Context: an optimization exercise on an open-source flow, tuned for small area, a short achievable clock period and few clock cycles per item. The choices shown serve that exercise and are no tape-out recipe. Where RTL was checked, it was by simulation tests only, not by an equivalence proof against the original. Some runs may be left out. An edit can pass the tests and still lose a function that they never use. No functional check of the RTL was part of runs 4 to 10.

<file path="run.sh">
#!/bin/bash
# synth_recipe.tcl (not shown) runs the flow's synth.tcl, then flattens the netlist and writes it again
# the make line also repeats each setting of config.mk as NAME=value (left out here)
make -C /OpenROAD-flow-scripts/flow DESIGN_CONFIG=/design/flow/config.mk WORK_HOME=/design/flow/orfs CLKGATE_MAP_FILE= SYNTH_SCRIPT=/design/flow/synth_recipe.tcl finish
</file>
<file path="design.v">
module Halver(a, b);
	input [6:0] a;
	output [6:0] b;
	assign b[0] = a[1] ^ a[0];
	assign b[1] = a[2];
	assign b[2] = a[3];
	assign b[3] = a[4];
	assign b[4] = a[5];
	assign b[5] = a[6];
	assign b[6] = a[0];
endmodule 
module Squarer(a, b);	
	input [6:0] a;
	output [6:0] b;
	assign b[0] = a[0];
	assign b[1] = a[4];
	assign b[2] = a[4] ^ a[1];
	assign b[3] = a[5];
	assign b[4] = a[5] ^ a[2];
	assign b[5] = a[6];
	assign b[6] = a[6] ^ a[3];
endmodule 
module Mastrovito7(a, b, c);
	input [6:0] a, b;
	output wire [6:0] c;
	wire s0, s1, s2, s3, s4, s5, s6, s7, s8, s9, s10, s11, s12;
	assign s0 = a[0] & b[0];
	assign s1 = (a[1] & b[0]) ^ (a[0] & b[1]);
	assign s2 = (a[2] & b[0]) ^ (a[1] & b[1]) ^ (a[0] & b[2]);
	assign s3 = (a[3] & b[0]) ^ (a[2] & b[1]) ^ (a[1] & b[2]) ^ (a[0] & b[3]);
	assign s4 = (a[4] & b[0]) ^ (a[3] & b[1]) ^ (a[2] & b[2]) ^ (a[1] & b[3]) ^ (a[0] & b[4]);
	assign s5 = (a[5] & b[0]) ^ (a[4] & b[1]) ^ (a[3] & b[2]) ^ (a[2] & b[3]) ^ (a[1] & b[4]) ^ (a[0] & b[5]);
	assign s6 = (a[6] & b[0]) ^ (a[5] & b[1]) ^ (a[4] & b[2]) ^ (a[3] & b[3]) ^ (a[2] & b[4]) ^ (a[1] & b[5]) ^ (a[0] & b[6]);
	assign s7 = (a[6] & b[1]) ^ (a[5] & b[2]) ^ (a[4] & b[3]) ^ (a[3] & b[4]) ^ (a[2] & b[5]) ^ (a[1] & b[6]);
	assign s8 = (a[6] & b[2]) ^ (a[5] & b[3]) ^ (a[4] & b[4]) ^ (a[3] & b[5]) ^ (a[2] & b[6]);
	assign s9 = (a[6] & b[3]) ^ (a[5] & b[4]) ^ (a[4] & b[5]) ^ (a[3] & b[6]);
	assign s10 = (a[6] & b[4]) ^ (a[5] & b[5]) ^ (a[4] & b[6]);
	assign s11 = (a[6] & b[5]) ^ (a[5] & b[6]);
	assign s12 = (a[6] & b[6]);
	assign c[0] = s7 ^ s0;
	assign c[1] = s8 ^ s7 ^ s1;
	assign c[2] = s9 ^ s8 ^ s2;
	assign c[3] = s10 ^ s9 ^ s3;
	assign c[4] = s11 ^ s10 ^ s4;
	assign c[5] = s12 ^ s11 ^ s5;
	assign c[6] = s12 ^ s6;
endmodule 
module Inverse(a, b, clk, load);
	input [6:0] a;
	output reg [6:0] b;
	input clk;
	input load;
	reg [7:0] s, t;
	reg [7:0] h1, h2, k1, k2;
	wire [6:0] adder1, adder2, adder3, adder4;
	wire [6:0] h1_half, h2_half, k1_half, k2_half;
	assign adder1 = (h1 ^ a);
	assign adder2 = (h2^ 7'b0000011);
	assign adder3 = (k1 ^ a);
	assign adder4 = (k2 ^ 7'b0000011);
	Halver halver1(adder1, h1_half);
	Halver halver2(adder2, h2_half);
	Halver halver3(adder3, k1_half);
	Halver halver4(adder4, k2_half);
	always@(posedge clk) begin
		if (load) begin
			s <= 8'b10000011;
			t <= a;
			h1 <= 8'b1;
			h2 <= 8'b0;
			k1 <= 8'b0;
			k2 <= 8'b1;
		end else if (s == 0) begin  
			b <= k2[6:0];
		end else begin
			if (s[0] == 0) begin 
				s <= s >> 1;
				if (h1[0] == 0 && h2[0] == 0) begin  
					h1 <= h1 >> 1;
					h2 <= h2 >> 1;
				end else begin  
					h1 <= h1_half;
					h2 <= h2_half ^ 7'b1000000;
				end
			end else if (t[0] == 0) begin  
				t <= t >> 1;
				if (k1[0] == 0 && k2[0] == 0) begin
					k1 <= k1 >> 1;
					k2 <= k2 >> 1;
				end else begin
					k1 <= k1_half;
					k2 <= k2_half ^ 7'b1000000;
				end
			end else if (s >= t) begin  
				s <= s ^ t;
				h1 <= h1 ^ k1;
				h2 <= h2 ^ k2;
			end else begin  
				t <= s ^ t;
				k1 <= h1 ^ k1;
				k2 <= h2 ^ k2;			
			end
			b <= b;
		end
	end
endmodule
module PointAdder(clk, point1, point2, load, sum);
	input [13:0] point1;
	input [13:0] point2;
	input load, clk;
	output [13:0] sum;
	wire [6:0] point1x;
	wire [6:0] point1y;
	wire [6:0] point2x;
	wire [6:0] point2y;
	wire [6:0] point3x;
	wire [6:0] point3y;
	wire [6:0] partial;
	wire [6:0] numerator;
	wire [6:0] denominator;
	wire [6:0] denominator_inv;
	wire [6:0] slope;
	wire [6:0] slopeSquared;
 	assign point1x = point1[6:0];
	assign point1y = point1[13:7];
	assign point2x = point2[6:0];
	assign point2y = point2[13:7];
	assign numerator = point1y ^ point2y;
	assign denominator = point1x ^ point2x;
	Inverse divider(denominator, denominator_inv, clk, load);
	Mastrovito7 mult2(numerator, denominator_inv, slope);
	Squarer square(slope, slopeSquared);
	assign point3x = (slopeSquared ^ slope) ^ (denominator ^ 7'b1);
	wire [6:0] out;
	assign partial = point1x ^ point3x;
	Mastrovito7 mult(slope, partial, out);
	assign point3y = ((out ^ point3x) ^ point1y);
	assign sum = (point1 == 0) ? point2 : ((point2 == 0) ? point1 : ((point1x == point2x) ? 14'b0 : {point3y, point3x}));
endmodule
module PointDouble(point, clk, load, sum);	
	input [13:0] point;
	input load, clk;
	output [13:0] sum;
	wire [6:0] pointx;
	wire [6:0] pointy;
	wire [6:0] point3x;
	wire [6:0] point3y;
	wire [6:0] partial;
	wire [6:0] partial2;
	wire [6:0] partial3;
	wire [6:0] slope;
	wire [6:0] slopeSquared;
 	assign pointx = point[6:0];
	assign pointy = point[13:7];
	Inverse divider(pointx, partial2, clk, load);
	Mastrovito7 mult2(partial2, pointy, partial3);
	assign slope = pointx ^ partial3;
	Squarer square2(slope, slopeSquared);
	assign point3x = (slopeSquared ^ slope ^ 7'b1);
	wire [6:0] out;
	assign partial = pointx ^ point3x;
	Mastrovito7 mult(slope, partial, out);
	assign point3y = ((out ^ point3x) ^ pointy);
	assign sum = (pointx == 0) ? 14'b0 : {point3y, point3x};
endmodule 
module PointMultiplier(point, scalar, clk, start, result, done);
	input [13:0] point;
	input [6:0] scalar;
	input clk, start;
	output reg [13:0] result;
	output reg done;
	reg [7:0] counter;
	reg [13:0] accumulator;
	reg [13:0] currentP;
	reg [6:0] currentS;
	reg cycle;
	wire [13:0] doubledPoint;
	wire [13:0] addedPoint;
	PointDouble doubler(currentP, clk, cycle, doubledPoint);
	PointAdder adder(clk, currentP, accumulator, cycle, addedPoint);
	always@(posedge clk) begin
		if (start) begin
			counter <= 7'b0;
			accumulator <= 14'b0;
			currentP <= point;
			currentS <= scalar;
			cycle <= 1'b1;
			result <= 14'b0;
			done <= 1'b0;
		end else begin
			if (counter[7:5] == 3'b111) begin  
				result <= accumulator;
				done <= 1'b1;
			end else if (counter[4:0] == 5'b11111) begin  
				if (currentS[0] == 1'b1)
					accumulator <= addedPoint;
				counter <= counter + 1'b1;
				cycle <= 1'b1;
				currentP <= doubledPoint;
				currentS <= currentS >> 1;
				result <= 14'b0;
				done <= 1'b0;
			end else begin
				counter <= counter + 1'b1;
				cycle <= 1'b0;
				result <= 14'b0;
				done <= 1'b0;
			end
		end
	end
endmodule 
</file>
<file path="config.mk">
export PLATFORM = sky130hd
export DESIGN_NAME = PointMultiplier
export DESIGN_NICKNAME = PointMultiplier
export VERILOG_FILES = /design/flow/design.v
export SDC_FILE = /design/flow/constraint.sdc
export NUM_CORES = 4
export LEC_CHECK = 0
export CAP_MARGIN = 20
export CORE_MARGIN = 2
export CORE_UTILIZATION = 40
export SLEW_MARGIN = 20
</file>
<file path="constraint.sdc">
create_clock -name core_clock -period 8.0 [get_ports {clk}]
set_input_delay 1.6000 -clock core_clock [delete_from_list [all_inputs] [get_ports {clk}]]
set_output_delay 1.6000 -clock core_clock [all_outputs]
set_load 0.01 [all_outputs]
</file>
run_1/metal_density.png
Scale bar: 50 um. 37 x 37 tiles, from dark purple (low) to yellow (high), scaled to the fullest tile. Values are wire area over tile area, all layers added.
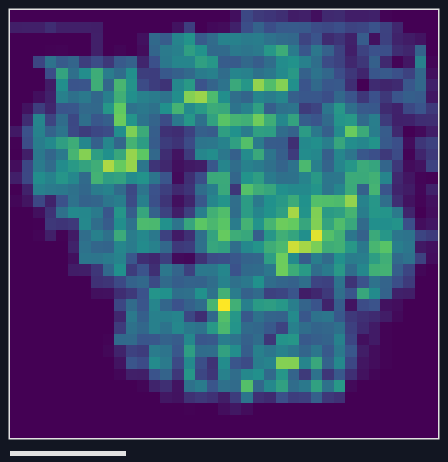
mean over tiles = 0.16
nearly empty tiles = 27%
tiles over half the peak = 15%
emptiest ninth of the die = south-west
via count of the routed design: 11161
Global Route Usage Sum: 20.4%
Avg WL per Cell: 17.2 um
Routed WL: 34200 um

run_1/power_grid.png
Pins as bars on the die edge. Tap cells in grey.
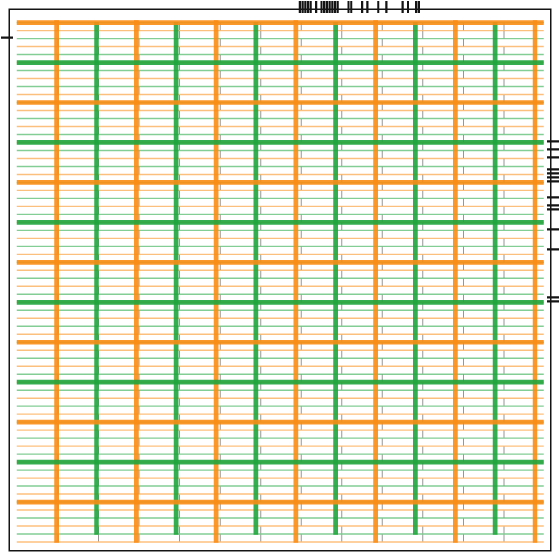
green -> VDD
orange -> VSS
rows = 65
met5 straps = 13
core outline area: 0.0317 mm2
width of the die: 184 um
die height: 184 um

run_1/layer_met1.png
Scale bar: 50 um.
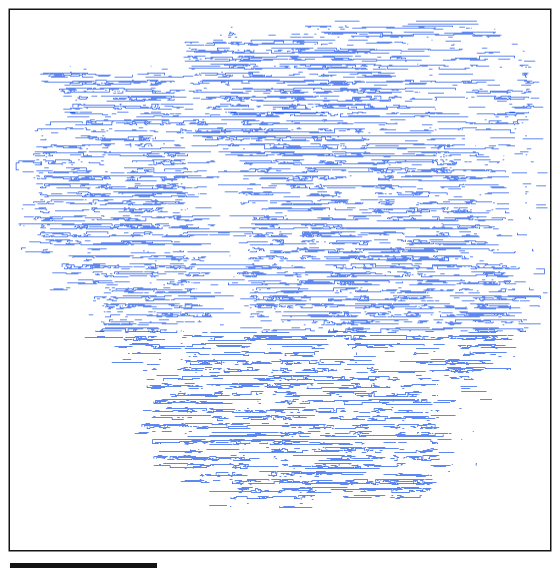
wire length on this layer = 16600 um
main direction = horizontal
met1 Resource Use GR: 29.3%

run_1/routing.png
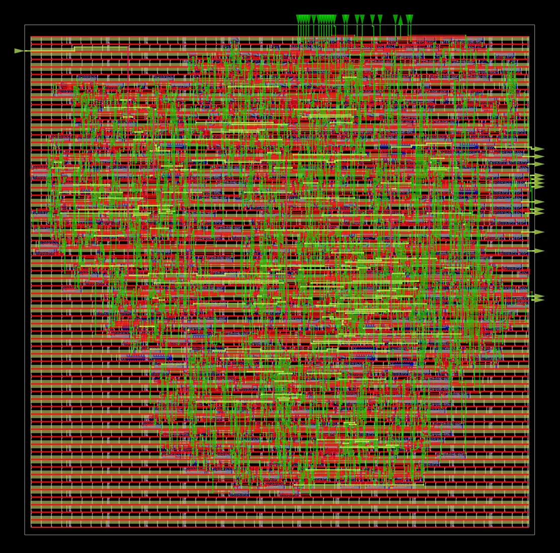
length of routed wiring on met1: 16600 um
met2 routed wirelength: 15300 um
top metal layer carrying routed signals: met4

==> qor.log, run 1 <==
qor: min_path.hold_class register to register
qor: critical_path.setup.worst_path.class register to register
qor: clock_tree.cts_tree done
qor: synthesis.ys_top_cells_by_count 226 x nand2_1, 176 x nor2_1, 159 x xnor2_1
qor: floorplan.num_rows 65
qor: clock_tree.post_cts_buffers 0
qor: floorplan.initial_core_utilization 40.8%
qor: layout.ff_latch_area 0.00387 mm2
qor: floorplan.die_area 0.0338 mm2
qor: layout.nets 1614
qor: synthesis.yosysSeqAreaShare 30.0%
qor: critical_path.worst_setup_path_start_kind register
qor: job.max-cap-violations 0
qor: sta.maxSlewViolCount 0
qor: critical_path.endpoint accumulator[9]
qor: run_status.run_status no timing/DRC/antenna violations
qor: clock_tree.clk-insertion-delay-late 0.45 ns
qor: critical_path.critPathSlowestCell edfxtp_1
qor: critical_path.cpLargestDelayFamily XOR/XNOR gates
qor: min_path.worstHoldStart doubler.divider.h1[7]
qor: sta.timing.slew.headroom 25.5%
qor: critical_path.r2r_start currentP[9]
qor: sta.final.setup_skew 0.0141 ns
qor: sta.max_freq 0.198 GHz
qor: place.gp_congestion 0.879
qor: synthesis.yosysTopAreaCell dfxtp_1
qor: sta.worst_slew_pin_slew 1.11 ns
qor: layout.multi_input_area_share 59.8%
qor: clock_tree.max-clock-path-buffers 2
qor: synthesis.mappedNetlistArea 0.0129 mm2
qor: clock_tree.cts_bufs_inserted 17
qor: layout.fill_cells 3095
qor: synthesis.yosysTopAreaCellShare 18.6%
qor: layout.antenna_cells_inserted 0
qor: layout.final-nonclk-buf-share 4.21%
qor: critical_path.critical_path.reg2reg.endpoint accumulator[9]
qor: layout.inv_count 43
qor: sta.grt_setup_unrepaired false
qor: layout.seq_share 27.3%
qor: synthesis.post_synthesis_async_set_or_reset_flop_share 0%
qor: layout.area_growth_syn_to_layout 9.83%
qor: critical_path.critical_path_arrival 5.38 ns
qor: layout.layout-drive-gt1-share 6.89%
qor: layout.fin_cells 1985
qor: layout.stdcell_area 0.0142 mm2
qor: synthesis.synth_enable_flop_cells 49
qor: min_path.endpoint_worst_hold doubler.divider.h1[7]
qor: synthesis.yosysMostFrequentCell nand2_1
qor: floorplan.taps 402
qor: synthesis.yosys_register_bits 169
qor: global_route.grt_first_pass_wirelength 55300 um
qor: route.drc 0
qor: layout.layout_common_cells 226 x nand2_1, 176 x nor2_1, 159 x xnor2_1, 126 x o21ai_0, 119 x dfxtp_1
qor: layout.nFlopsAndLatches 169
qor: route.final_antenna_net_count 0
qor: layout.multi_input_gate_area_in_the_final_layout 0.00849 mm2
qor: sta.layout_min_cycle_time 5.04 ns
qor: synthesis.synth_ff_type dfxtp_1
qor: clock_tree.htree_num_levels 4
qor: critical_path.timing.critical_path.slowest_cell_delay 0.66 ns
qor: synthesis.synthCells 1597
qor: synthesis.syn-mean-instance-area 8.10 um2
qor: critical_path.worst_case_register_to_register_setup_slack 2.96 ns
qor: route.via_per_inst 5.62
qor: layout.dominant_cells multi-input gates
qor: clock_tree.root_buffer clkbuf_16
qor: synthesis.synthesis_warning_total 2
qor: critical_path.crit_path_end_kind register
qor: route.detail_route.first_pass.iterations 5
qor: critical_path.cell_breakdown_of_the_critical_path xor2_1, nand2_1, xnor3_1, xnor2_1, xor2_2, xnor3_1, nand2_1, xor2_1, xnor2_1, xnor3_1, and4_1, a2111oi_2, nand2_1
qor: place.numPlacedInstances 1953
qor: sta.final_hold_viol_count 0
qor: place.hpwlAfterDp 23100 um
qor: route.initial_detailed_routing_violation_count 873
qor: floorplan.ioPinCount 38
qor: place.port_buffers 37
qor: layout.num-nonclk-buffers 68
qor: layout.layout.cells.most_common nand2_1
Testbench counts for the RTL of run 1, summed over its fixed seeds: cycles 86,784, items 384.
-- run 1: kinds of logic (layout without fill, tap and decap cells) --
group                    count (synthesis)  after routing  synth area share (%)
XOR/XNOR                               269            269                  22.5
multiplexers                            42             42                  3.37
AND/OR/NAND/NOR                        554            554                  18.7
flip-flops                             169            169                  30.0
adder cells (fa/ha/maj)                 21             21                  2.03
buffers and inverters                  157            143                  4.59
AO/OA/AOI/OAI                          385            385                  18.8
-- run 1: stage by stage --
| step | util (%) | setup WS (ns) | hold WS [ns] |
|---|---|---|---|
| 3_3_place_gp | 42.9 | 3.03 | 0.456 |
| 2_1_floorplan | - | 3.99 | 0.445 |
| 3_5_place_dp | 42.9 | 2.95 | 0.465 |
| 5_1_grt | 44.8 | 2.59 | 0.504 |
| 6_report | 44.8 | 2.96 | 0.473 |
| 4_1_cts | 44.7 | 2.92 | 0.474 |
-- run 1: per-layer routing --
| metal | track usage (%) | vias to the layer above | share of wire, % |
|---|---|---|---|
| met4 | 4.77 | 0 | 1.2 |
| met1 | 29.3 | 5321 | 49 |
| met5 | 0 | - | 0 |
| met3 | 3.49 | 26 | 5.5 |
| met2 | 31.8 | 297 | 45 |
| li1 | - | 5517 | - |
--- run 2 (changed files replaced; the others as in run 1) ---
==> design.v <==
module Squarer(a, b);	
	input [6:0] a;
	output [6:0] b;
	assign b[0] = a[0];
	assign b[1] = a[4];
	assign b[2] = a[4] ^ a[1];
	assign b[3] = a[5];
	assign b[4] = a[5] ^ a[2];
	assign b[5] = a[6];
	assign b[6] = a[6] ^ a[3];
endmodule 
module Mastrovito7(a, b, c);
	input [6:0] a, b;
	output wire [6:0] c;
	wire s0, s1, s2, s3, s4, s5, s6, s7, s8, s9, s10, s11, s12;
	assign s0 = a[0] & b[0];
	assign s1 = (a[1] & b[0]) ^ (a[0] & b[1]);
	assign s2 = (a[2] & b[0]) ^ (a[1] & b[1]) ^ (a[0] & b[2]);
	assign s3 = (a[3] & b[0]) ^ (a[2] & b[1]) ^ (a[1] & b[2]) ^ (a[0] & b[3]);
	assign s4 = (a[4] & b[0]) ^ (a[3] & b[1]) ^ (a[2] & b[2]) ^ (a[1] & b[3]) ^ (a[0] & b[4]);
	assign s5 = (a[5] & b[0]) ^ (a[4] & b[1]) ^ (a[3] & b[2]) ^ (a[2] & b[3]) ^ (a[1] & b[4]) ^ (a[0] & b[5]);
	assign s6 = (a[6] & b[0]) ^ (a[5] & b[1]) ^ (a[4] & b[2]) ^ (a[3] & b[3]) ^ (a[2] & b[4]) ^ (a[1] & b[5]) ^ (a[0] & b[6]);
	assign s7 = (a[6] & b[1]) ^ (a[5] & b[2]) ^ (a[4] & b[3]) ^ (a[3] & b[4]) ^ (a[2] & b[5]) ^ (a[1] & b[6]);
	assign s8 = (a[6] & b[2]) ^ (a[5] & b[3]) ^ (a[4] & b[4]) ^ (a[3] & b[5]) ^ (a[2] & b[6]);
	assign s9 = (a[6] & b[3]) ^ (a[5] & b[4]) ^ (a[4] & b[5]) ^ (a[3] & b[6]);
	assign s10 = (a[6] & b[4]) ^ (a[5] & b[5]) ^ (a[4] & b[6]);
	assign s11 = (a[6] & b[5]) ^ (a[5] & b[6]);
	assign s12 = (a[6] & b[6]);
	assign c[0] = s7 ^ s0;
	assign c[1] = s8 ^ s7 ^ s1;
	assign c[2] = s9 ^ s8 ^ s2;
	assign c[3] = s10 ^ s9 ^ s3;
	assign c[4] = s11 ^ s10 ^ s4;
	assign c[5] = s12 ^ s11 ^ s5;
	assign c[6] = s12 ^ s6;
endmodule 
module Inverse(a, b);
	input [6:0] a;
	output reg [6:0] b;
	always @(*) begin
		case (a)
			7'd0: b = 7'd0;
			7'd1: b = 7'd1;
			7'd2: b = 7'd65;
			7'd3: b = 7'd126;
			7'd4: b = 7'd97;
			7'd5: b = 7'd42;
			7'd6: b = 7'd63;
			7'd7: b = 7'd54;
			7'd8: b = 7'd113;
			7'd9: b = 7'd18;
			7'd10: b = 7'd21;
			7'd11: b = 7'd74;
			7'd12: b = 7'd94;
			7'd13: b = 7'd79;
			7'd14: b = 7'd27;
			7'd15: b = 7'd103;
			7'd16: b = 7'd121;
			7'd17: b = 7'd92;
			7'd18: b = 7'd9;
			7'd19: b = 7'd112;
			7'd20: b = 7'd75;
			7'd21: b = 7'd10;
			7'd22: b = 7'd37;
			7'd23: b = 7'd68;
			7'd24: b = 7'd47;
			7'd25: b = 7'd35;
			7'd26: b = 7'd102;
			7'd27: b = 7'd14;
			7'd28: b = 7'd76;
			7'd29: b = 7'd71;
			7'd30: b = 7'd114;
			7'd31: b = 7'd110;
			7'd32: b = 7'd125;
			7'd33: b = 7'd91;
			7'd34: b = 7'd46;
			7'd35: b = 7'd25;
			7'd36: b = 7'd69;
			7'd37: b = 7'd22;
			7'd38: b = 7'd56;
			7'd39: b = 7'd61;
			7'd40: b = 7'd100;
			7'd41: b = 7'd119;
			7'd42: b = 7'd5;
			7'd43: b = 7'd96;
			7'd44: b = 7'd83;
			7'd45: b = 7'd123;
			7'd46: b = 7'd34;
			7'd47: b = 7'd24;
			7'd48: b = 7'd86;
			7'd49: b = 7'd116;
			7'd50: b = 7'd80;
			7'd51: b = 7'd52;
			7'd52: b = 7'd51;
			7'd53: b = 7'd81;
			7'd54: b = 7'd7;
			7'd55: b = 7'd62;
			7'd56: b = 7'd38;
			7'd57: b = 7'd60;
			7'd58: b = 7'd98;
			7'd59: b = 7'd73;
			7'd60: b = 7'd57;
			7'd61: b = 7'd39;
			7'd62: b = 7'd55;
			7'd63: b = 7'd6;
			7'd64: b = 7'd127;
			7'd65: b = 7'd2;
			7'd66: b = 7'd108;
			7'd67: b = 7'd84;
			7'd68: b = 7'd23;
			7'd69: b = 7'd36;
			7'd70: b = 7'd77;
			7'd71: b = 7'd29;
			7'd72: b = 7'd99;
			7'd73: b = 7'd59;
			7'd74: b = 7'd11;
			7'd75: b = 7'd20;
			7'd76: b = 7'd28;
			7'd77: b = 7'd70;
			7'd78: b = 7'd95;
			7'd79: b = 7'd13;
			7'd80: b = 7'd50;
			7'd81: b = 7'd53;
			7'd82: b = 7'd122;
			7'd83: b = 7'd44;
			7'd84: b = 7'd67;
			7'd85: b = 7'd109;
			7'd86: b = 7'd48;
			7'd87: b = 7'd117;
			7'd88: b = 7'd104;
			7'd89: b = 7'd107;
			7'd90: b = 7'd124;
			7'd91: b = 7'd33;
			7'd92: b = 7'd17;
			7'd93: b = 7'd120;
			7'd94: b = 7'd12;
			7'd95: b = 7'd78;
			7'd96: b = 7'd43;
			7'd97: b = 7'd4;
			7'd98: b = 7'd58;
			7'd99: b = 7'd72;
			7'd100: b = 7'd40;
			7'd101: b = 7'd118;
			7'd102: b = 7'd26;
			7'd103: b = 7'd15;
			7'd104: b = 7'd88;
			7'd105: b = 7'd106;
			7'd106: b = 7'd105;
			7'd107: b = 7'd89;
			7'd108: b = 7'd66;
			7'd109: b = 7'd85;
			7'd110: b = 7'd31;
			7'd111: b = 7'd115;
			7'd112: b = 7'd19;
			7'd113: b = 7'd8;
			7'd114: b = 7'd30;
			7'd115: b = 7'd111;
			7'd116: b = 7'd49;
			7'd117: b = 7'd87;
			7'd118: b = 7'd101;
			7'd119: b = 7'd41;
			7'd120: b = 7'd93;
			7'd121: b = 7'd16;
			7'd122: b = 7'd82;
			7'd123: b = 7'd45;
			7'd124: b = 7'd90;
			7'd125: b = 7'd32;
			7'd126: b = 7'd3;
			7'd127: b = 7'd64;
			default: b = 7'd0;
		endcase
	end
endmodule
module PointAdder(point1, point2, dbl, sum);
	input [13:0] point1;
	input [13:0] point2;
	input dbl;
	output [13:0] sum;
	wire [6:0] x1 = point1[6:0];
	wire [6:0] y1 = point1[13:7];
	wire [6:0] x2 = point2[6:0];
	wire [6:0] y2 = point2[13:7];
	wire [6:0] den = x1 ^ (x2 & {7{~dbl}});
	wire [6:0] num = y1 ^ (y2 & {7{~dbl}});
	wire [6:0] den_inv, q, slope, slopeSquared, out;
	Inverse divider(den, den_inv);
	Mastrovito7 mult2(num, den_inv, q);
	assign slope = q ^ (x1 & {7{dbl}});
	Squarer square(slope, slopeSquared);
	wire [6:0] point3x = slopeSquared ^ slope ^ 7'b1 ^ (den & {7{~dbl}});
	Mastrovito7 mult(slope, x1 ^ point3x, out);
	wire [6:0] point3y = out ^ point3x ^ y1;
	assign sum = (den == 7'd0) ? 14'b0 : {point3y, point3x};
endmodule
module PointMultiplier(point, scalar, clk, start, result, done);
	input [13:0] point;
	input [6:0] scalar;
	input clk, start;
	output [13:0] result;
	output reg done;
	reg [13:0] cur;
	reg [13:0] acc;
	reg [6:0] ks;
	reg ph;
	reg accz;
	reg dbl;
	wire cur_zero = (cur == 14'b0);
	wire acc_zero = (acc == 14'b0);
	wire last = (ks[6:1] == 6'b0);
	wire add_now = ks[0] & ~ph;           
	wire [13:0] unit_out;
	PointAdder unit(cur, acc, dbl, unit_out);
	assign result = acc;
	reg [6:0] ks_n;
	reg ph_n, accz_n;
	always @(*) begin
		ks_n = ks;
		ph_n = ph;
		accz_n = acc_zero;
		if (add_now) begin
			if (accz) begin
				accz_n = 1'b0;
				ks_n = ks >> 1;
			end else begin
				ph_n = 1'b1;
			end
		end else begin
			ks_n = ks >> 1;
			ph_n = 1'b0;
		end
	end
	always @(posedge clk) begin
		if (start) begin
			cur <= point;
			acc <= 14'b0;
			ks <= scalar;
			ph <= 1'b0;
			accz <= 1'b1;
			dbl <= 1'b1;
			done <= 1'b0;
		end else if (!done) begin
			ks <= ks_n;
			ph <= ph_n;
			accz <= accz_n;
			dbl <= ~(ks_n[0] & ~ph_n & ~accz_n);
			if (ks == 7'b0 || cur_zero) begin
				done <= 1'b1;
			end else if (add_now) begin
				if (accz) begin
					acc <= cur;
					if (last) done <= 1'b1;
					else begin
						cur <= unit_out;
						if (cur[6:0] == 7'b0) done <= 1'b1;
					end
				end else begin
					acc <= unit_out;
					if (last) done <= 1'b1;
				end
			end else begin
				cur <= unit_out;
				if (cur[6:0] == 7'b0) done <= 1'b1;
			end
		end
	end
endmodule
==> config.mk <==
export PLATFORM = sky130hd
export DESIGN_NAME = PointMultiplier
export DESIGN_NICKNAME = PointMultiplier
export VERILOG_FILES = /design/flow/design.v
export SDC_FILE = /design/flow/constraint.sdc
export NUM_CORES = 4
export LEC_CHECK = 0
export ABC_AREA = 1
export CAP_MARGIN = 20
export CORE_MARGIN = 2
export CORE_UTILIZATION = 40
export SLEW_MARGIN = 20
==> run 2 against run 1 <==
Still clean. Synthesized cell count is 21% lower. Count of clock-buffer cells in the layout is 12 lower. Cell area is 48% lower. Area after synthesis is 47% lower. Wire length is 32% lower. First-iteration DRC count is 5.0% higher. Utilization is 0.30 points lower. Maximum frequency is 21% lower. Critical endpoint is now acc[9]. Largest cell class unchanged.
==> qor.log, run 2 <==
qor: layout.layout-drive-gt1-share 8.37%
qor: sta.max_freq 0.157 GHz
qor: critical_path.worst_setup_path_startpoint dbl
qor: route.initial_detailed_routing_violation_count 917
qor: synthesis.yosysMostFrequentCell nand2_1
qor: global_route.grt_start_max_net_pins 52
qor: synthesis.synth_mux_area_share 0%
qor: sta.worst_slew_pin_slew 0.961 ns
qor: critical_path.crit_path_end_kind register
qor: floorplan.width_of_the_die 135 um
qor: run_status.run_status no timing/DRC/antenna violations
qor: sta.layout_min_cycle_time 6.38 ns
qor: sta.maxSlewViolCount 0
qor: synthesis.ys_top_cells_by_count 530 x nand2_1, 249 x nand3_1, 105 x inv_1
qor: floorplan.num_rows 47
qor: critical_path.worst_setup_path_start_kind register
qor: clock_tree.htree_num_levels 2
qor: place.placed_area 0.00728 mm2
qor: critical_path.critPathSlowestCell dfxtp_1
qor: layout.layout.cells.most_common nand2_1
qor: min_path.hold_class register to register
qor: sta.setup_total_negative_slack 0 ns
qor: layout.fill_cells 1885
qor: sta.finalSetupViolations 0
qor: clock_tree.post_cts_buffers 0
qor: synthesis.mappedNetlistArea 0.00686 mm2
qor: layout.layout_common_cells 530 x nand2_1, 249 x nand3_1, 105 x inv_1, 53 x nor2_1, 46 x nand2_2
qor: synthesis.synth.net_count 1298
qor: sta.timing.slew.headroom 35.8%
qor: min_path.worstHoldStart ph
qor: layout.antenna_cells_inserted 0
qor: synthesis.yosys_register_bits 39
qor: synthesis.post_synthesis_async_set_or_reset_flop_share 0%
qor: critical_path.cpLargestDelayFamily simple AND/OR/NAND/NOR gates
qor: critical_path.critical_path_arrival 6.59 ns
qor: route.detail_route.first_pass.iterations 8
qor: sta.timing.hold.ws 0.504 ns
qor: synthesis.synth_simple_gate_area_share 60.3%
qor: clock_tree.root_buffer clkbuf_16
qor: layout.fin_cells 1499
qor: layout.stdcell_area 0.00743 mm2
qor: synthesis.synthDistinctLibCells 41
qor: synthesis.synth_ff_type edfxtp_1
qor: synthesis.synth-compound-area-share 6.51%
qor: critical_path.critical_path.reg2reg.endpoint acc[9]
qor: floorplan.floorplan.die.height 135 um
qor: critical_path.worst_case_register_to_register_setup_slack 1.62 ns
qor: synthesis.yosysSeqAreaShare 14.4%
qor: layout.nets 1309
qor: synthesis.yosysTopAreaCellShare 29.0%
qor: sta.final.setup_skew 0.0111 ns
qor: synthesis.synth_enable_flop_cells 21
qor: critical_path.critical_path.max_fanout 48
qor: place.numPlacedInstances 1491
qor: clock_tree.clk-insertion-delay-late 0.28 ns
qor: synthesis.synth_xor_xnor_area_share 6.62%
qor: min_path.endpoint_worst_hold ph
qor: synthesis.yosysTopAreaCell nand2_1
qor: min_path.worstHoldPathCells 2
qor: synthesis.syn-mean-instance-area 5.41 um2
qor: clock_tree.max-clock-path-buffers 2
qor: global_route.grt_first_pass_wirelength 38200 um
qor: sta.grt_setup_unrepaired false
qor: synthesis.synthCells 1267
qor: synthesis.synthAdderAreaFrac 1.46%
qor: layout.multi_input_gate_area_in_the_final_layout 0.00514 mm2
qor: clock_tree.clk_transition_reported_paths 0.06 ns
qor: sta.timing.final.ws_setup 1.62 ns
qor: critical_path.r2r_start dbl
qor: clock_tree.cts_bufs_inserted 5
qor: route.final_antenna_net_count 0
qor: layout.largestRegisters acc x14, cur x14, ks x7
qor: critical_path.worst_r2r_path_depth 43
qor: floorplan.ioPinCount 38
qor: critical_path.critical_path_depth 43
qor: place.hpwlAfterDp 17900 um
qor: clock_tree.cts_resized 0
qor: critical_path.worst-endpoint-required 8.21 ns
qor: global_route.grt_antenna_before_repair 0
qor: synthesis.synthesis_warning_total 2
qor: route.drc 0
qor: critical_path.endpoint acc[9]
qor: global_route.number_of_global_route_vias_before_repair 7542
qor: critical_path.timing.critical_path.slowest_cell_delay 0.70 ns
qor: sta.period_share 79.7%
qor: clock_tree.ctsHoldBuffers 0
qor: critical_path.path_common_cell nand2_1
qor: critical_path.timing.critical_path.buf_inv 9
qor: sta.final_hold_viol_count 0
qor: clock_tree.cts_tree done
qor: floorplan.die_area 0.0182 mm2
qor: critical_path.setup.worst_path.class register to register
qor: synthesis.synth_top_family_by_area simple AND/OR/NAND/NOR gates
qor: route.via_per_inst 5.44
qor: synthesis.top_post_synthesis_cells_by_area nand2_1 29%, nand3_1 18%, edfxtp_1 9.2%
qor: global_route.overflow 0
qor: layout.area_growth_syn_to_layout 8.32%
qor: place.gp_congestion 0.994
qor: place.port_buffers 37
qor: clock_tree.numClockSinks 39
qor: job.max-cap-violations 0
qor: place.post-place-ws 1.82 ns
Testbench counts for the RTL of run 2, summed over its fixed seeds: cycles 3,246, items 384.
-- run 2: changes by cell type in the layout (fill, tap and decap cells not counted), sizes merged, moves of 30 or more --
cell   before  now
o21ai     128   30
xor2       72   37
nor2      176   56
nand3      28  263
a22oi      34    0
mux2i      30    0
inv        50  120
nand2     228  588
a21oi      81   43
xnor3      30    0
xnor2     165   14
dfxtp     120   18
-- run 2: layout make-up --
class	instances	area share, %
Tap cell	220	3.70
Clock buffer	5	1.68
Multi-Input combinational cell	1067	69.2
Clock inverter	3	0.236
Sequential cell	39	13.3
Inverter	122	6.23
Timing Repair Buffer	43	5.59
-- run 2: routing by layer --
layer	track usage [%]	up-vias	part of all wire, %
met3	3.08	67	7.3
li1	-	4089	-
met5	0	-	0
met1	35.2	3652	44
met4	7.70	0	3.3
met2	42.8	346	45
-- run 2: tightest hold or removal path, stage by stage (launching register included) --
cell	delay (ns)
dfxtp_1	0.30
inv_1	0.09
a21oi_1	0.07
run_2/routing.png
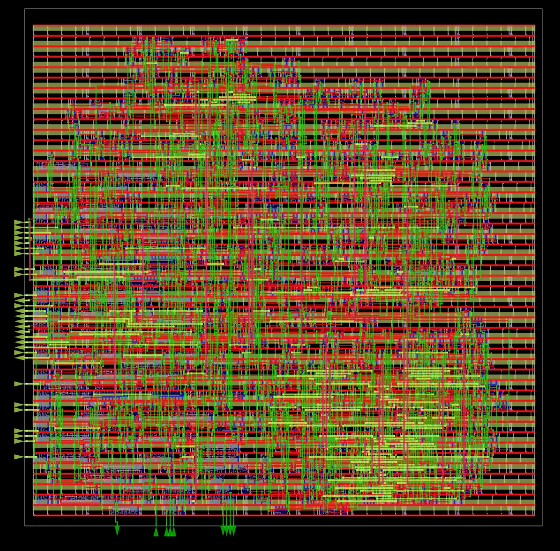
Global Route Usage Sum: 25.8%
Avg WL per Cell: 15.4 um
Routed WL: 23200 um
met3 WL: 1690 um

run_2/metal_density.png
Scale bar: 50 um. 27 x 27 tiles, from dark purple (low) to yellow (high), scaled to the fullest tile. Values are wire area over tile area, all layers added.
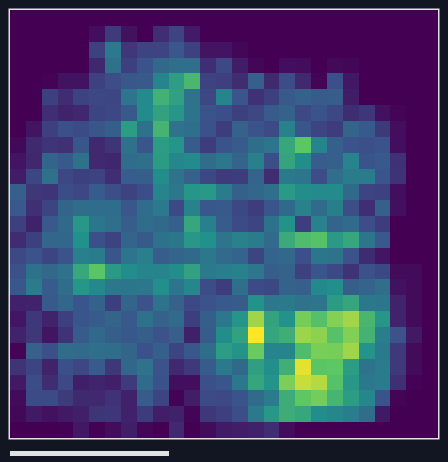
via count of the routed design: 8154

run_2/flops_by_reg.png
Scale bar: 50 um. Other sequential cells in the stronger grey, the rest of the logic in the fainter grey.
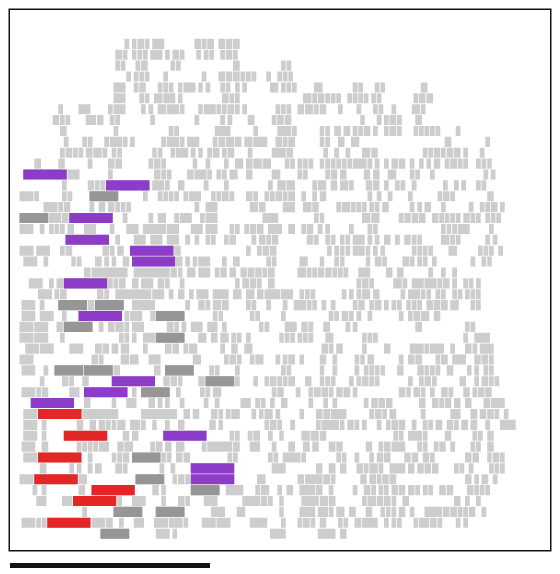
red -> ks  # placed flops 7, where south-west
purple -> cur  # placed flops 14
not coloured = 18
Register Area: 991 um2
fraction of area in registers: 13.3%
utilization after layout: 44.5%

run_2/cell_density.png
13 x 13 tiles, from dark purple (low) to yellow (high), 0 to 100% covered.
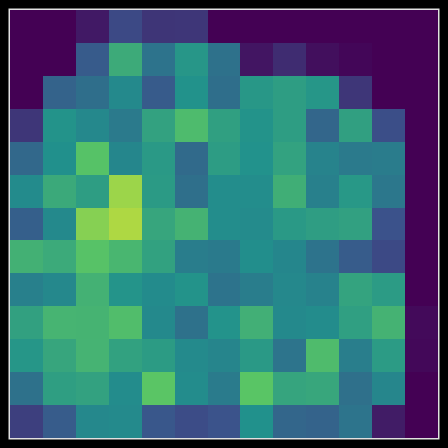
tiles over 75% full = 1.8%
mean over tiles = 39%
emptiest ninth of the die = north-east
fullest tile = 88%
densest ninth of the die = west
nearly empty tiles = 15%
initial core utilization: 41.1%
core outline area: 0.0167 mm2

## Run 3: what changed since run 2
--- a/config.mk
+++ b/config.mk
@@ -5,7 +5,6 @@
 export SDC_FILE = /design/flow/constraint.sdc
 export NUM_CORES = 4
 export LEC_CHECK = 0
-export ABC_AREA = 1
 export CAP_MARGIN = 20
 export CORE_MARGIN = 2
 export CORE_UTILIZATION = 40
==> run 3 against run 2 <==
Still clean. Setup slack got worse by 0.98 ns. Non-clock buffer count increased by 33. Clock skew is 0.0037 ns lower. Register-to-register slack worse by 0.98 ns. Global-route usage increased by 4.0 points. Final cell count is 11% lower. Maximum frequency fell by 13%. Largest cell class unchanged.
==> qor.log, run 3 <==
qor: critical_path.critical_path_depth 21
qor: global_route.overflow 0
qor: min_path.worstHoldStart ph
qor: layout.layout.cells.most_common nor2_1
qor: critical_path.endpoint acc[9]
qor: route.highest_layer met4
qor: place.port_buffers 37
qor: clock_tree.cts_resized 0
qor: route.route.layer.met1.wl 13400 um
qor: layout.fill_cells 2146
qor: synthesis.yosysMostFrequentCell nor2_1
qor: route.dr_wl_met3 3110 um
qor: route.final_antenna_net_count 0
qor: synthesis.synth.net_count 1112
qor: critical_path.r2r_start acc[0]
qor: route.drc 0
qor: synthesis.synth_ff_type edfxtp_1
qor: place.hpwlAfterDp 24300 um
qor: sta.final_hold_viol_count 0
qor: sta.setup_total_negative_slack 0 ns
qor: floorplan.ioPinCount 38
qor: synthesis.synth_enable_flop_cells 21
qor: critical_path.timing.critical_path.buf_inv 1
qor: clock_tree.ctsHoldBuffers 0
qor: route.via_per_inst 6.53
qor: sta.worst_slew_pin_slew 1.13 ns
qor: global_route.globalRouteMet2Util 46.4%
qor: critical_path.worst-endpoint-required 8.22 ns
qor: layout.multi_input_gate_area_in_the_final_layout 0.00653 mm2
qor: critical_path.worst_setup_path_start_kind register
qor: sta.grt_setup_unrepaired false
qor: route.detail_route.first_pass.iterations 7
qor: sta.maxSlewViolCount 0
qor: min_path.worstHoldPathCells 2
qor: layout.nets 1101
qor: clock_tree.max-clock-path-buffers 2
qor: synthesis.ys_top_cells_by_count 123 x nor2_1, 122 x nand2_1, 77 x xnor2_1
qor: job.max-cap-violations 0
qor: layout.layout-drive-gt1-share 8.87%
qor: synthesis.synthCells 1081
qor: critical_path.worst_case_register_to_register_setup_slack 0.64 ns
qor: critical_path.setup.worst_path.class register to register
qor: min_path.endpoint_worst_hold ph
qor: clock_tree.clk-insertion-delay-late 0.29 ns
qor: sta.max_freq 0.136 GHz
qor: critical_path.critical_path_arrival 7.58 ns
qor: synthesis.yosysSeqAreaShare 12.2%
qor: critical_path.crit_path_end_kind register
qor: synthesis.syn-mean-instance-area 7.50 um2
qor: floorplan.width_of_the_die 146 um
qor: critical_path.critical_path.max_fanout 16
qor: sta.final.setup_skew 0.00735 ns
qor: run_status.run_status no timing/DRC/antenna violations
qor: route.detailroute.via_count 8763
qor: clock_tree.cts_bufs_inserted 5
qor: synthesis.mappedNetlistArea 0.00811 mm2
qor: synthesis.yosys_register_bits 39
qor: critical_path.critPathSlowestCell a2111oi_2
qor: route.initial_detailed_routing_violation_count 1307
[run 3: cell families after synthesis]
kind of cell / share of synthesized area, %
AO/OA/AOI/OAI: 30.9
buffers and inverters: 7.42
AND/OR/NAND/NOR: 24.7
adder cells (fa/ha/maj): 1.23
multiplexers: 1.73
flip-flops: 12.2
XOR/XNOR: 21.8
[run 3: area by class of cell]
type                            count  share of cell area [%]
Clock buffer                        5                    1.42
Clock inverter                      3                   0.484
Inverter                           26                    1.11
Multi-Input combinational cell    922                    74.2
Sequential cell                    39                    11.3
Tap cell                          270                    3.84
Timing Repair Buffer               76                    7.62
[run 3: per-stage QoR]
step                      setup WS (ns)  instance area [um2]  hold WS (ns)  instances
after floorplan                    2.05                 8110         0.452       1081
after detailed placement          0.664                 8630         0.489       1333
after CTS                         0.618                 8800         0.498       1341
after global routing              0.174                 8800         0.531       1341
final                             0.640                 8800         0.497       1341
after global placement            0.661                 8630         0.482       1333
run_3/routing.png
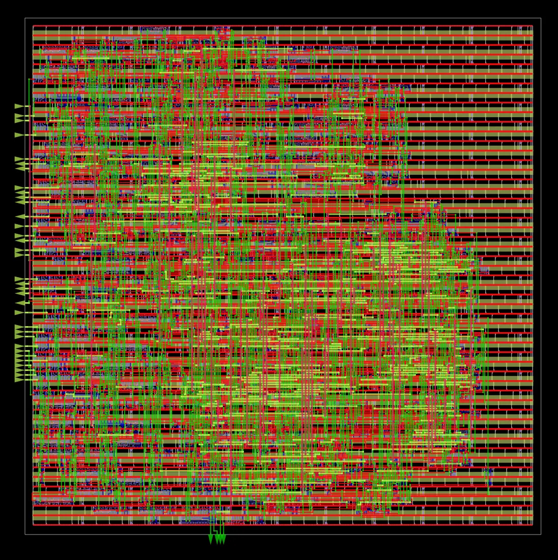
met2 routed wirelength: 14100 um
Routed WL: 32400 um
Avg WL per Cell: 24.2 um

run_3/cell_density.png
15 x 15 tiles, from dark purple (low) to yellow (high), 0 to 100% covered.
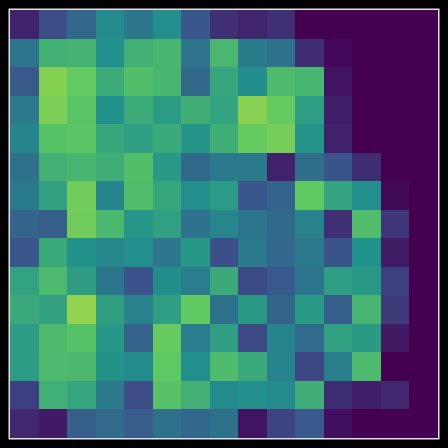
nearly empty tiles = 14%
emptiest ninth of the die = north-east
fullest tile = 83%
tiles over 75% full = 5.8%
mean over tiles = 40%
core outline area: 0.0200 mm2
initial core utilization: 40.5%
utilization after layout: 43.9%

run_3/flops_by_reg.png
Scale bar: 50 um. Other sequential cells in the stronger grey, the rest of the logic in the fainter grey.
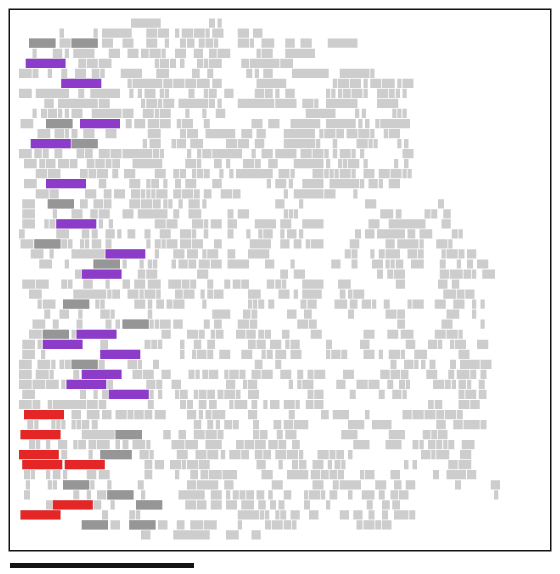
purple -> cur  # placed flops 14
red -> ks  # placed flops 7, where south-west
fraction of area in registers: 11.3%
Register Area: 995 um2

run_3/power_grid.png
Pins as bars on the die edge. Tap cells in grey.
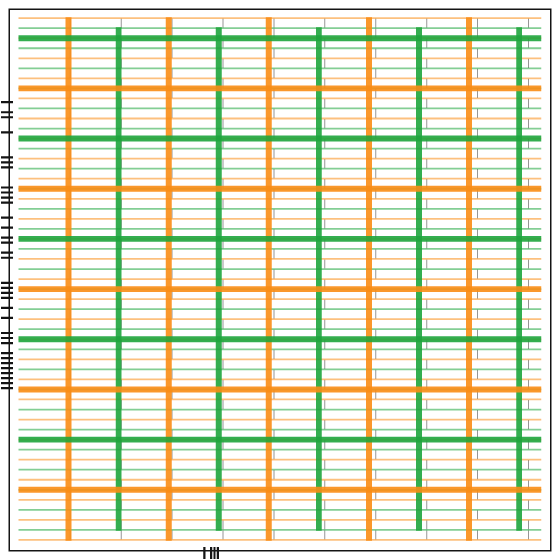
orange -> VSS
green -> VDD
met1 rails = 53
signal pins = 38
die height: 146 um

## Run 4: what changed since run 3
--- a/design.v
+++ b/design.v
@@ -171,16 +171,15 @@
 		endcase
 	end
 endmodule
-module PointAdder(point1, point2, dbl, sum);
+module PointAdder(point1, point2, den, dbl, sum);
 	input [13:0] point1;
 	input [13:0] point2;
+	input [6:0] den;
 	input dbl;
 	output [13:0] sum;
 	wire [6:0] x1 = point1[6:0];
 	wire [6:0] y1 = point1[13:7];
-	wire [6:0] x2 = point2[6:0];
 	wire [6:0] y2 = point2[13:7];
-	wire [6:0] den = x1 ^ (x2 & {7{~dbl}});
 	wire [6:0] num = y1 ^ (y2 & {7{~dbl}});
 	wire [6:0] den_inv, q, slope, slopeSquared, out;
 	Inverse divider(den, den_inv);
@@ -204,15 +203,20 @@
 	reg ph;
 	reg accz;
 	reg dbl;
+	reg [6:0] den;
 	wire cur_zero = (cur == 14'b0);
 	wire acc_zero = (acc == 14'b0);
 	wire last = (ks[6:1] == 6'b0);
 	wire add_now = ks[0] & ~ph;           
 	wire [13:0] unit_out;
-	PointAdder unit(cur, acc, dbl, unit_out);
+	PointAdder unit(cur, acc, den, dbl, unit_out);
 	assign result = acc;
 	reg [6:0] ks_n;
 	reg ph_n, accz_n;
+	wire dbl_n = ~(ks_n[0] & ~ph_n & ~accz_n);
+	wire [6:0] den_add = accz ? cur[6:0] : acc[6:0];
+	wire [6:0] den_n = (add_now & ~accz) ? cur[6:0] :
+	                   (unit_out[6:0] ^ (den_add & {7{~dbl_n}}));
 	always @(*) begin
 		ks_n = ks;
 		ph_n = ph;
@@ -237,12 +241,14 @@
 			ph <= 1'b0;
 			accz <= 1'b1;
 			dbl <= 1'b1;
+			den <= point[6:0];
 			done <= 1'b0;
 		end else if (!done) begin
 			ks <= ks_n;
 			ph <= ph_n;
 			accz <= accz_n;
-			dbl <= ~(ks_n[0] & ~ph_n & ~accz_n);
+			dbl <= dbl_n;
+			den <= den_n;
 			if (ks == 7'b0 || cur_zero) begin
 				done <= 1'b1;
 			end else if (add_now) begin
--- a/config.mk
+++ b/config.mk
@@ -5,6 +5,7 @@
 export SDC_FILE = /design/flow/constraint.sdc
 export NUM_CORES = 4
 export LEC_CHECK = 0
+export ABC_AREA = 1
 export CAP_MARGIN = 20
 export CORE_MARGIN = 2
 export CORE_UTILIZATION = 40
==> run 4 against run 3 <==
Area after synthesis decreased by 14%. Wire length shrank 27%. Count of clock-buffer cells in the layout unchanged. Critical path depth fell by 4. Cell area is 13% lower. Final cell count increased by 10%. Flip-flop and latch count grew 14.
==> qor.log, run 4 <==
qor: critical_path.timing.critical_path.buf_inv 7
qor: layout.stdcell_area 0.00763 mm2
qor: clock_tree.cts_resized 0
qor: synthesis.synthCells 1240
qor: synthesis.yosysTopAreaCellShare 23.8%
qor: critical_path.endpoint unit.mult2.b[1]
qor: global_route.busiest_layer met2
qor: clock_tree.root_buffer clkbuf_16
qor: synthesis.mappedNetlistArea 0.00698 mm2
qor: layout.fill_cells 1911
qor: place.port_buffers 37
qor: critical_path.worst_setup_path_startpoint start
qor: layout.layout_common_cells 442 x nand2_1, 229 x nand3_1, 124 x inv_1, 81 x nor2_1, 43 x o21ai_0
qor: global_route.gr-usage-met1 36.0%
qor: critical_path.r2r_start dbl
qor: synthesis.synthDistinctLibCells 45
qor: critical_path.worst_setup_path_start_kind input port
qor: floorplan.initial_core_utilization 40.6%
qor: place.placed_area 0.00747 mm2
qor: route.drc 0
qor: synthesis.yosysSeqAreaShare 19.2%
qor: critical_path.cell_breakdown_of_the_critical_path clkdlybuf4s50_1, buf_4, nor2_1, clkinv_1, o21ai_1, inv_1, ha_1, inv_1, nor2_1, inv_1, o21ai_1, inv_1, nand3_1, nand2_1, o21ai_1, nand2_1, nand2_1
qor: route.route.layer.met1.wl 11000 um
qor: sta.finalSetupViolations 0
qor: critical_path.critical_path.max_fanout 24
qor: sta.grt_setup_unrepaired false
qor: synthesis.top_post_synthesis_cells_by_area nand2_1 24%, nand3_1 16%, edfxtp_1 12%
qor: critical_path.critical_path.reg2reg.endpoint unit.mult2.b[4]
qor: place.hpwlAfterDp 18300 um
qor: synthesis.ys_top_cells_by_count 442 x nand2_1, 229 x nand3_1, 124 x inv_1
qor: layout.nets 1284
qor: sta.timing.hold.ws 0.492 ns
qor: synthesis.synth_ff_type edfxtp_1
qor: layout.multi_input_gate_area_in_the_final_layout 0.00490 mm2
qor: synthesis.synth.net_count 1271
qor: global_route.grt_antenna_before_repair 0
qor: route.initial_detailed_routing_violation_count 938
qor: sta.worst_slew_pin_slew 1.13 ns
qor: floorplan.die_area 0.0185 mm2
qor: route.dr_wl_met3 1650 um
qor: synthesis.post_synthesis_async_set_or_reset_flop_share 0%
qor: critical_path.worst_case_register_to_register_setup_slack 2.61 ns
qor: critical_path.critPathSlowestCell o21ai_1
qor: clock_tree.max-clock-path-buffers 2
qor: layout.antenna_cells_inserted 0
qor: synthesis.syn-mean-instance-area 5.63 um2
qor: critical_path.path_common_cell inv_1
qor: layout.largestRegisters acc x14, cur x14
qor: synthesis.yosys_register_bits 53
qor: sta.final.setup_skew 0.00964 ns
qor: sta.max_freq 0.179 GHz
qor: critical_path.setup.worst_path.class input port to register
qor: critical_path.worst-endpoint-required 8.26 ns
qor: layout.layout-drive-gt1-share 7.26%
qor: place.gp_congestion 0.970
qor: clock_tree.cts_tree done
qor: min_path.worstHoldPathCells 2
qor: sta.period_share 69.9%
qor: synthesis.synthesis_warning_total 2
qor: global_route.grt_first_pass_wirelength 37500 um
qor: route.via_per_inst 5.41
qor: route.detail_route.first_pass.iterations 8
qor: sta.setup_total_negative_slack 0 ns
qor: global_route.globalRouteMet2Util 41.1%
qor: sta.maxSlewViolCount 0
qor: layout.area_growth_syn_to_layout 9.27%
qor: global_route.grt_start_max_net_pins 42
qor: run_status.run_status no timing/DRC/antenna violations
qor: critical_path.critical_path_depth 17
qor: sta.final_hold_viol_count 0
qor: global_route.globalRouteMet3Util 3.62%
qor: layout.fin_cells 1479
qor: clock_tree.clk-insertion-delay-late 0.32 ns
qor: critical_path.worst_r2r_path_depth 32
qor: floorplan.num_rows 48
qor: clock_tree.ctsHoldBuffers 0
qor: layout.layout.cells.most_common nand2_1
qor: clock_tree.post_cts_buffers 0
qor: clock_tree.htree_num_levels 2
qor: critical_path.cpLargestDelayFamily buffers and inverters
qor: sta.timing.slew.headroom 24.7%
qor: route.final_antenna_net_count 0
qor: min_path.worstHoldStart ph
qor: job.max-cap-violations 0
qor: sta.layout_min_cycle_time 5.59 ns
qor: synthesis.yosysMostFrequentCell nand2_1
qor: min_path.endpoint_worst_hold ph
qor: clock_tree.numClockSinks 53
qor: global_route.number_of_global_route_vias_before_repair 7119
qor: critical_path.crit_path_end_kind register
qor: synthesis.synth_enable_flop_cells 28
qor: route.highest_layer met4
qor: clock_tree.clk_transition_reported_paths 0.08 ns
qor: global_route.overflow 0
qor: min_path.hold_class register to register
qor: floorplan.ioPinCount 38
qor: clock_tree.cts_bufs_inserted 5
qor: place.numPlacedInstances 1471
qor: critical_path.critical_path_arrival 5.85 ns
qor: critical_path.timing.critical_path.slowest_cell_delay 0.73 ns
qor: synthesis.yosysTopAreaCell nand2_1
run 4: cell count changes after synthesis, sizes merged, moves of 16 or more:
| cell | previous run | this run |
|---|---|---|
| nor2b | 33 | 0 |
| inv | 25 | 141 |
| xnor2 | 87 | 21 |
| buf | 49 | 19 |
| nand2 | 122 | 474 |
| nor2 | 123 | 86 |
| nand2b | 20 | 0 |
| o211ai | 24 | 8 |
| nor3 | 30 | 3 |
| xnor3 | 26 | 0 |
| clkbuf | 45 | 17 |
| nand3 | 19 | 237 |
run 4: stage by stage:
step | utilization (%) | setup WS (ns)
final | 44.4 | 2.41
after global routing | 44.4 | 1.88
after CTS | 44.4 | 2.43
after detailed placement | 43.5 | 2.12
after global placement | 43.5 | 2.21
after floorplan | - | 3.95
run 4: area by class of cell:
type                            instances  share of cell area (%)
Tap cell                              225                    3.69
Inverter                              144                    7.12
Timing Repair Buffer                   42                    5.35
Multi-Input combinational cell       1007                    64.2
Clock buffer                            5                    1.64
Clock inverter                          3                   0.377
Sequential cell                        53                    17.6
run 4: cell families after synthesis:
kind of cell,Yosys count,share of synthesized area [%]
buf+inv,180,10.6
xor+xnor,45,5.75
simple gates,835,53.2
compound gates,119,9.79
fa+ha+maj,8,1.43
flops,53,19.2
run_4/flops_by_reg.png
Scale bar: 50 um. Other sequential cells in the stronger grey, the rest of the logic in the fainter grey.
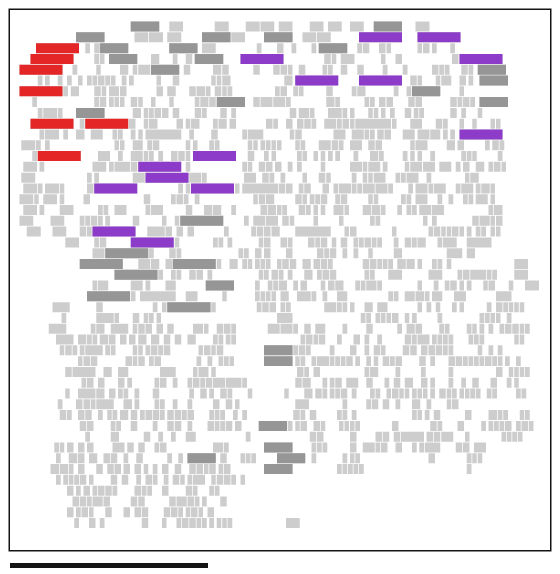
purple -> cur  # placed flops 14
red -> ks  # placed flops 7, where north-west
not coloured = 32
Register Area: 0.00134 mm2
utilization after layout: 44.4%
fraction of area in registers: 17.6%

run_4/power_grid.png
Pins as bars on the die edge. Tap cells in grey.
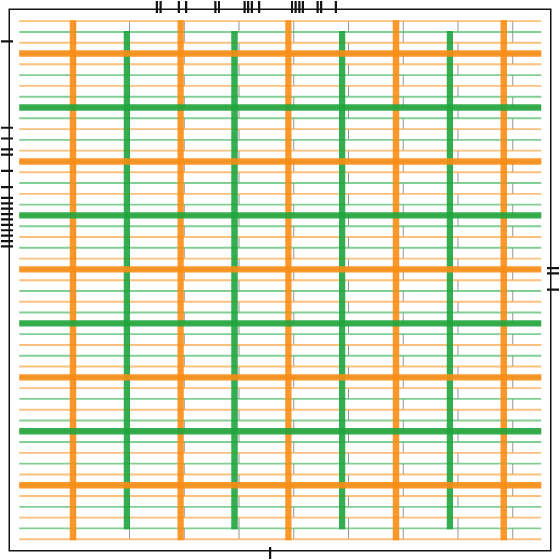
orange -> VSS
green -> VDD
met1 rails = 49
met4 straps = 9
die height: 136 um
core outline area: 0.0172 mm2
width of the die: 136 um

run_4/routing.png
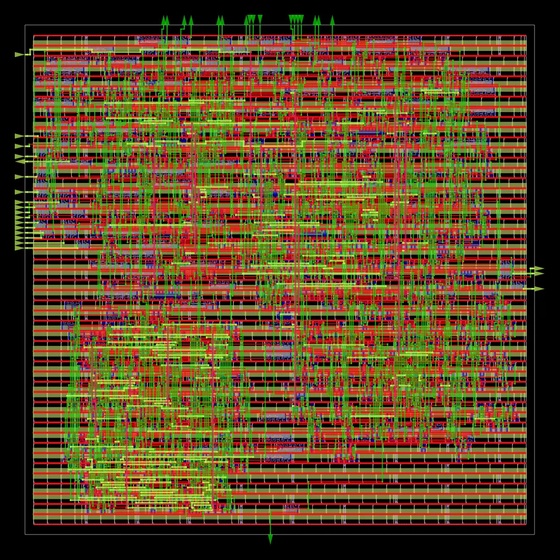
Global Route Usage Sum: 25.6%
met2 routed wirelength: 10600 um
Avg WL per Cell: 16.1 um
Routed WL: 23800 um

run_4/metal_density.png
Scale bar: 50 um. 27 x 27 tiles, from dark purple (low) to yellow (high), scaled to the fullest tile. Values are wire area over tile area, all layers added.
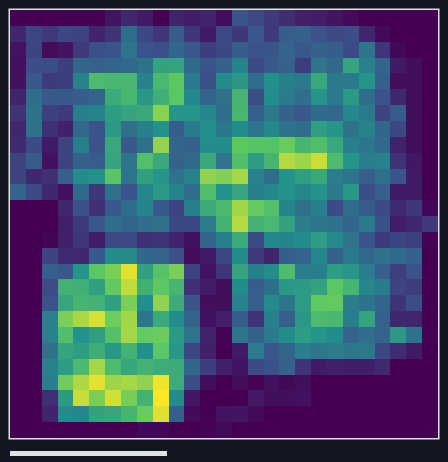
nearly empty tiles = 17%
emptiest ninth of the die = south-east
fullest tile = 0.66
mean over tiles = 0.21
tiles over half the peak = 24%
via count of the routed design: 8000

## Run 5: what changed since run 4
==> flow/run.sh (new file) <==
#!/bin/bash
# Layout flow: the standard flow, except that the synthesis's final
# technology mapping (ABC) uses Yosys's default ABC script with a delay
# target instead of ORFS's abc_speed/abc_area script, and the half/full-adder
# extraction is off (this design is XOR logic, not arithmetic).
# Everything before ABC (and so every register, its name and cell) is
# the standard synthesis (synth_recipe.tcl); everything after synthesis
# is standard.sh.
set -euo pipefail
W=$(pwd)
export MY_ABC_D=$(cat "$W/flow/abc_d.txt" 2>/dev/null || echo 4000)
make -C "$FLOW_HOME" DESIGN_CONFIG="$W/config.mk" WORK_HOME="$W/orfs" CLKGATE_MAP_FILE= \
  SYNTH_SCRIPT="$W/flow/my_synth.tcl" ADDER_MAP_FILE= synth > "$W/synth.log" 2>&1
bash "$W/standard.sh" > "$W/layout.log" 2>&1
==> flow/abc_d.txt (new file) <==
4000
==> flow/my_synth.tcl (new file) <==
proc synth {args} { yosys synth -nofsm -noshare {*}$args }
# Same synthesis as synth_recipe.tcl, but the final technology mapping uses
# Yosys's default ABC script with the delay target from MY_ABC_D (ps).
proc abc {args} {
  set keep {}
  set i 0
  while {$i < [llength $args]} {
    set a [lindex $args $i]
    if {$a eq "-script" || $a eq "-D"} {
      incr i 2
      continue
    }
    lappend keep $a
    incr i
  }
  if {[info exists ::env(MY_ABC_SCRIPT)] && $::env(MY_ABC_SCRIPT) ne ""} {
    lappend keep -script $::env(MY_ABC_SCRIPT)
  }
  yosys abc {*}$keep -D [expr {[info exists ::env(MY_ABC_D)] ? $::env(MY_ABC_D) : 4000}]
}
source $::env(SCRIPTS_DIR)/synth.tcl
# left out here: clear keep_hierarchy, flatten, clean up, hide names made inside functions, write 1_2_yosys.v
==> standard.sh (new file) <==
#!/bin/bash
# synth_recipe.tcl (not shown) runs the flow's synth.tcl, then flattens the netlist and writes it again
# the make line also repeats each setting of config.mk as NAME=value (left out here)
make -C /OpenROAD-flow-scripts/flow DESIGN_CONFIG=/design/flow/config.mk WORK_HOME=/design/flow/orfs CLKGATE_MAP_FILE= SYNTH_SCRIPT=/design/flow/synth_recipe.tcl "${@:-finish}"
--- a/config.mk
+++ b/config.mk
@@ -5,7 +5,6 @@
 export SDC_FILE = /design/flow/constraint.sdc
 export NUM_CORES = 4
 export LEC_CHECK = 0
-export ABC_AREA = 1
 export CAP_MARGIN = 20
 export CORE_MARGIN = 2
 export CORE_UTILIZATION = 40
removed: run.sh
==> run 5 against run 4 <==
Utilization up 1.5 points. Register-to-register slack worse by 0.55 ns. Maximum frequency down 5.8%. Clock skew up 0.0022 ns. Sequential share of layout area up 3.3 points. Non-clock buffer count up 1. Setup slack worse by 0.35 ns. First-iteration DRC count down 24%.
==> qor.log, run 5 <==
qor: run_status.run_status no timing/DRC/antenna violations
qor: critical_path.worst_setup_path_start_kind register
qor: critical_path.worst_setup_path_startpoint dbl
qor: route.via_per_inst 6.09
qor: sta.finalSetupViolations 0
qor: clock_tree.numClockSinks 53
qor: layout.area_growth_syn_to_layout 11.7%
qor: critical_path.r2r_start dbl
qor: sta.final.setup_skew 0.0118 ns
qor: min_path.hold_class register to register
qor: clock_tree.cts_tree done
qor: route.detail_route.first_pass.iterations 5
qor: floorplan.num_rows 43
qor: clock_tree.max-clock-path-buffers 2
qor: route.dr_wl_met3 1290 um
qor: sta.max_freq 0.168 GHz
qor: clock_tree.clk_transition_reported_paths 0.08 ns
qor: layout.nets 777
qor: clock_tree.ctsHoldBuffers 0
qor: sta.layout_min_cycle_time 5.94 ns
qor: synthesis.synth_simple_gate_area_share 23.3%
qor: clock_tree.cts_resized 0
qor: synthesis.ys_top_cells_by_count 141 x nand2_1, 73 x nor2_1, 64 x xnor2_1
qor: synthesis.synth_top_family_by_area XOR/XNOR gates
qor: route.detailroute.via_count 5693
qor: synthesis.synth_mux_area_share 1.76%
qor: place.post-place-ws 2.22 ns
qor: synthesis.yosysTopAreaCellShare 14.6%
qor: clock_tree.post_cts_buffers 0
qor: layout.fin_cells 935
qor: layout.largestRegisters acc x14, cur x14
qor: sta.period_share 74.2%
qor: global_route.busiest_layer met2
qor: sta.grt_setup_unrepaired false
qor: critical_path.critical_path_arrival 6.11 ns
qor: synthesis.syn-mean-instance-area 7.77 um2
qor: route.drc 0
qor: synthesis.synth_xor_xnor_area_share 26.4%
qor: place.gp_congestion 0.955
qor: critical_path.critical_path.max_fanout 24
qor: layout.layout-drive-gt1-share 5.56%
qor: layout.layout.cells.most_common nand2_1
qor: critical_path.worst_case_register_to_register_setup_slack 2.06 ns
qor: place.placed_area 0.00626 mm2
qor: critical_path.critical_path.reg2reg.endpoint unit.mult2.b[4]
qor: floorplan.width_of_the_die 124 um
qor: min_path.endpoint_worst_hold ph
qor: layout.layout_common_cells 141 x nand2_1, 73 x nor2_1, 64 x xnor2_1, 57 x a21oi_1, 47 x o21ai_0
qor: synthesis.synthesis_warning_total 2
qor: critical_path.worst-endpoint-required 8.17 ns
qor: layout.antenna_cells_inserted 0
qor: sta.timing.hold.ws 0.480 ns
qor: global_route.grt_first_pass_wirelength 28600 um
qor: sta.final_hold_viol_count 0
qor: floorplan.die_area 0.0154 mm2
qor: place.numPlacedInstances 927
qor: clock_tree.htree_num_levels 2
qor: global_route.globalRouteMet3Util 5.04%
qor: clock_tree.clk-insertion-delay-late 0.30 ns
qor: sta.timing.slew.headroom 25.9%
qor: sta.timing.final.ws_setup 2.06 ns
qor: global_route.number_of_global_route_vias_before_repair 5291
qor: floorplan.floorplan.die.height 124 um
qor: route.final_antenna_net_count 0
qor: global_route.grt_antenna_before_repair 0
qor: sta.setup_total_negative_slack 0 ns
qor: floorplan.ioPinCount 38
qor: sta.worst_slew_pin_slew 1.11 ns
qor: synthesis.top_post_synthesis_cells_by_area edfxtp_1 15%, xnor2_1 9.7%, nand2_1 9.2%
qor: clock_tree.root_buffer clkbuf_16
qor: synthesis.post_synthesis_async_set_or_reset_flop_share 0%
qor: route.highest_layer met4
qor: place.port_buffers 37
qor: synthesis.yosysSeqAreaShare 23.3%
qor: synthesis.mappedNetlistArea 0.00575 mm2
qor: place.hpwlAfterDp 13600 um
qor: critical_path.endpoint unit.mult2.b[4]
qor: sta.maxSlewViolCount 0
qor: synthesis.synth.net_count 763
qor: global_route.gr-usage-met1 33.9%
qor: synthesis.synthCells 740
qor: route.initial_detailed_routing_violation_count 713
qor: critical_path.crit_path_end_kind register
qor: min_path.worstHoldPathCells 2
qor: synthesis.yosysTopAreaCell edfxtp_1
qor: global_route.grt_start_max_net_pins 57
qor: global_route.globalRouteMet2Util 37.2%
qor: synthesis.synth_ff_type edfxtp_1
qor: synthesis.synthAdderAreaFrac 0%
qor: synthesis.yosysMostFrequentCell nand2_1
qor: min_path.worstHoldStart ph
qor: route.met2WireLength 8120 um
qor: synthesis.synthDistinctLibCells 59
qor: layout.stdcell_area 0.00642 mm2
qor: critical_path.setup.worst_path.class register to register
qor: synthesis.synth-compound-area-share 22.1%
qor: critical_path.worst_r2r_path_depth 17
qor: clock_tree.cts_bufs_inserted 5
qor: synthesis.synth_enable_flop_cells 28
qor: job.max-cap-violations 0
qor: global_route.overflow 0
qor: synthesis.yosys_register_bits 53
run 5: cell count changes in the layout (fill, tap and decap cells not counted), sizes merged, moves of 10 or more:
| cell | before | now |
|---|---|---|
| a21oi | 36 | 58 |
| inv | 143 | 9 |
| nand2 | 474 | 141 |
| nand2b | 0 | 15 |
| nand3 | 237 | 10 |
| nand4 | 11 | 1 |
| nor2 | 86 | 75 |
| nor2b | 0 | 18 |
| nor3 | 3 | 26 |
| xnor2 | 21 | 75 |
| xnor3 | 0 | 22 |
run 5: final cells by class:
type / count / area [um2]
tap: 180 / 225
inverter: 8 / 30.0
clock inverter: 1 / 8.76
multi-input combinational: 643 / 4250
timing repair buffer: 43 / 410
fill: 1405 / 7560
sequential: 53 / 1340
clock buffer: 7 / 154
run 5: critical path: stages (launching register included):
cell	delay [ns]
dfxtp_1	0.75
nand2b_1	0.23
xnor2_2	0.20
nand2_1	0.13
xnor3_1	0.37
xnor3_1	0.48
xor2_2	0.40
xnor3_1	0.46
or2_1	0.30
xor2_1	0.16
o211ai_1	0.34
mux2_2	0.53
nor2_1	0.23
a221oi_1	0.37
o21ai_0	0.20
o211ai_1	0.19
o21ai_1	0.10
a22oi_1	0.35
run_5/flops_by_reg.png
Scale bar: 20 um. Other sequential cells in the stronger grey, the rest of the logic in the fainter grey.
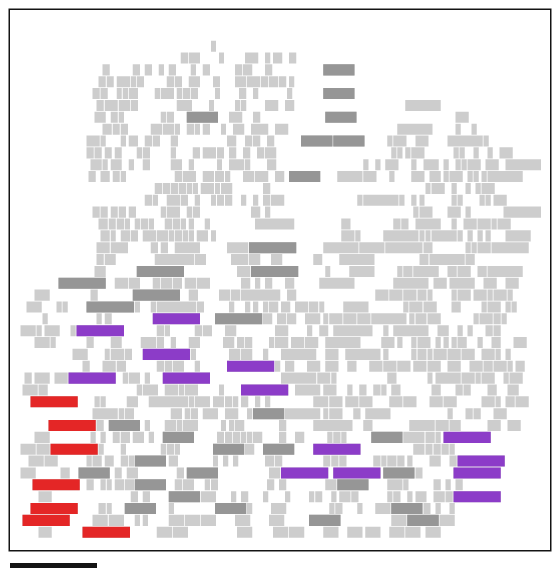
fraction of area in registers: 20.9%
utilization after layout: 45.9%

run_5/routing.png
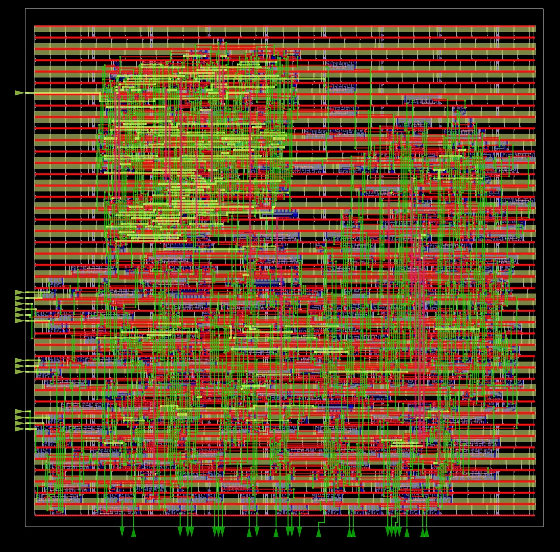
Routed WL: 18200 um
length of routed wiring on met1: 8240 um

run_5/cell_density.png
12 x 12 tiles, from dark purple (low) to yellow (high), 0 to 100% covered.
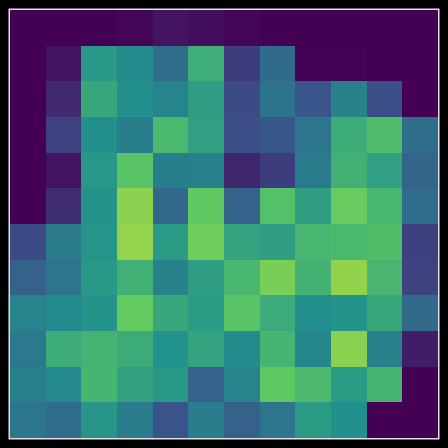
emptiest ninth of the die = north-east
mean over tiles = 40%
tiles over 75% full = 6.2%
initial core utilization: 41.1%
core outline area: 0.0140 mm2

run_5/metal_density.png
Scale bar: 20 um. 25 x 25 tiles, from dark purple (low) to yellow (high), scaled to the fullest tile. Values are wire area over tile area, all layers added.
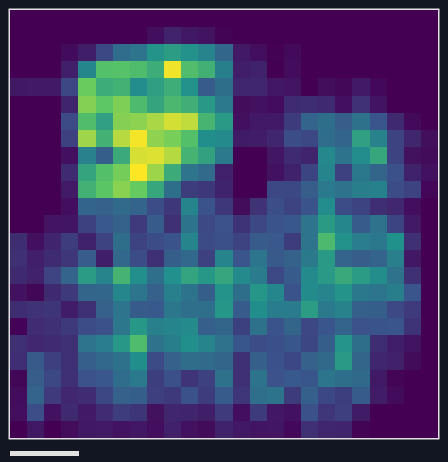
mean over tiles = 0.19
emptiest ninth of the die = north-east
tiles over half the peak = 13%
fullest tile = 0.81
nearly empty tiles = 22%
Avg WL per Cell: 19.4 um
Global Route Usage Sum: 24.2%

## Run 6: what changed since run 5
--- a/config.mk
+++ b/config.mk
@@ -8,4 +8,5 @@
 export CAP_MARGIN = 20
 export CORE_MARGIN = 2
 export CORE_UTILIZATION = 40
+export SETUP_SLACK_MARGIN = 2.5
 export SLEW_MARGIN = 20
==> run 6 against run 5 <==
Still clean. Global-route usage grew 0.082 points. Critical path type unchanged. Flip-flop and latch count is the same. Non-clock buffer count grew 4. Count of clock-buffer cells in the layout is the same. Maximum frequency grew 11%. Critical path depth grew 2. Register-to-register slack gained 0.58 ns. Utilization grew 1.1 points.
==> qor.log, run 6 <==
qor: run_status.run_status no timing/DRC/antenna violations
qor: floorplan.num_rows 43
qor: synthesis.synthDistinctLibCells 59
qor: min_path.hold_class register to register
qor: floorplan.width_of_the_die 124 um
qor: layout.area_share_clock_buf_inv 2.47%
qor: global_route.globalRouteMet3Util 5.04%
qor: floorplan.taps 180
qor: layout.largestRegisters acc x14, cur x14
qor: synthesis.synth.net_count 763
qor: critical_path.crit_path_end_kind register
qor: layout.area_growth_syn_to_layout 14.5%
qor: sta.final.setup_skew 0.0117 ns
qor: global_route.busiest_layer met2
qor: sta.timing.final.ws_setup 2.64 ns
qor: synthesis.yosysSeqAreaShare 23.3%
qor: layout.num-nonclk-buffers 47
qor: critical_path.worst_setup_path_startpoint dbl
qor: sta.timing.hold.ws 0.480 ns
qor: synthesis.yosysMostFrequentCell nand2_1
qor: sta.final_hold_viol_count 0
qor: layout.fill_cells 1395
qor: floorplan.ioPinCount 38
qor: global_route.gr-usage-met1 34.1%
qor: layout.nFlopsAndLatches 53
qor: clock_tree.cts_tree done
qor: place.gp_congestion 0.955
qor: sta.finalSetupViolations 0
qor: sta.layout_min_cycle_time 5.36 ns
qor: synthesis.yosys_register_bits 53
qor: layout.seq_share 20.4%
qor: layout.multi_input_area_share 66.5%
qor: global_route.number_of_global_route_vias_before_repair 5321
qor: layout.antenna_cells_inserted 0
qor: synthesis.syn-mean-instance-area 7.77 um2
qor: synthesis.yosysTopAreaCellShare 14.6%
qor: place.placed_area 0.00626 mm2
qor: place.numPlacedInstances 927
qor: route.drc 0
qor: sta.max_freq 0.187 GHz
qor: place.hpwlAfterDp 13600 um
qor: route.via_per_inst 6.04
qor: global_route.grt_first_pass_wirelength 28700 um
qor: critical_path.r2r_start dbl
qor: job.max-cap-violations 0
qor: route.initial_detailed_routing_violation_count 733
qor: sta.maxSlewViolCount 0
qor: clock_tree.root_buffer clkbuf_16
qor: route.final_antenna_net_count 0
qor: floorplan.initial_core_utilization 41.1%
qor: floorplan.die_area 0.0154 mm2
qor: sta.period_share 67.0%
qor: layout.dominant_cells multi-input gates
qor: layout.inv_count 8
qor: clock_tree.cts_bufs_inserted 5
qor: layout.fin_cells 939
qor: synthesis.synthesis_warning_total 2
qor: min_path.worstHoldStart ph
qor: clock_tree.max-clock-path-buffers 2
qor: synthesis.ys_top_cells_by_count 141 x nand2_1, 73 x nor2_1, 64 x xnor2_1
qor: sta.timing.slew.headroom 27.4%
qor: critical_path.worst-endpoint-required 8.13 ns
qor: critical_path.critical_path_arrival 5.49 ns
qor: layout.count_of_multi_input_gates 643
qor: global_route.grt_antenna_before_repair 0
qor: clock_tree.clk-insertion-delay-late 0.30 ns
qor: clock_tree.htree_num_levels 2
qor: critical_path.critical_path.max_fanout 22
qor: critical_path.worst_setup_path_start_kind register
qor: critical_path.setup.worst_path.class register to register
qor: layout.nets 781
qor: layout.layout-drive-gt1-share 7.77%
qor: global_route.grt_start_max_net_pins 57
qor: layout.clock_buffer_count 7
qor: synthesis.yosysTopAreaCell edfxtp_1
qor: layout.layout_common_cells 140 x nand2_1, 71 x nor2_1, 62 x xnor2_1, 56 x a21oi_1, 46 x o21ai_0
qor: synthesis.synth_ff_type edfxtp_1
qor: layout.layout.cells.most_common nand2_1
qor: synthesis.post_synthesis_async_set_or_reset_flop_share 0%
qor: synthesis.synthCells 740
qor: clock_tree.numClockSinks 53
-- run 6: critical path: stages, from the launching register on --
cell      delay, ns
dfxtp_4        0.42
nand2b_1       0.24
xnor2_4        0.27
nand2_1        0.12
xnor3_1        0.37
xnor3_1        0.53
xor2_4         0.30
xnor3_1        0.44
or2_1          0.30
xor2_1         0.16
o211ai_1       0.11
buf_4          0.16
buf_4          0.13
mux2i_4        0.34
buf_4          0.31
a21oi_1        0.13
a221oi_1       0.31
nor3_1         0.08
o21ai_0        0.27
o21ai_0        0.21
-- run 6: timing repair --
action | in CTS | in global routing
pin swaps | 0 | 2
hold buffers | 0 | 0
resized for setup | 3 | 21
endpoints found under the setup margin | 7 | 9
buffers inserted | 0 | 4
-- run 6: logic make-up after synthesis --
kind of cell | share of synthesized area, %
flops | 23.3
mux | 1.76
compound gates | 22.2
simple gates | 23.3
xor+xnor | 26.4
buf+inv | 3.02
-- run 6: final timing paths --
path | end | slack, ns | depth (start not counted)
worst min-delay path | ph | 0.48 | 2
worst max register to register | unit.mult2.b[6] | 2.64 | 19
worst max-delay path | unit.mult2.b[6] | 2.64 | 19
worst min register to register | ph | 0.48 | 2
run_6/power_grid.png
Pins as bars on the die edge. Tap cells in grey.
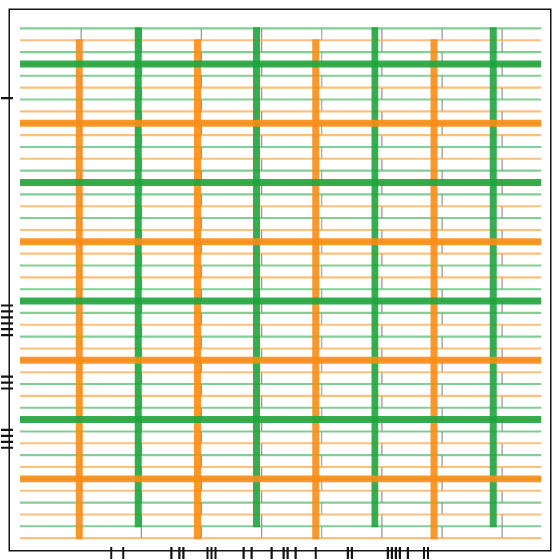
orange -> VSS
green -> VDD
met5 straps = 8
rows = 43
met1 rails = 44
tap cells = 180
signal pins = 38
die height: 124 um

run_6/metal_density.png
Scale bar: 20 um. 25 x 25 tiles, from dark purple (low) to yellow (high), scaled to the fullest tile. Values are wire area over tile area, all layers added.
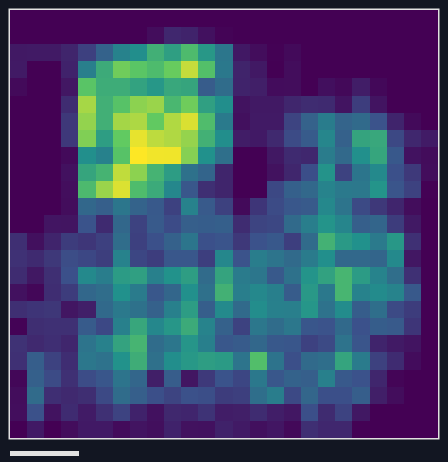
via count of the routed design: 5672
Routed WL: 18300 um
Avg WL per Cell: 19.5 um
Global Route Usage Sum: 24.3%

run_6/cell_density.png
12 x 12 tiles, from dark purple (low) to yellow (high), 0 to 100% covered.
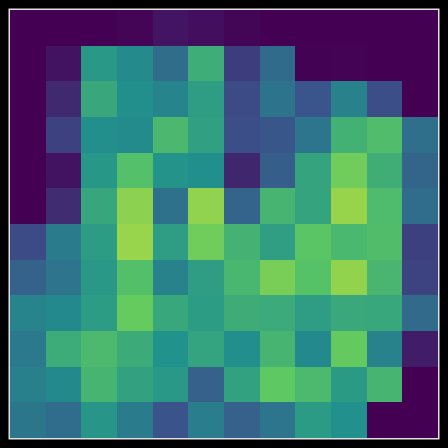
tiles over 75% full = 6.9%
emptiest ninth of the die = north-east
fullest tile = 84%
utilization after layout: 47.1%

run_6/routing.png
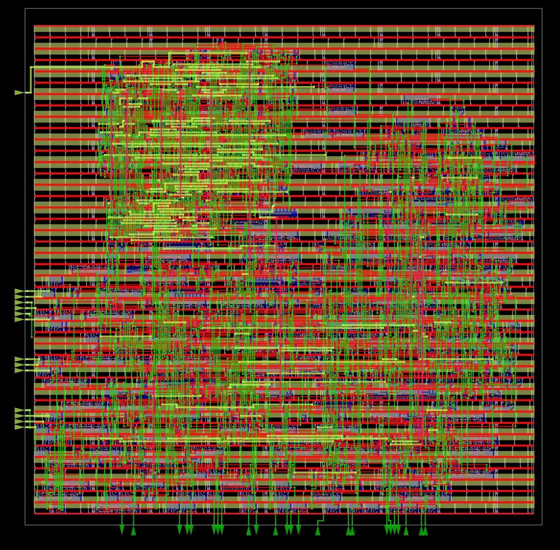
met3 WL: 1490 um
length of routed wiring on met1: 8050 um
met2 routed wirelength: 8340 um

## Run 7: what changed since run 6
--- a/config.mk
+++ b/config.mk
@@ -7,6 +7,6 @@
 export LEC_CHECK = 0
 export CAP_MARGIN = 20
 export CORE_MARGIN = 2
-export CORE_UTILIZATION = 40
+export CORE_UTILIZATION = 65
 export SETUP_SLACK_MARGIN = 2.5
 export SLEW_MARGIN = 20
==> run 7 against run 6 <==
Synthesized cell count unchanged. Via count up 5.4%. Register-to-register slack about the same. Utilization up 27 points. Critical endpoint is now unit.mult2.b[5]. Largest cell class unchanged.
==> qor.log, run 7 <==
qor: global_route.overflow 0
qor: clock_tree.cts_bufs_inserted 5
qor: layout.clock_buffer_count 6
qor: route.detail_route.first_pass.iterations 8
qor: layout.dominant_cells multi-input gates
qor: sta.finalSetupViolations 0
qor: critical_path.setup.worst_path.class register to register
qor: place.numPlacedInstances 854
qor: layout.layout-drive-gt1-share 6.76%
qor: layout.largestRegisters acc x14, cur x14
qor: layout.area_growth_syn_to_layout 10.5%
qor: critical_path.worst_case_register_to_register_setup_slack 2.64 ns
qor: sta.layout_min_cycle_time 5.36 ns
qor: clock_tree.root_buffer clkbuf_8
qor: min_path.hold_class register to register
qor: place.port_buffers 37
qor: layout.layout.cells.most_common nand2_1
qor: global_route.grt_antenna_before_repair 0
qor: sta.timing.final.ws_setup 2.64 ns
qor: critical_path.crit_path_end_kind register
qor: place.hpwlAfterDp 13100 um
qor: place.placed_area 0.00616 mm2
qor: min_path.endpoint_worst_hold ph
qor: min_path.worstHoldStart ph
qor: clock_tree.post_cts_buffers 0
qor: sta.timing.hold.ws 0.492 ns
qor: floorplan.ioPinCount 38
qor: place.gp_congestion 1.05
qor: sta.grt_setup_unrepaired true
qor: sta.final.setup_skew 0.0191 ns
qor: route.via_per_inst 6.94
qor: layout.nets 776
qor: route.final_antenna_net_count 0
qor: sta.maxSlewViolCount 0
qor: synthesis.top_post_synthesis_cells_by_area edfxtp_1 15%, xnor2_1 9.7%, nand2_1 9.2%
qor: layout.num-nonclk-buffers 42
qor: synthesis.synthesis_warning_total 2
qor: clock_tree.max-clock-path-buffers 2
qor: synthesis.yosysTopAreaCellShare 14.6%
qor: layout.multi_input_area_share 68.5%
qor: global_route.number_of_global_route_vias_before_repair 5365
qor: critical_path.critPathSlowestCell xnor3_1
qor: critical_path.critical_path.reg2reg.endpoint unit.mult2.b[5]
qor: synthesis.yosysMostFrequentCell nand2_1
qor: min_path.worstHoldPathCells 2
qor: critical_path.cell_breakdown_of_the_critical_path nand2b_1, xnor2_2, nand2_1, xor2_1, xnor3_1, xnor2_2, xnor3_1, xnor2_1, a21boi_1, o21ai_1, a31oi_4, nor2_1, nand2_1, a21oi_1, o311ai_0, a31oi_1
qor: sta.timing.slew.headroom 24.2%
qor: sta.final_hold_viol_count 0
qor: sta.period_share 67.0%
qor: synthesis.synth_ff_type edfxtp_1
qor: clock_tree.clk_transition_reported_paths 0.10 ns
qor: critical_path.timing.critical_path.buf_inv 0
qor: synthesis.yosysTopAreaCell edfxtp_1
qor: synthesis.syn-mean-instance-area 7.77 um2
qor: layout.area_share_clock_buf_inv 1.40%
qor: synthesis.synthDistinctLibCells 59
qor: synthesis.synth.net_count 763
qor: sta.setup_total_negative_slack 0 ns
qor: clock_tree.numClockSinks 53
qor: synthesis.yosys_register_bits 53
qor: synthesis.synth_enable_flop_cells 28
qor: layout.antenna_cells_inserted 0
qor: run_status.run_status no timing/DRC/antenna violations
qor: synthesis.yosysSeqAreaShare 23.3%
qor: synthesis.ys_top_cells_by_count 141 x nand2_1, 73 x nor2_1, 64 x xnor2_1
qor: floorplan.die_area 0.00962 mm2
## run 7: logic make-up after synthesis
family	share of synthesized area [%]
buf+inv	3.02
flops	23.3
mux	1.76
xor+xnor	26.4
compound gates	22.2
simple gates	23.3
## run 7: repair_timing
| action | in CTS | in global routing |
|---|---|---|
| hold buffers | 0 | 0 |
| resized for setup | 2 | 16 |
| setup endpoints to repair | 7 | 9 |
| hold endpoints to repair | 0 | 0 |
## run 7: how the worst max path moves through the flow
| stage | to | slack (ns) | cells after the start |
|---|---|---|---|
| after floorplan | acc[8] | 3.58 | 17 |
| after global placement | unit.mult2.b[4] | 2.13 | 10 |
| after detailed placement | unit.mult2.b[4] | 2.11 | 10 |
| after CTS | unit.mult2.b[5] | 2.61 | 17 |
| after global routing | unit.mult2.b[5] | 2.39 | 18 |
| final | unit.mult2.b[5] | 2.64 | 16 |
## run 7: worst reg2reg max path, delay by kind of cell (launching register included)
family          cells  cell delay [ns]
compound gates      6             1.61
xor+xnor            6             2.15
simple gates        4             1.04
flops               1             0.45
## run 7: layer usage
layer	GRT usage, %	up-vias	share of wire (%)
met4	14.5	0	6.0
met3	5.65	100	12
met1	48.5	2758	36
met2	59.5	473	46
li1	-	2650	-
met5	0	-	0
run_7/power_grid.png
Pins as bars on the die edge. Tap cells in grey.
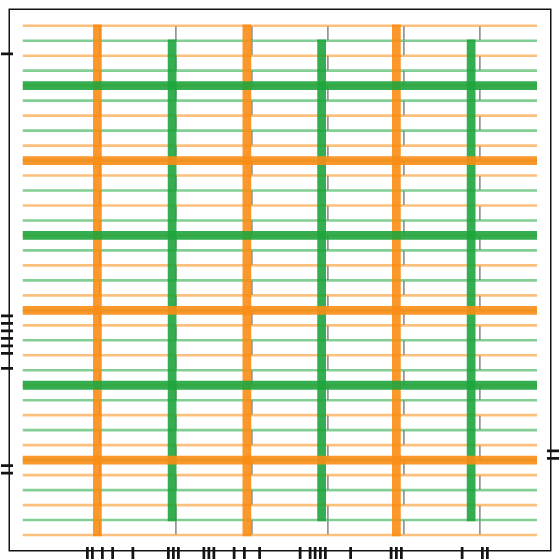
orange -> VSS
green -> VDD
tap cells = 108
met4 straps = 6
met5 straps = 6
signal pins = 38
met1 rails = 35
die height: 98.1 um
core outline area: 0.00864 mm2

run_7/metal_density.png
Scale bar: 20 um. 20 x 20 tiles, from dark purple (low) to yellow (high), scaled to the fullest tile. Values are wire area over tile area, all layers added.
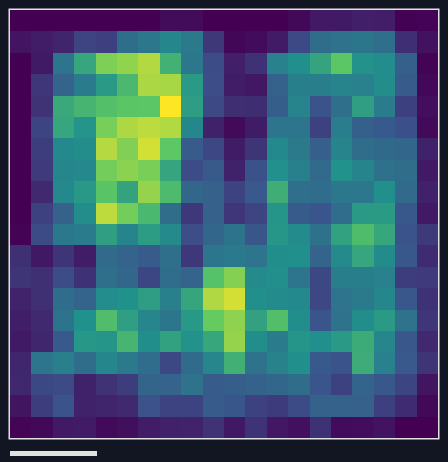
mean over tiles = 0.33
tiles over half the peak = 21%
fullest tile = 0.99
nearly empty tiles = 6.8%
Global Route Usage Sum: 36.4%
Avg WL per Cell: 20.9 um
via count of the routed design: 5981
Routed WL: 18000 um

run_7/routing.png
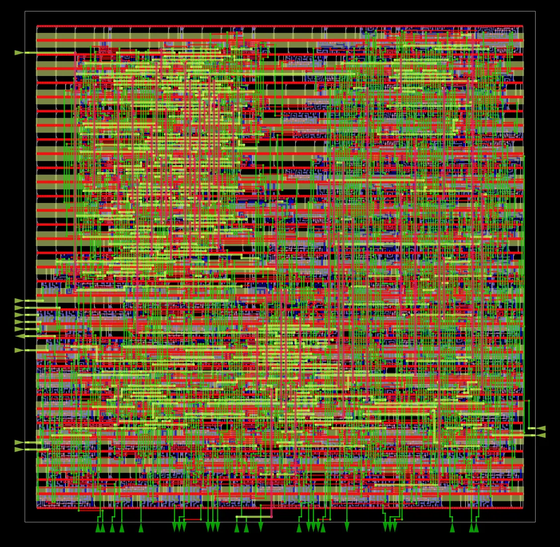
met3 WL: 2110 um
length of routed wiring on met1: 6590 um

run_7/flops_by_reg.png
Scale bar: 20 um. Other sequential cells in the stronger grey, the rest of the logic in the fainter grey.
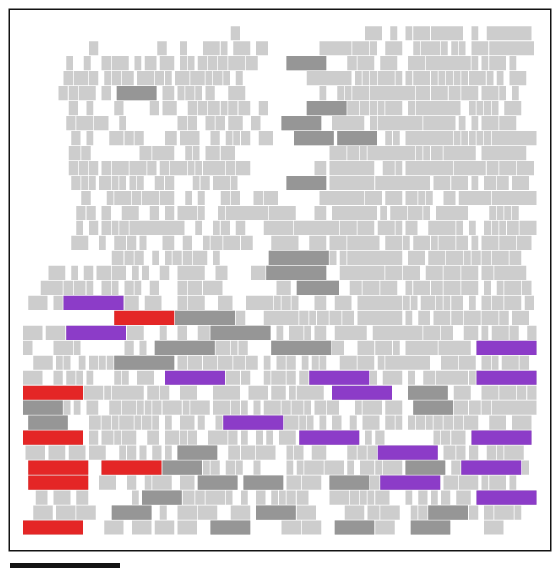
purple -> cur  # placed flops 14
red -> ks  # placed flops 7, where south-west
Register Area: 0.00134 mm2
utilization after layout: 73.6%

## Run 8: what changed since run 7
--- a/design.v
+++ b/design.v
@@ -171,25 +171,25 @@
 		endcase
 	end
 endmodule
-module PointAdder(point1, point2, den, dbl, sum);
+module PointAdder(point1, point2, den_inv, dbl, sum);
 	input [13:0] point1;
 	input [13:0] point2;
-	input [6:0] den;
+	input [6:0] den_inv;
 	input dbl;
 	output [13:0] sum;
 	wire [6:0] x1 = point1[6:0];
 	wire [6:0] y1 = point1[13:7];
+	wire [6:0] x2 = point2[6:0];
 	wire [6:0] y2 = point2[13:7];
 	wire [6:0] num = y1 ^ (y2 & {7{~dbl}});
-	wire [6:0] den_inv, q, slope, slopeSquared, out;
-	Inverse divider(den, den_inv);
+	wire [6:0] q, slope, slopeSquared, out;
 	Mastrovito7 mult2(num, den_inv, q);
 	assign slope = q ^ (x1 & {7{dbl}});
 	Squarer square(slope, slopeSquared);
-	wire [6:0] point3x = slopeSquared ^ slope ^ 7'b1 ^ (den & {7{~dbl}});
+	wire [6:0] point3x = slopeSquared ^ slope ^ 7'b1 ^ ((x1 ^ x2) & {7{~dbl}});
 	Mastrovito7 mult(slope, x1 ^ point3x, out);
 	wire [6:0] point3y = out ^ point3x ^ y1;
-	assign sum = (den == 7'd0) ? 14'b0 : {point3y, point3x};
+	assign sum = (den_inv == 7'd0) ? 14'b0 : {point3y, point3x};
 endmodule
 module PointMultiplier(point, scalar, clk, start, result, done);
 	input [13:0] point;
@@ -203,19 +203,22 @@
 	reg ph;
 	reg accz;
 	reg dbl;
-	reg [6:0] den;
+	reg [6:0] invd;
 	wire cur_zero = (cur == 14'b0);
 	wire acc_zero = (acc == 14'b0);
 	wire last = (ks[6:1] == 6'b0);
 	wire add_now = ks[0] & ~ph;           
 	wire [13:0] unit_out;
-	PointAdder unit(cur, acc, den, dbl, unit_out);
+	PointAdder unit(cur, acc, invd, dbl, unit_out);
+	wire [6:0] den_n;
+	wire [6:0] invd_n;
+	Inverse inv_next(start ? point[6:0] : den_n, invd_n);
 	assign result = acc;
 	reg [6:0] ks_n;
 	reg ph_n, accz_n;
 	wire dbl_n = ~(ks_n[0] & ~ph_n & ~accz_n);
 	wire [6:0] den_add = accz ? cur[6:0] : acc[6:0];
-	wire [6:0] den_n = (add_now & ~accz) ? cur[6:0] :
+	assign den_n = (add_now & ~accz) ? cur[6:0] :
 	                   (unit_out[6:0] ^ (den_add & {7{~dbl_n}}));
 	always @(*) begin
 		ks_n = ks;
@@ -241,14 +244,14 @@
 			ph <= 1'b0;
 			accz <= 1'b1;
 			dbl <= 1'b1;
-			den <= point[6:0];
+			invd <= invd_n;
 			done <= 1'b0;
 		end else if (!done) begin
 			ks <= ks_n;
 			ph <= ph_n;
 			accz <= accz_n;
 			dbl <= dbl_n;
-			den <= den_n;
+			invd <= invd_n;
 			if (ks == 7'b0 || cur_zero) begin
 				done <= 1'b1;
 			end else if (add_now) begin
--- a/config.mk
+++ b/config.mk
@@ -7,6 +7,6 @@
 export LEC_CHECK = 0
 export CAP_MARGIN = 20
 export CORE_MARGIN = 2
-export CORE_UTILIZATION = 65
-export SETUP_SLACK_MARGIN = 2.5
+export CORE_UTILIZATION = 55
+export SETUP_SLACK_MARGIN = 4
 export SLEW_MARGIN = 20
==> run 8 against run 7 <==
Count of clock-buffer cells in the layout is 1 lower. Setup slack improved by 0.47 ns. Maximum frequency grew 9.5%. Non-clock buffer count increased by 76. Hold slack better by 0.058 ns. Synthesized cell count down 2.6%. Die area is 14% higher. Area after synthesis decreased by 3.4%. Critical endpoint is now invd[1]. Largest cell class unchanged. Highest routed layer unchanged.
==> qor.log, run 8 <==
qor: critical_path.worst_r2r_path_depth 17
qor: critical_path.crit_path_end_kind register
qor: clock_tree.numClockSinks 46
qor: clock_tree.max-clock-path-buffers 2
qor: synthesis.post_synthesis_async_set_or_reset_flop_share 0%
qor: route.detail_route.first_pass.iterations 9
qor: sta.timing.hold.ws 0.550 ns
qor: global_route.overflow 0
qor: sta.final.setup_skew 0.0127 ns
qor: sta.max_freq 0.204 GHz
qor: clock_tree.ctsHoldBuffers 0
qor: synthesis.synth_ff_type edfxtp_1
qor: synthesis.top_post_synthesis_cells_by_area edfxtp_1 15%, xnor2_1 11%, nand2_1 8.6%
qor: synthesis.ys_top_cells_by_count 127 x nand2_1, 75 x nor2_1, 67 x xnor2_1
qor: critical_path.setup.worst_path.class register to register
qor: global_route.number_of_global_route_vias_before_repair 6000
qor: sta.timing.final.ws_setup 3.11 ns
qor: critical_path.cell_breakdown_of_the_critical_path xnor2_4, buf_4, nand2_1, xor2_2, xnor3_2, xnor2_2, xnor3_2, xnor2_4, nand3_2, a32oi_4, buf_12, nand2_8, xnor2_2, a21oi_1, a21oi_1, o22ai_1, a22o_1
qor: sta.period_share 61.2%
qor: sta.setup_total_negative_slack 0 ns
qor: critical_path.worst_case_register_to_register_setup_slack 3.11 ns
qor: layout.fin_cells 942
qor: floorplan.initial_core_utilization 56.9%
qor: layout.utilization_after_layout 76.5%
qor: layout.antenna_cells_inserted 0
qor: critical_path.critical_path_depth 17
qor: sta.worst_slew_pin_slew 0.899 ns
qor: place.gp_congestion 0.951
qor: floorplan.ioPinCount 38
qor: route.via_per_inst 7.02
qor: critical_path.worst-endpoint-required 8.09 ns
qor: layout.stdcell_area 0.00748 mm2
qor: run_status.run_status no timing/DRC/antenna violations
qor: route.final_antenna_net_count 0
qor: min_path.hold_class register to register
qor: clock_tree.root_buffer clkbuf_8
qor: synthesis.yosysTopAreaCellShare 15.1%
qor: synthesis.yosysMostFrequentCell nand2_1
qor: place.numPlacedInstances 855
qor: critical_path.timing.critical_path.slowest_cell_delay 0.58 ns
qor: floorplan.num_rows 36
qor: synthesis.synthDistinctLibCells 59
qor: synthesis.synth_enable_flop_cells 28
qor: floorplan.die_area 0.0109 mm2
qor: layout.layout-drive-gt1-share 26.7%
qor: place.port_buffers 37
qor: synthesis.yosys_register_bits 46
qor: route.initial_detailed_routing_violation_count 1115
qor: sta.grt_setup_unrepaired true
qor: critical_path.critPathSlowestCell xnor3_2
qor: critical_path.critical_path_arrival 4.99 ns
qor: route.drc 0
qor: critical_path.timing.critical_path.buf_inv 2
qor: place.hpwlAfterDp 13200 um
qor: synthesis.synthCells 721
qor: critical_path.worst_setup_path_start_kind register
qor: job.max-cap-violations 0
qor: layout.layout.cells.most_common nand2_1
qor: critical_path.critical_path.reg2reg.endpoint invd[1]
qor: critical_path.worst_setup_path_startpoint cur[9]
qor: layout.area_growth_syn_to_layout 34.5%
qor: place.placed_area 0.00620 mm2
qor: global_route.grt_start_max_net_pins 59
qor: synthesis.yosysSeqAreaShare 21.6%
qor: global_route.grt_first_pass_wirelength 32600 um
qor: layout.largestRegisters acc x14, cur x14
qor: place.post-place-ws 2.76 ns
qor: synthesis.syn-mean-instance-area 7.71 um2
qor: critical_path.critical_path.max_fanout 27
qor: layout.layout_common_cells 123 x nand2_1, 79 x buf_4, 63 x nor2_1, 49 x xnor2_1, 40 x o21ai_0
qor: critical_path.endpoint invd[1]
qor: sta.final_hold_viol_count 0
qor: global_route.grt_antenna_before_repair 0
qor: clock_tree.cts_bufs_inserted 5
qor: clock_tree.clk_transition_reported_paths 0.12 ns
qor: sta.timing.slew.headroom 39.7%
qor: synthesis.synth.net_count 744
qor: clock_tree.cts_tree done
qor: critical_path.cpLargestDelayFamily XOR/XNOR gates
qor: synthesis.yosysTopAreaCell edfxtp_1
qor: sta.finalSetupViolations 0
qor: synthesis.mappedNetlistArea 0.00556 mm2
qor: sta.layout_min_cycle_time 4.89 ns
qor: min_path.endpoint_worst_hold acc[11]
qor: clock_tree.htree_num_levels 2
qor: clock_tree.clk-insertion-delay-late 0.32 ns
qor: sta.maxSlewViolCount 0
qor: min_path.worstHoldPathCells 2
qor: synthesis.synthesis_warning_total 2
qor: min_path.worstHoldStart acc[11]
qor: layout.nets 831
qor: critical_path.r2r_start cur[9]
[run 8: what timing repair did]
action	in CTS	in global routing
resized for setup	69	48
setup buffers	54	24
setup endpoints to repair	35	21
gates cloned	0	1
pin swaps	22	17
[run 8: routing by layer]
| metal | up-vias | GRT usage [%] | share of wire (%) |
|---|---|---|---|
| met1 | 3016 | 47.0 | 33 |
| met2 | 643 | 61.6 | 44 |
| met3 | 199 | 7.27 | 14 |
| li1 | 2758 | - | - |
| met5 | - | 0 | 0 |
| met4 | 0 | 20.5 | 8.6 |
[run 8: cell families (layout without fill, tap and decap cells)]
family,count (synthesis),in the layout,share of synthesized area (%)
xor gates and xnor gates,128,128,27.4
and+or+nand+nor,300,301,24.0
muxes,7,7,1.26
AOI/OAI and AO/OA,196,196,22.7
DFF,46,46,21.6
buffers and inverters,44,131,3.04
[run 8: layout make-up]
cell class | instances | area [um2]
tap | 133 | 166
fill | 623 | 2300
clock buffer | 5 | 68.8
sequential | 46 | 1210
clock inverter | 3 | 28.8
multi-input combinational | 632 | 4980
inverter | 5 | 21.3
timing repair buffer | 118 | 1000
run_8/flops_by_reg.png
Scale bar: 20 um. Other sequential cells in the stronger grey, the rest of the logic in the fainter grey.
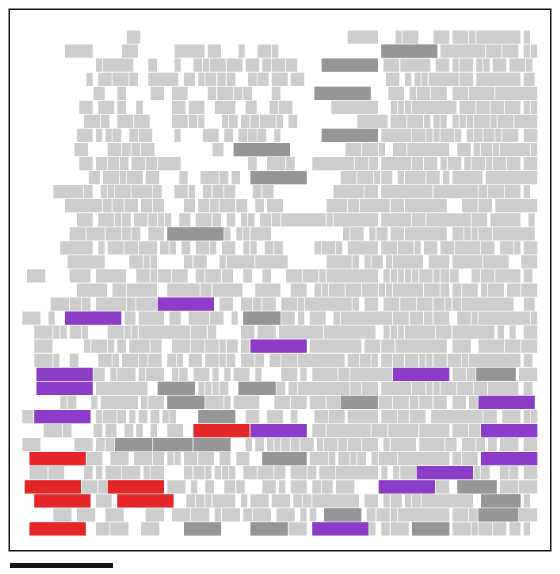
purple -> cur  # placed flops 14
red -> ks  # placed flops 7, where south-west
not coloured = 25
Register Area: 0.00121 mm2

run_8/metal_density.png
Scale bar: 20 um. 21 x 21 tiles, from dark purple (low) to yellow (high), scaled to the fullest tile. Values are wire area over tile area, all layers added.
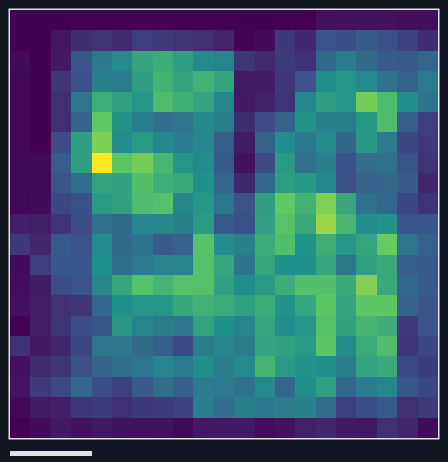
fullest tile = 1.1
emptiest ninth of the die = south-west
densest ninth of the die = centre
tiles over half the peak = 27%
nearly empty tiles = 5.7%
Avg WL per Cell: 24.8 um
via count of the routed design: 6616
Global Route Usage Sum: 37.8%
Routed WL: 23400 um

run_8/power_grid.png
Pins as bars on the die edge. Tap cells in grey.
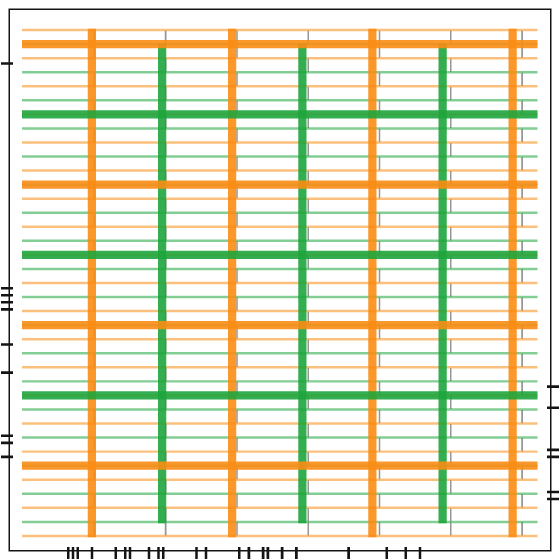
core outline area: 0.00977 mm2
die height: 105 um
width of the die: 105 um

run_8/routing.png
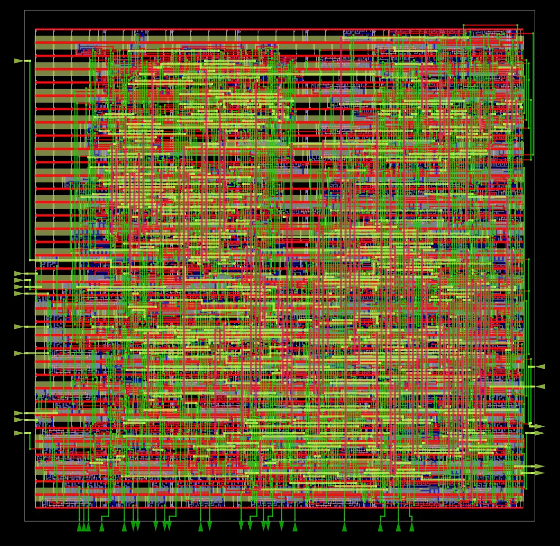
length of routed wiring on met1: 7820 um
met2 routed wirelength: 10300 um
met3 WL: 3230 um

## Run 9: what changed since run 8
--- a/config.mk
+++ b/config.mk
@@ -8,5 +8,5 @@
 export CAP_MARGIN = 20
 export CORE_MARGIN = 2
 export CORE_UTILIZATION = 55
-export SETUP_SLACK_MARGIN = 4
+export SETUP_SLACK_MARGIN = 3
 export SLEW_MARGIN = 20
==> run 9 against run 8 <==
Critical path depth is 2 higher. Highest routed layer unchanged. Final cell count decreased by 2.2%. Count of clock-buffer cells in the layout rose by 2. Global-route usage shrank 3.1 points. Register-to-register slack lost 0.17 ns. Cell area fell by 3.1%. Utilization shrank 2.4 points. Synthesized cell count unchanged. Hold slack worse by 0.031 ns. Wire length decreased by 5.2%. Still clean.
==> qor.log, run 9 <==
qor: layout.fill_cells 674
qor: synthesis.synth_ff_type edfxtp_1
qor: route.drc 0
qor: min_path.hold_class register to register
qor: layout.layout-drive-gt1-share 20.7%
qor: min_path.worstHoldPathCells 2
qor: layout.nets 810
qor: sta.period_share 63.3%
qor: floorplan.placeableCoreArea 0.00977 mm2
qor: clock_tree.root_buffer clkbuf_8
qor: critical_path.r2r_start dbl
qor: synthesis.ys_top_cells_by_count 127 x nand2_1, 75 x nor2_1, 67 x xnor2_1
qor: critical_path.timing.critical_path.buf_inv 3
qor: critical_path.critical_path_depth 19
qor: critical_path.worst-endpoint-required 8.25 ns
qor: critical_path.cpLargestDelayFamily XOR/XNOR gates
qor: sta.maxSlewViolCount 0
qor: critical_path.endpoint acc[10]
qor: floorplan.width_of_the_die 105 um
qor: synthesis.yosys_register_bits 46
qor: critical_path.worst_case_register_to_register_setup_slack 2.93 ns
qor: floorplan.num_rows 36
qor: critical_path.critPathSlowestCell xor3_2
qor: place.gp_congestion 1.00
qor: critical_path.critical_path.max_fanout 12
qor: clock_tree.max-clock-path-buffers 2
qor: clock_tree.clk_transition_reported_paths 0.10 ns
qor: synthesis.synthDistinctLibCells 59
qor: layout.layout_common_cells 126 x nand2_1, 68 x nor2_1, 60 x xnor2_1, 50 x buf_4, 49 x o21ai_0
qor: global_route.grt_first_pass_wirelength 30100 um
qor: synthesis.yosysSeqAreaShare 21.6%
qor: place.post-place-ws 1.95 ns
qor: min_path.worstHoldStart acc[10]
qor: layout.area_share_clock_buf_inv 1.45%
qor: sta.setup_total_negative_slack 0 ns
qor: critical_path.worst_setup_path_start_kind register
qor: synthesis.mappedNetlistArea 0.00556 mm2
qor: clock_tree.cts_bufs_inserted 5
qor: critical_path.setup.worst_path.class register to register
qor: synthesis.synth_enable_flop_cells 28
qor: critical_path.critical_path.reg2reg.endpoint acc[10]
qor: global_route.grt_antenna_before_repair 0
qor: sta.worst_slew_pin_slew 0.986 ns
qor: synthesis.yosysTopAreaCellShare 15.1%
qor: critical_path.worst_setup_path_startpoint dbl
qor: critical_path.critical_path_arrival 5.32 ns
qor: sta.grt_setup_unrepaired false
qor: route.initial_detailed_routing_violation_count 998
qor: global_route.number_of_global_route_vias_before_repair 5728
qor: global_route.overflow 0
qor: synthesis.post_synthesis_async_set_or_reset_flop_share 0%
qor: clock_tree.numClockSinks 46
qor: layout.final-nonclk-buf-share 12.0%
qor: route.detail_route.first_pass.iterations 8
qor: critical_path.crit_path_end_kind register
qor: synthesis.synth.net_count 744
qor: layout.num-nonclk-buffers 94
qor: critical_path.timing.critical_path.slowest_cell_delay 0.45 ns
qor: critical_path.worst_r2r_path_depth 19
qor: synthesis.yosysMostFrequentCell nand2_1
qor: floorplan.initial_core_utilization 56.9%
qor: clock_tree.ctsHoldBuffers 0
qor: place.port_buffers 37
qor: synthesis.syn-mean-instance-area 7.71 um2
qor: global_route.grt_start_max_net_pins 59
qor: critical_path.path_common_cell xnor3_1
qor: clock_tree.clk-insertion-delay-late 0.33 ns
qor: layout.area_growth_syn_to_layout 30.3%
qor: layout.nFlopsAndLatches 46
qor: synthesis.synthCells 721
qor: sta.timing.final.ws_setup 2.93 ns
qor: sta.layout_min_cycle_time 5.07 ns
qor: sta.final_hold_viol_count 0
qor: run_status.run_status no timing/DRC/antenna violations
[run 9: kinds of logic (layout without fill, tap and decap cells)]
| family | count (synthesis) | after routing | share of synthesized area (%) |
|---|---|---|---|
| flops | 46 | 46 | 21.6 |
| mux | 7 | 7 | 1.26 |
| simple gates | 300 | 302 | 24.0 |
| compound gates | 196 | 198 | 22.7 |
| buf+inv | 44 | 107 | 3.04 |
| xor+xnor | 128 | 128 | 27.4 |
[run 9: through the flow]
stage	util, %	area, um2	hold slack, ns
2_1_floorplan	-	5560	0.490
3_3_place_gp	61.1	5970	0.473
3_5_place_dp	61.1	5970	0.489
4_1_cts	65.9	6440	0.506
5_1_grt	74.1	7240	0.579
6_report	74.1	7240	0.519
[run 9: worst min-delay path: stages (launching register included)]
cell and delay, ns:
dfxtp_1 0.35, nand2_1 0.06, a21oi_1 0.06
[run 9: routing by layer]
metal	share of wire, %	track usage (%)
met1	36	45.9
met3	12	8.15
met4	5.9	15.9
met5	0	0
met2	46	53.5
run_9/routing.png
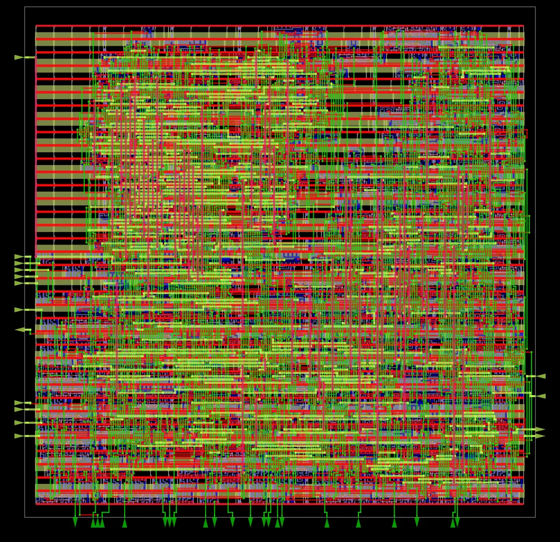
met2 routed wirelength: 10100 um
met3 WL: 2700 um
Routed WL: 22200 um
via count of the routed design: 6465

run_9/flops_by_reg.png
Scale bar: 20 um. Other sequential cells in the stronger grey, the rest of the logic in the fainter grey.
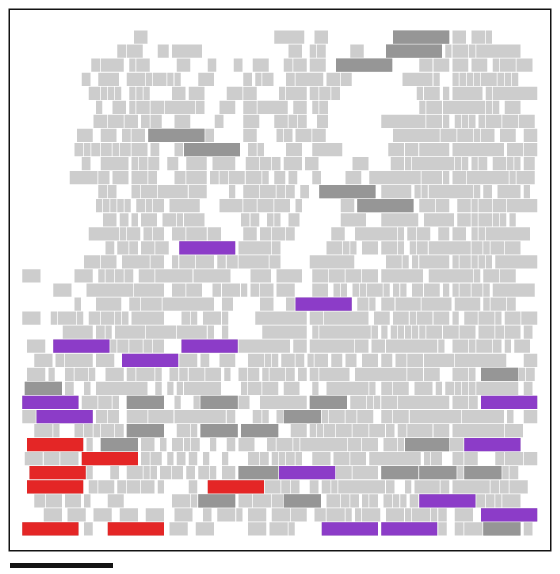
red -> ks  # placed flops 7, where south-west
purple -> cur  # placed flops 14
not coloured = 25
utilization after layout: 74.1%
fraction of area in registers: 16.6%
Register Area: 0.00121 mm2

run_9/metal_density.png
Scale bar: 20 um. 21 x 21 tiles, from dark purple (low) to yellow (high), scaled to the fullest tile. Values are wire area over tile area, all layers added.
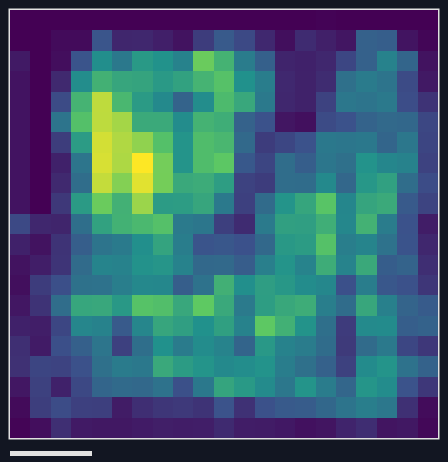
emptiest ninth of the die = north-east
tiles over half the peak = 25%
densest ninth of the die = centre
mean over tiles = 0.36
fullest tile = 1.1
Global Route Usage Sum: 34.6%
Avg WL per Cell: 24.1 um

run_9/power_grid.png
Pins as bars on the die edge. Tap cells in grey.
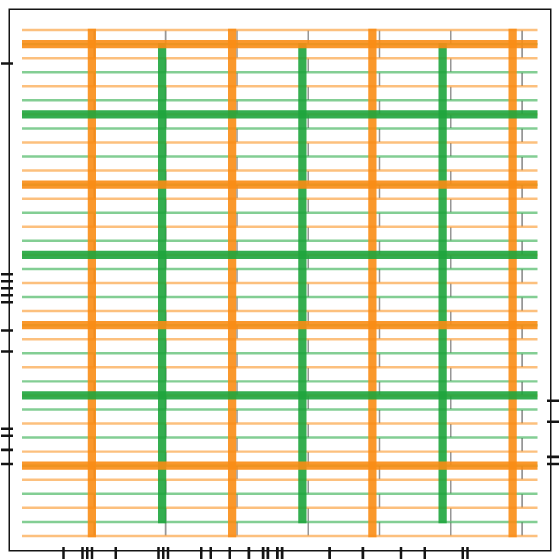
orange -> VSS
green -> VDD
tap cells = 133
met4 straps = 7
met1 rails = 37

## Run 10: what changed since run 9
==> flow/run.sh (replaced) <==
#!/bin/bash
# Layout flow: the standard flow, except that the synthesis's final
# technology mapping (ABC) runs flow/abc.script (Yosys's default ABC script
# for a liberty library, with a relaxed delay target for area recovery)
# instead of ORFS's abc_speed/abc_area script, and the half/full-adder
# extraction is off (this design is XOR logic, not arithmetic).
# Everything before ABC (and so every register, its name and cell) is
# the standard synthesis (synth_recipe.tcl); everything after synthesis
# is standard.sh. Logs: synth.log, layout.log.
set -euo pipefail
W=$(pwd)
export MY_ABC_D=$(cat "$W/flow/abc_d.txt" 2>/dev/null || echo 4000)
export MY_ABC_SCRIPT="$W/flow/abc.script"
make -C "$FLOW_HOME" DESIGN_CONFIG="$W/config.mk" WORK_HOME="$W/orfs" CLKGATE_MAP_FILE= \
  SYNTH_SCRIPT="$W/flow/my_synth.tcl" ADDER_MAP_FILE= synth > "$W/synth.log" 2>&1
bash "$W/standard.sh" > "$W/layout.log" 2>&1
==> flow/abc.script (new file) <==
strash; &get -n; &fraig -x; &put; dc2; strash; &get -n; &dch -f; &nf -R 20 {D}; &put; buffer; upsize {D}; dnsize {D}; stime -p
--- a/config.mk
+++ b/config.mk
@@ -8,5 +8,5 @@
 export CAP_MARGIN = 20
 export CORE_MARGIN = 2
 export CORE_UTILIZATION = 55
-export SETUP_SLACK_MARGIN = 3
+export SETUP_SLACK_MARGIN = 2
 export SLEW_MARGIN = 20
==> run 10 against run 9 <==
Area after synthesis down 1.8%. Critical path depth unchanged. Global-route usage is 2.7 points lower. Final cell count is 4.3% lower. Clock skew grew 0.0085 ns. Largest cell class unchanged. Flip-flop and latch count unchanged. Synthesized cell count is 1.5% higher. Critical path type unchanged. Count of clock-buffer cells in the layout decreased by 2. Register-to-register slack worse by 0.66 ns. Highest routed layer unchanged.
==> qor.log, run 10 <==
qor: critical_path.setup.worst_path.class register to register
qor: sta.timing.final.ws_setup 2.27 ns
qor: floorplan.die_area 0.0107 mm2
qor: clock_tree.max-clock-path-buffers 2
qor: synthesis.synth_enable_flop_cells 28
qor: sta.layout_min_cycle_time 5.73 ns
qor: clock_tree.clk_transition_reported_paths 0.11 ns
qor: global_route.number_of_global_route_vias_before_repair 5265
qor: sta.timing.slew.headroom 35.8%
qor: critical_path.crit_path_end_kind register
qor: route.detail_route.first_pass.iterations 6
qor: layout.area_growth_syn_to_layout 10.2%
qor: layout.stdcell_area 0.00601 mm2
qor: critical_path.worst_r2r_path_depth 19
qor: clock_tree.ctsHoldBuffers 0
qor: synthesis.yosysTopAreaCell edfxtp_1
qor: synthesis.synth_ff_type edfxtp_1
qor: layout.layout_common_cells 146 x nand2_1, 88 x nor2_1, 74 x xnor2_1, 57 x o21ai_0, 49 x a21oi_1
qor: synthesis.yosysSeqAreaShare 22.0%
qor: run_status.run_status no timing/DRC/antenna violations
qor: min_path.hold_class register to register
qor: critical_path.timing.critical_path.slowest_cell_delay 0.61 ns
qor: place.gp_congestion 1.01
qor: sta.max_freq 0.175 GHz
qor: route.initial_detailed_routing_violation_count 726
qor: synthesis.synth_xor_xnor_area_share 27.2%
qor: synthesis.synth_mux_area_share 1.65%
qor: sta.period_share 71.6%
qor: layout.fin_cells 881
qor: layout.nets 770
qor: synthesis.yosys_register_bits 46
qor: synthesis.yosysMostFrequentCell nand2_1
qor: critical_path.critical_path.max_fanout 24
qor: critical_path.cpLargestDelayFamily XOR/XNOR gates
qor: min_path.worstHoldPathCells 2
qor: sta.setup_total_negative_slack 0 ns
qor: clock_tree.root_buffer clkbuf_8
qor: critical_path.worst-endpoint-required 8.09 ns
qor: synthesis.synthCells 732
qor: synthesis.mappedNetlistArea 0.00546 mm2
qor: layout.antenna_cells_inserted 0
qor: route.via_per_inst 6.45
qor: sta.final.setup_skew 0.0136 ns
qor: place.placed_area 0.00587 mm2
qor: synthesis.synth_top_family_by_area XOR/XNOR gates
qor: floorplan.ioPinCount 38
qor: place.post-place-ws 2.04 ns
qor: synthesis.post_synthesis_async_set_or_reset_flop_share 0%
qor: synthesis.synth.net_count 755
qor: global_route.grt_antenna_before_repair 0
qor: synthesis.syn-mean-instance-area 7.45 um2
qor: clock_tree.post_cts_buffers 0
qor: route.finalWirelength 17400 um
qor: critical_path.worst_setup_path_start_kind register
qor: place.port_buffers 37
qor: synthesis.synth-compound-area-share 21.7%
qor: critical_path.timing.critical_path.buf_inv 1
qor: route.drc 0
qor: critical_path.critical_path_arrival 5.81 ns
qor: synthesis.top_post_synthesis_cells_by_area edfxtp_1 15%, xnor2_1 12%, nand2_1 10%
qor: job.max-cap-violations 0
qor: synthesis.synthesis_warning_total 2
qor: global_route.grt_first_pass_wirelength 27800 um
qor: sta.final_hold_viol_count 0
qor: sta.finalSetupViolations 0
qor: synthesis.synthDistinctLibCells 60
qor: critical_path.path_common_cell nand2_1
qor: synthesis.synthAdderAreaFrac 0%
qor: clock_tree.numClockSinks 46
qor: global_route.overflow 0
qor: sta.grt_setup_unrepaired false
qor: sta.timing.hold.ws 0.539 ns
qor: clock_tree.cts_bufs_inserted 5
qor: global_route.grt_start_max_net_pins 32
qor: layout.largestRegisters acc x14, cur x14
qor: synthesis.yosysTopAreaCellShare 15.4%
qor: route.detailroute.via_count 5686
-- run 10: changes by cell type in the layout (fill, tap and decap cells not counted), moves of 6 or more --
cell,previous run,this run
a21oi_2,7,1
xnor2_2,6,13
nor2_1,68,88
xnor2_4,9,1
o21ai_4,6,0
xnor3_2,9,2
xnor2_1,60,74
a21oi_1,35,49
xor2_1,20,34
nand2_1,126,146
buf_4,50,9
nand3_1,19,12
o21ai_0,49,57
-- run 10: logic make-up after synthesis --
group | after synthesis
AO/OA/AOI/OAI | 191
flip-flops | 46
AND/OR/NAND/NOR | 305
XOR/XNOR | 136
multiplexers | 9
buffers and inverters | 45
-- run 10: routing by layer --
layer  global-route usage (%)  share of wire, %
met5                        0                 0
met4                     16.0               5.0
met3                     5.22                10
met2                     50.9                45
met1                     42.2                39
-- run 10: cell type report --
cell class	instances	area (um2)
multi-input cells	641	4070
clock inverters	3	43.8
well taps	133	166
flip-flops and latches	46	1200
repair buffers	46	433
fillers	867	3670
clock buffers	5	68.8
inverters	7	26.3
-- run 10: worst paths after layout --
path	start	slack (ns)	to
hold / removal	ph	0.54	ph
setup / recovery	dbl	2.27	invd[5]
hold reg to reg	ph	0.54	ph
setup reg to reg	dbl	2.27	invd[5]
run_10/flops_by_reg.png
Scale bar: 20 um. Other sequential cells in the stronger grey, the rest of the logic in the fainter grey.
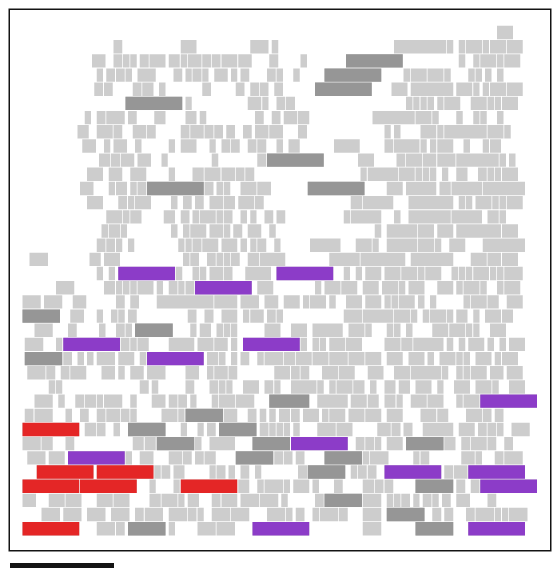
utilization after layout: 62.1%

run_10/metal_density.png
Scale bar: 20 um. 21 x 21 tiles, from dark purple (low) to yellow (high), scaled to the fullest tile. Values are wire area over tile area, all layers added.
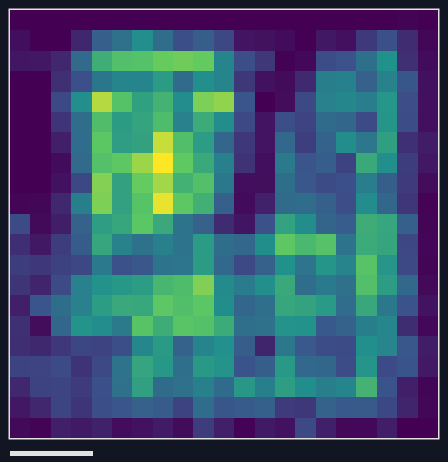
Avg WL per Cell: 19.8 um
Global Route Usage Sum: 32.0%

run_10/power_grid.png
Pins as bars on the die edge. Tap cells in grey.
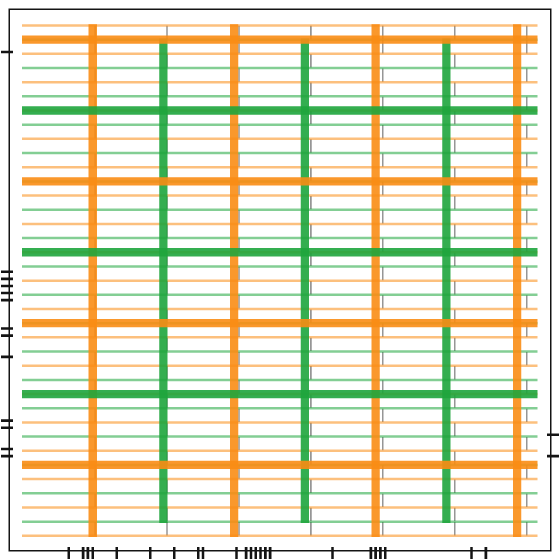
green -> VDD
orange -> VSS
met1 rails = 37
met4 straps = 7
tap cells = 133
signal pins = 38
core outline area: 0.00968 mm2
width of the die: 104 um
die height: 104 um

run_10/cell_density.png
10 x 10 tiles, from dark purple (low) to yellow (high), 0 to 100% covered.
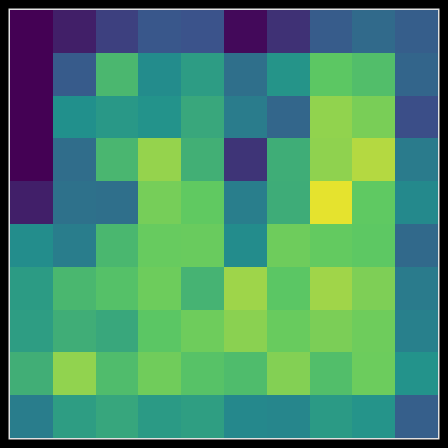
fullest tile = 96%
emptiest ninth of the die = north-west
mean over tiles = 55%
tiles over 75% full = 26%
nearly empty tiles = 4.0%
initial core utilization: 56.3%


## Gallery

Local utilization.
image #1
10 x 10 tiles, from dark purple (low) to yellow (high), 0 to 100% covered.
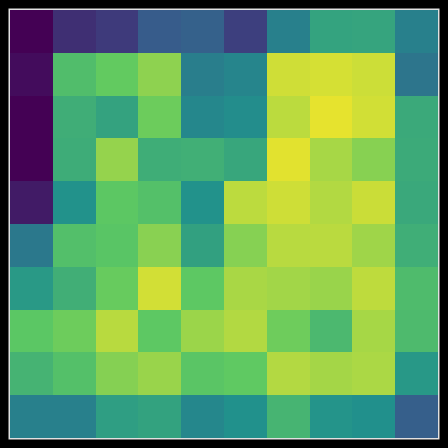
image #2
18 x 18 tiles, from dark purple (low) to yellow (high), 0 to 100% covered.
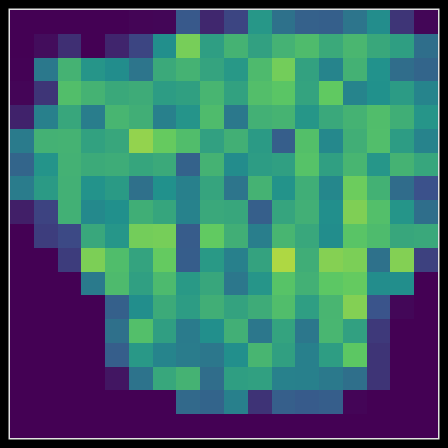
image #3
10 x 10 tiles, from dark purple (low) to yellow (high), 0 to 100% covered.
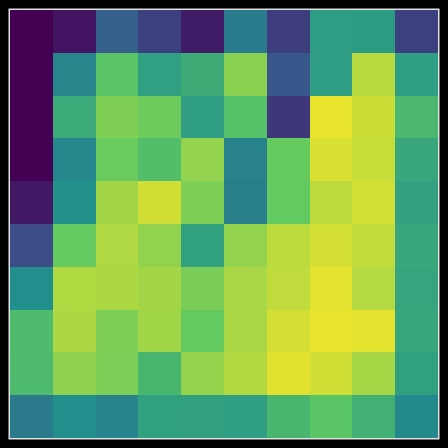
image #4
14 x 14 tiles, from dark purple (low) to yellow (high), 0 to 100% covered.
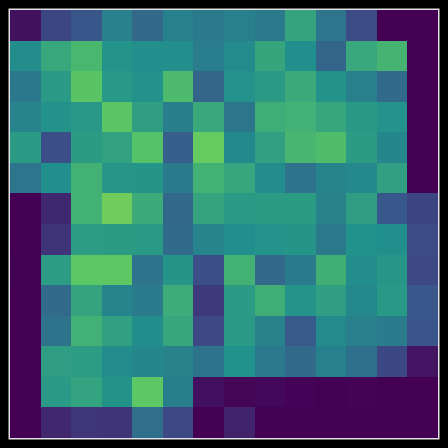
image #1 -> run 7
image #2 -> run 1
image #3 -> run 9
image #4 -> run 4

## re-timing with driven ports
In the flow no input, the clock included, has a driving cell. The finished layouts below were timed again as built, in two steps.
Step 1 sets driving cells, clkbuf_16 on the clock port and buf_2 on the other inputs (assumed; they add their load-dependent delay and slew).
Step 2 also shifts input and output timing later by t, the mid clock arrival at the registers, as if the neighbouring blocks saw the same clock.
Three values: no drivers, after step 1, after step 2; two values: the first two.
run	shift t [ns]	setup WS [ns]	worst setup path after step 2
run 1	0.492	2.957 / 2.957 / 2.957	register to register
run 2	0.304	1.622 / 1.622 / 1.622	register to register
run 3	0.317	0.640 / 0.640 / 0.640	register to register
run 4	0.348	2.408 / 2.425 / 2.077	input to register
run 5	0.341	2.061 / 2.061 / 2.061	register to register
run 6	0.343	2.644 / 2.644 / 2.461	input to register
run 7	0.345	2.641 / 2.641 / 2.401	input to register
run 8	0.349	3.107 / 3.107 / 3.065	input to register
run 9	0.358	2.934 / 2.934 / 2.698	input to register
run 10	0.348	2.275 / 2.275 / 2.275	register to register
After both steps setup and hold are still met in every run listed. For run 4, which loses most, drivers alone change the setup slack by +0.017 ns; drivers and shift together by -0.331 ns.
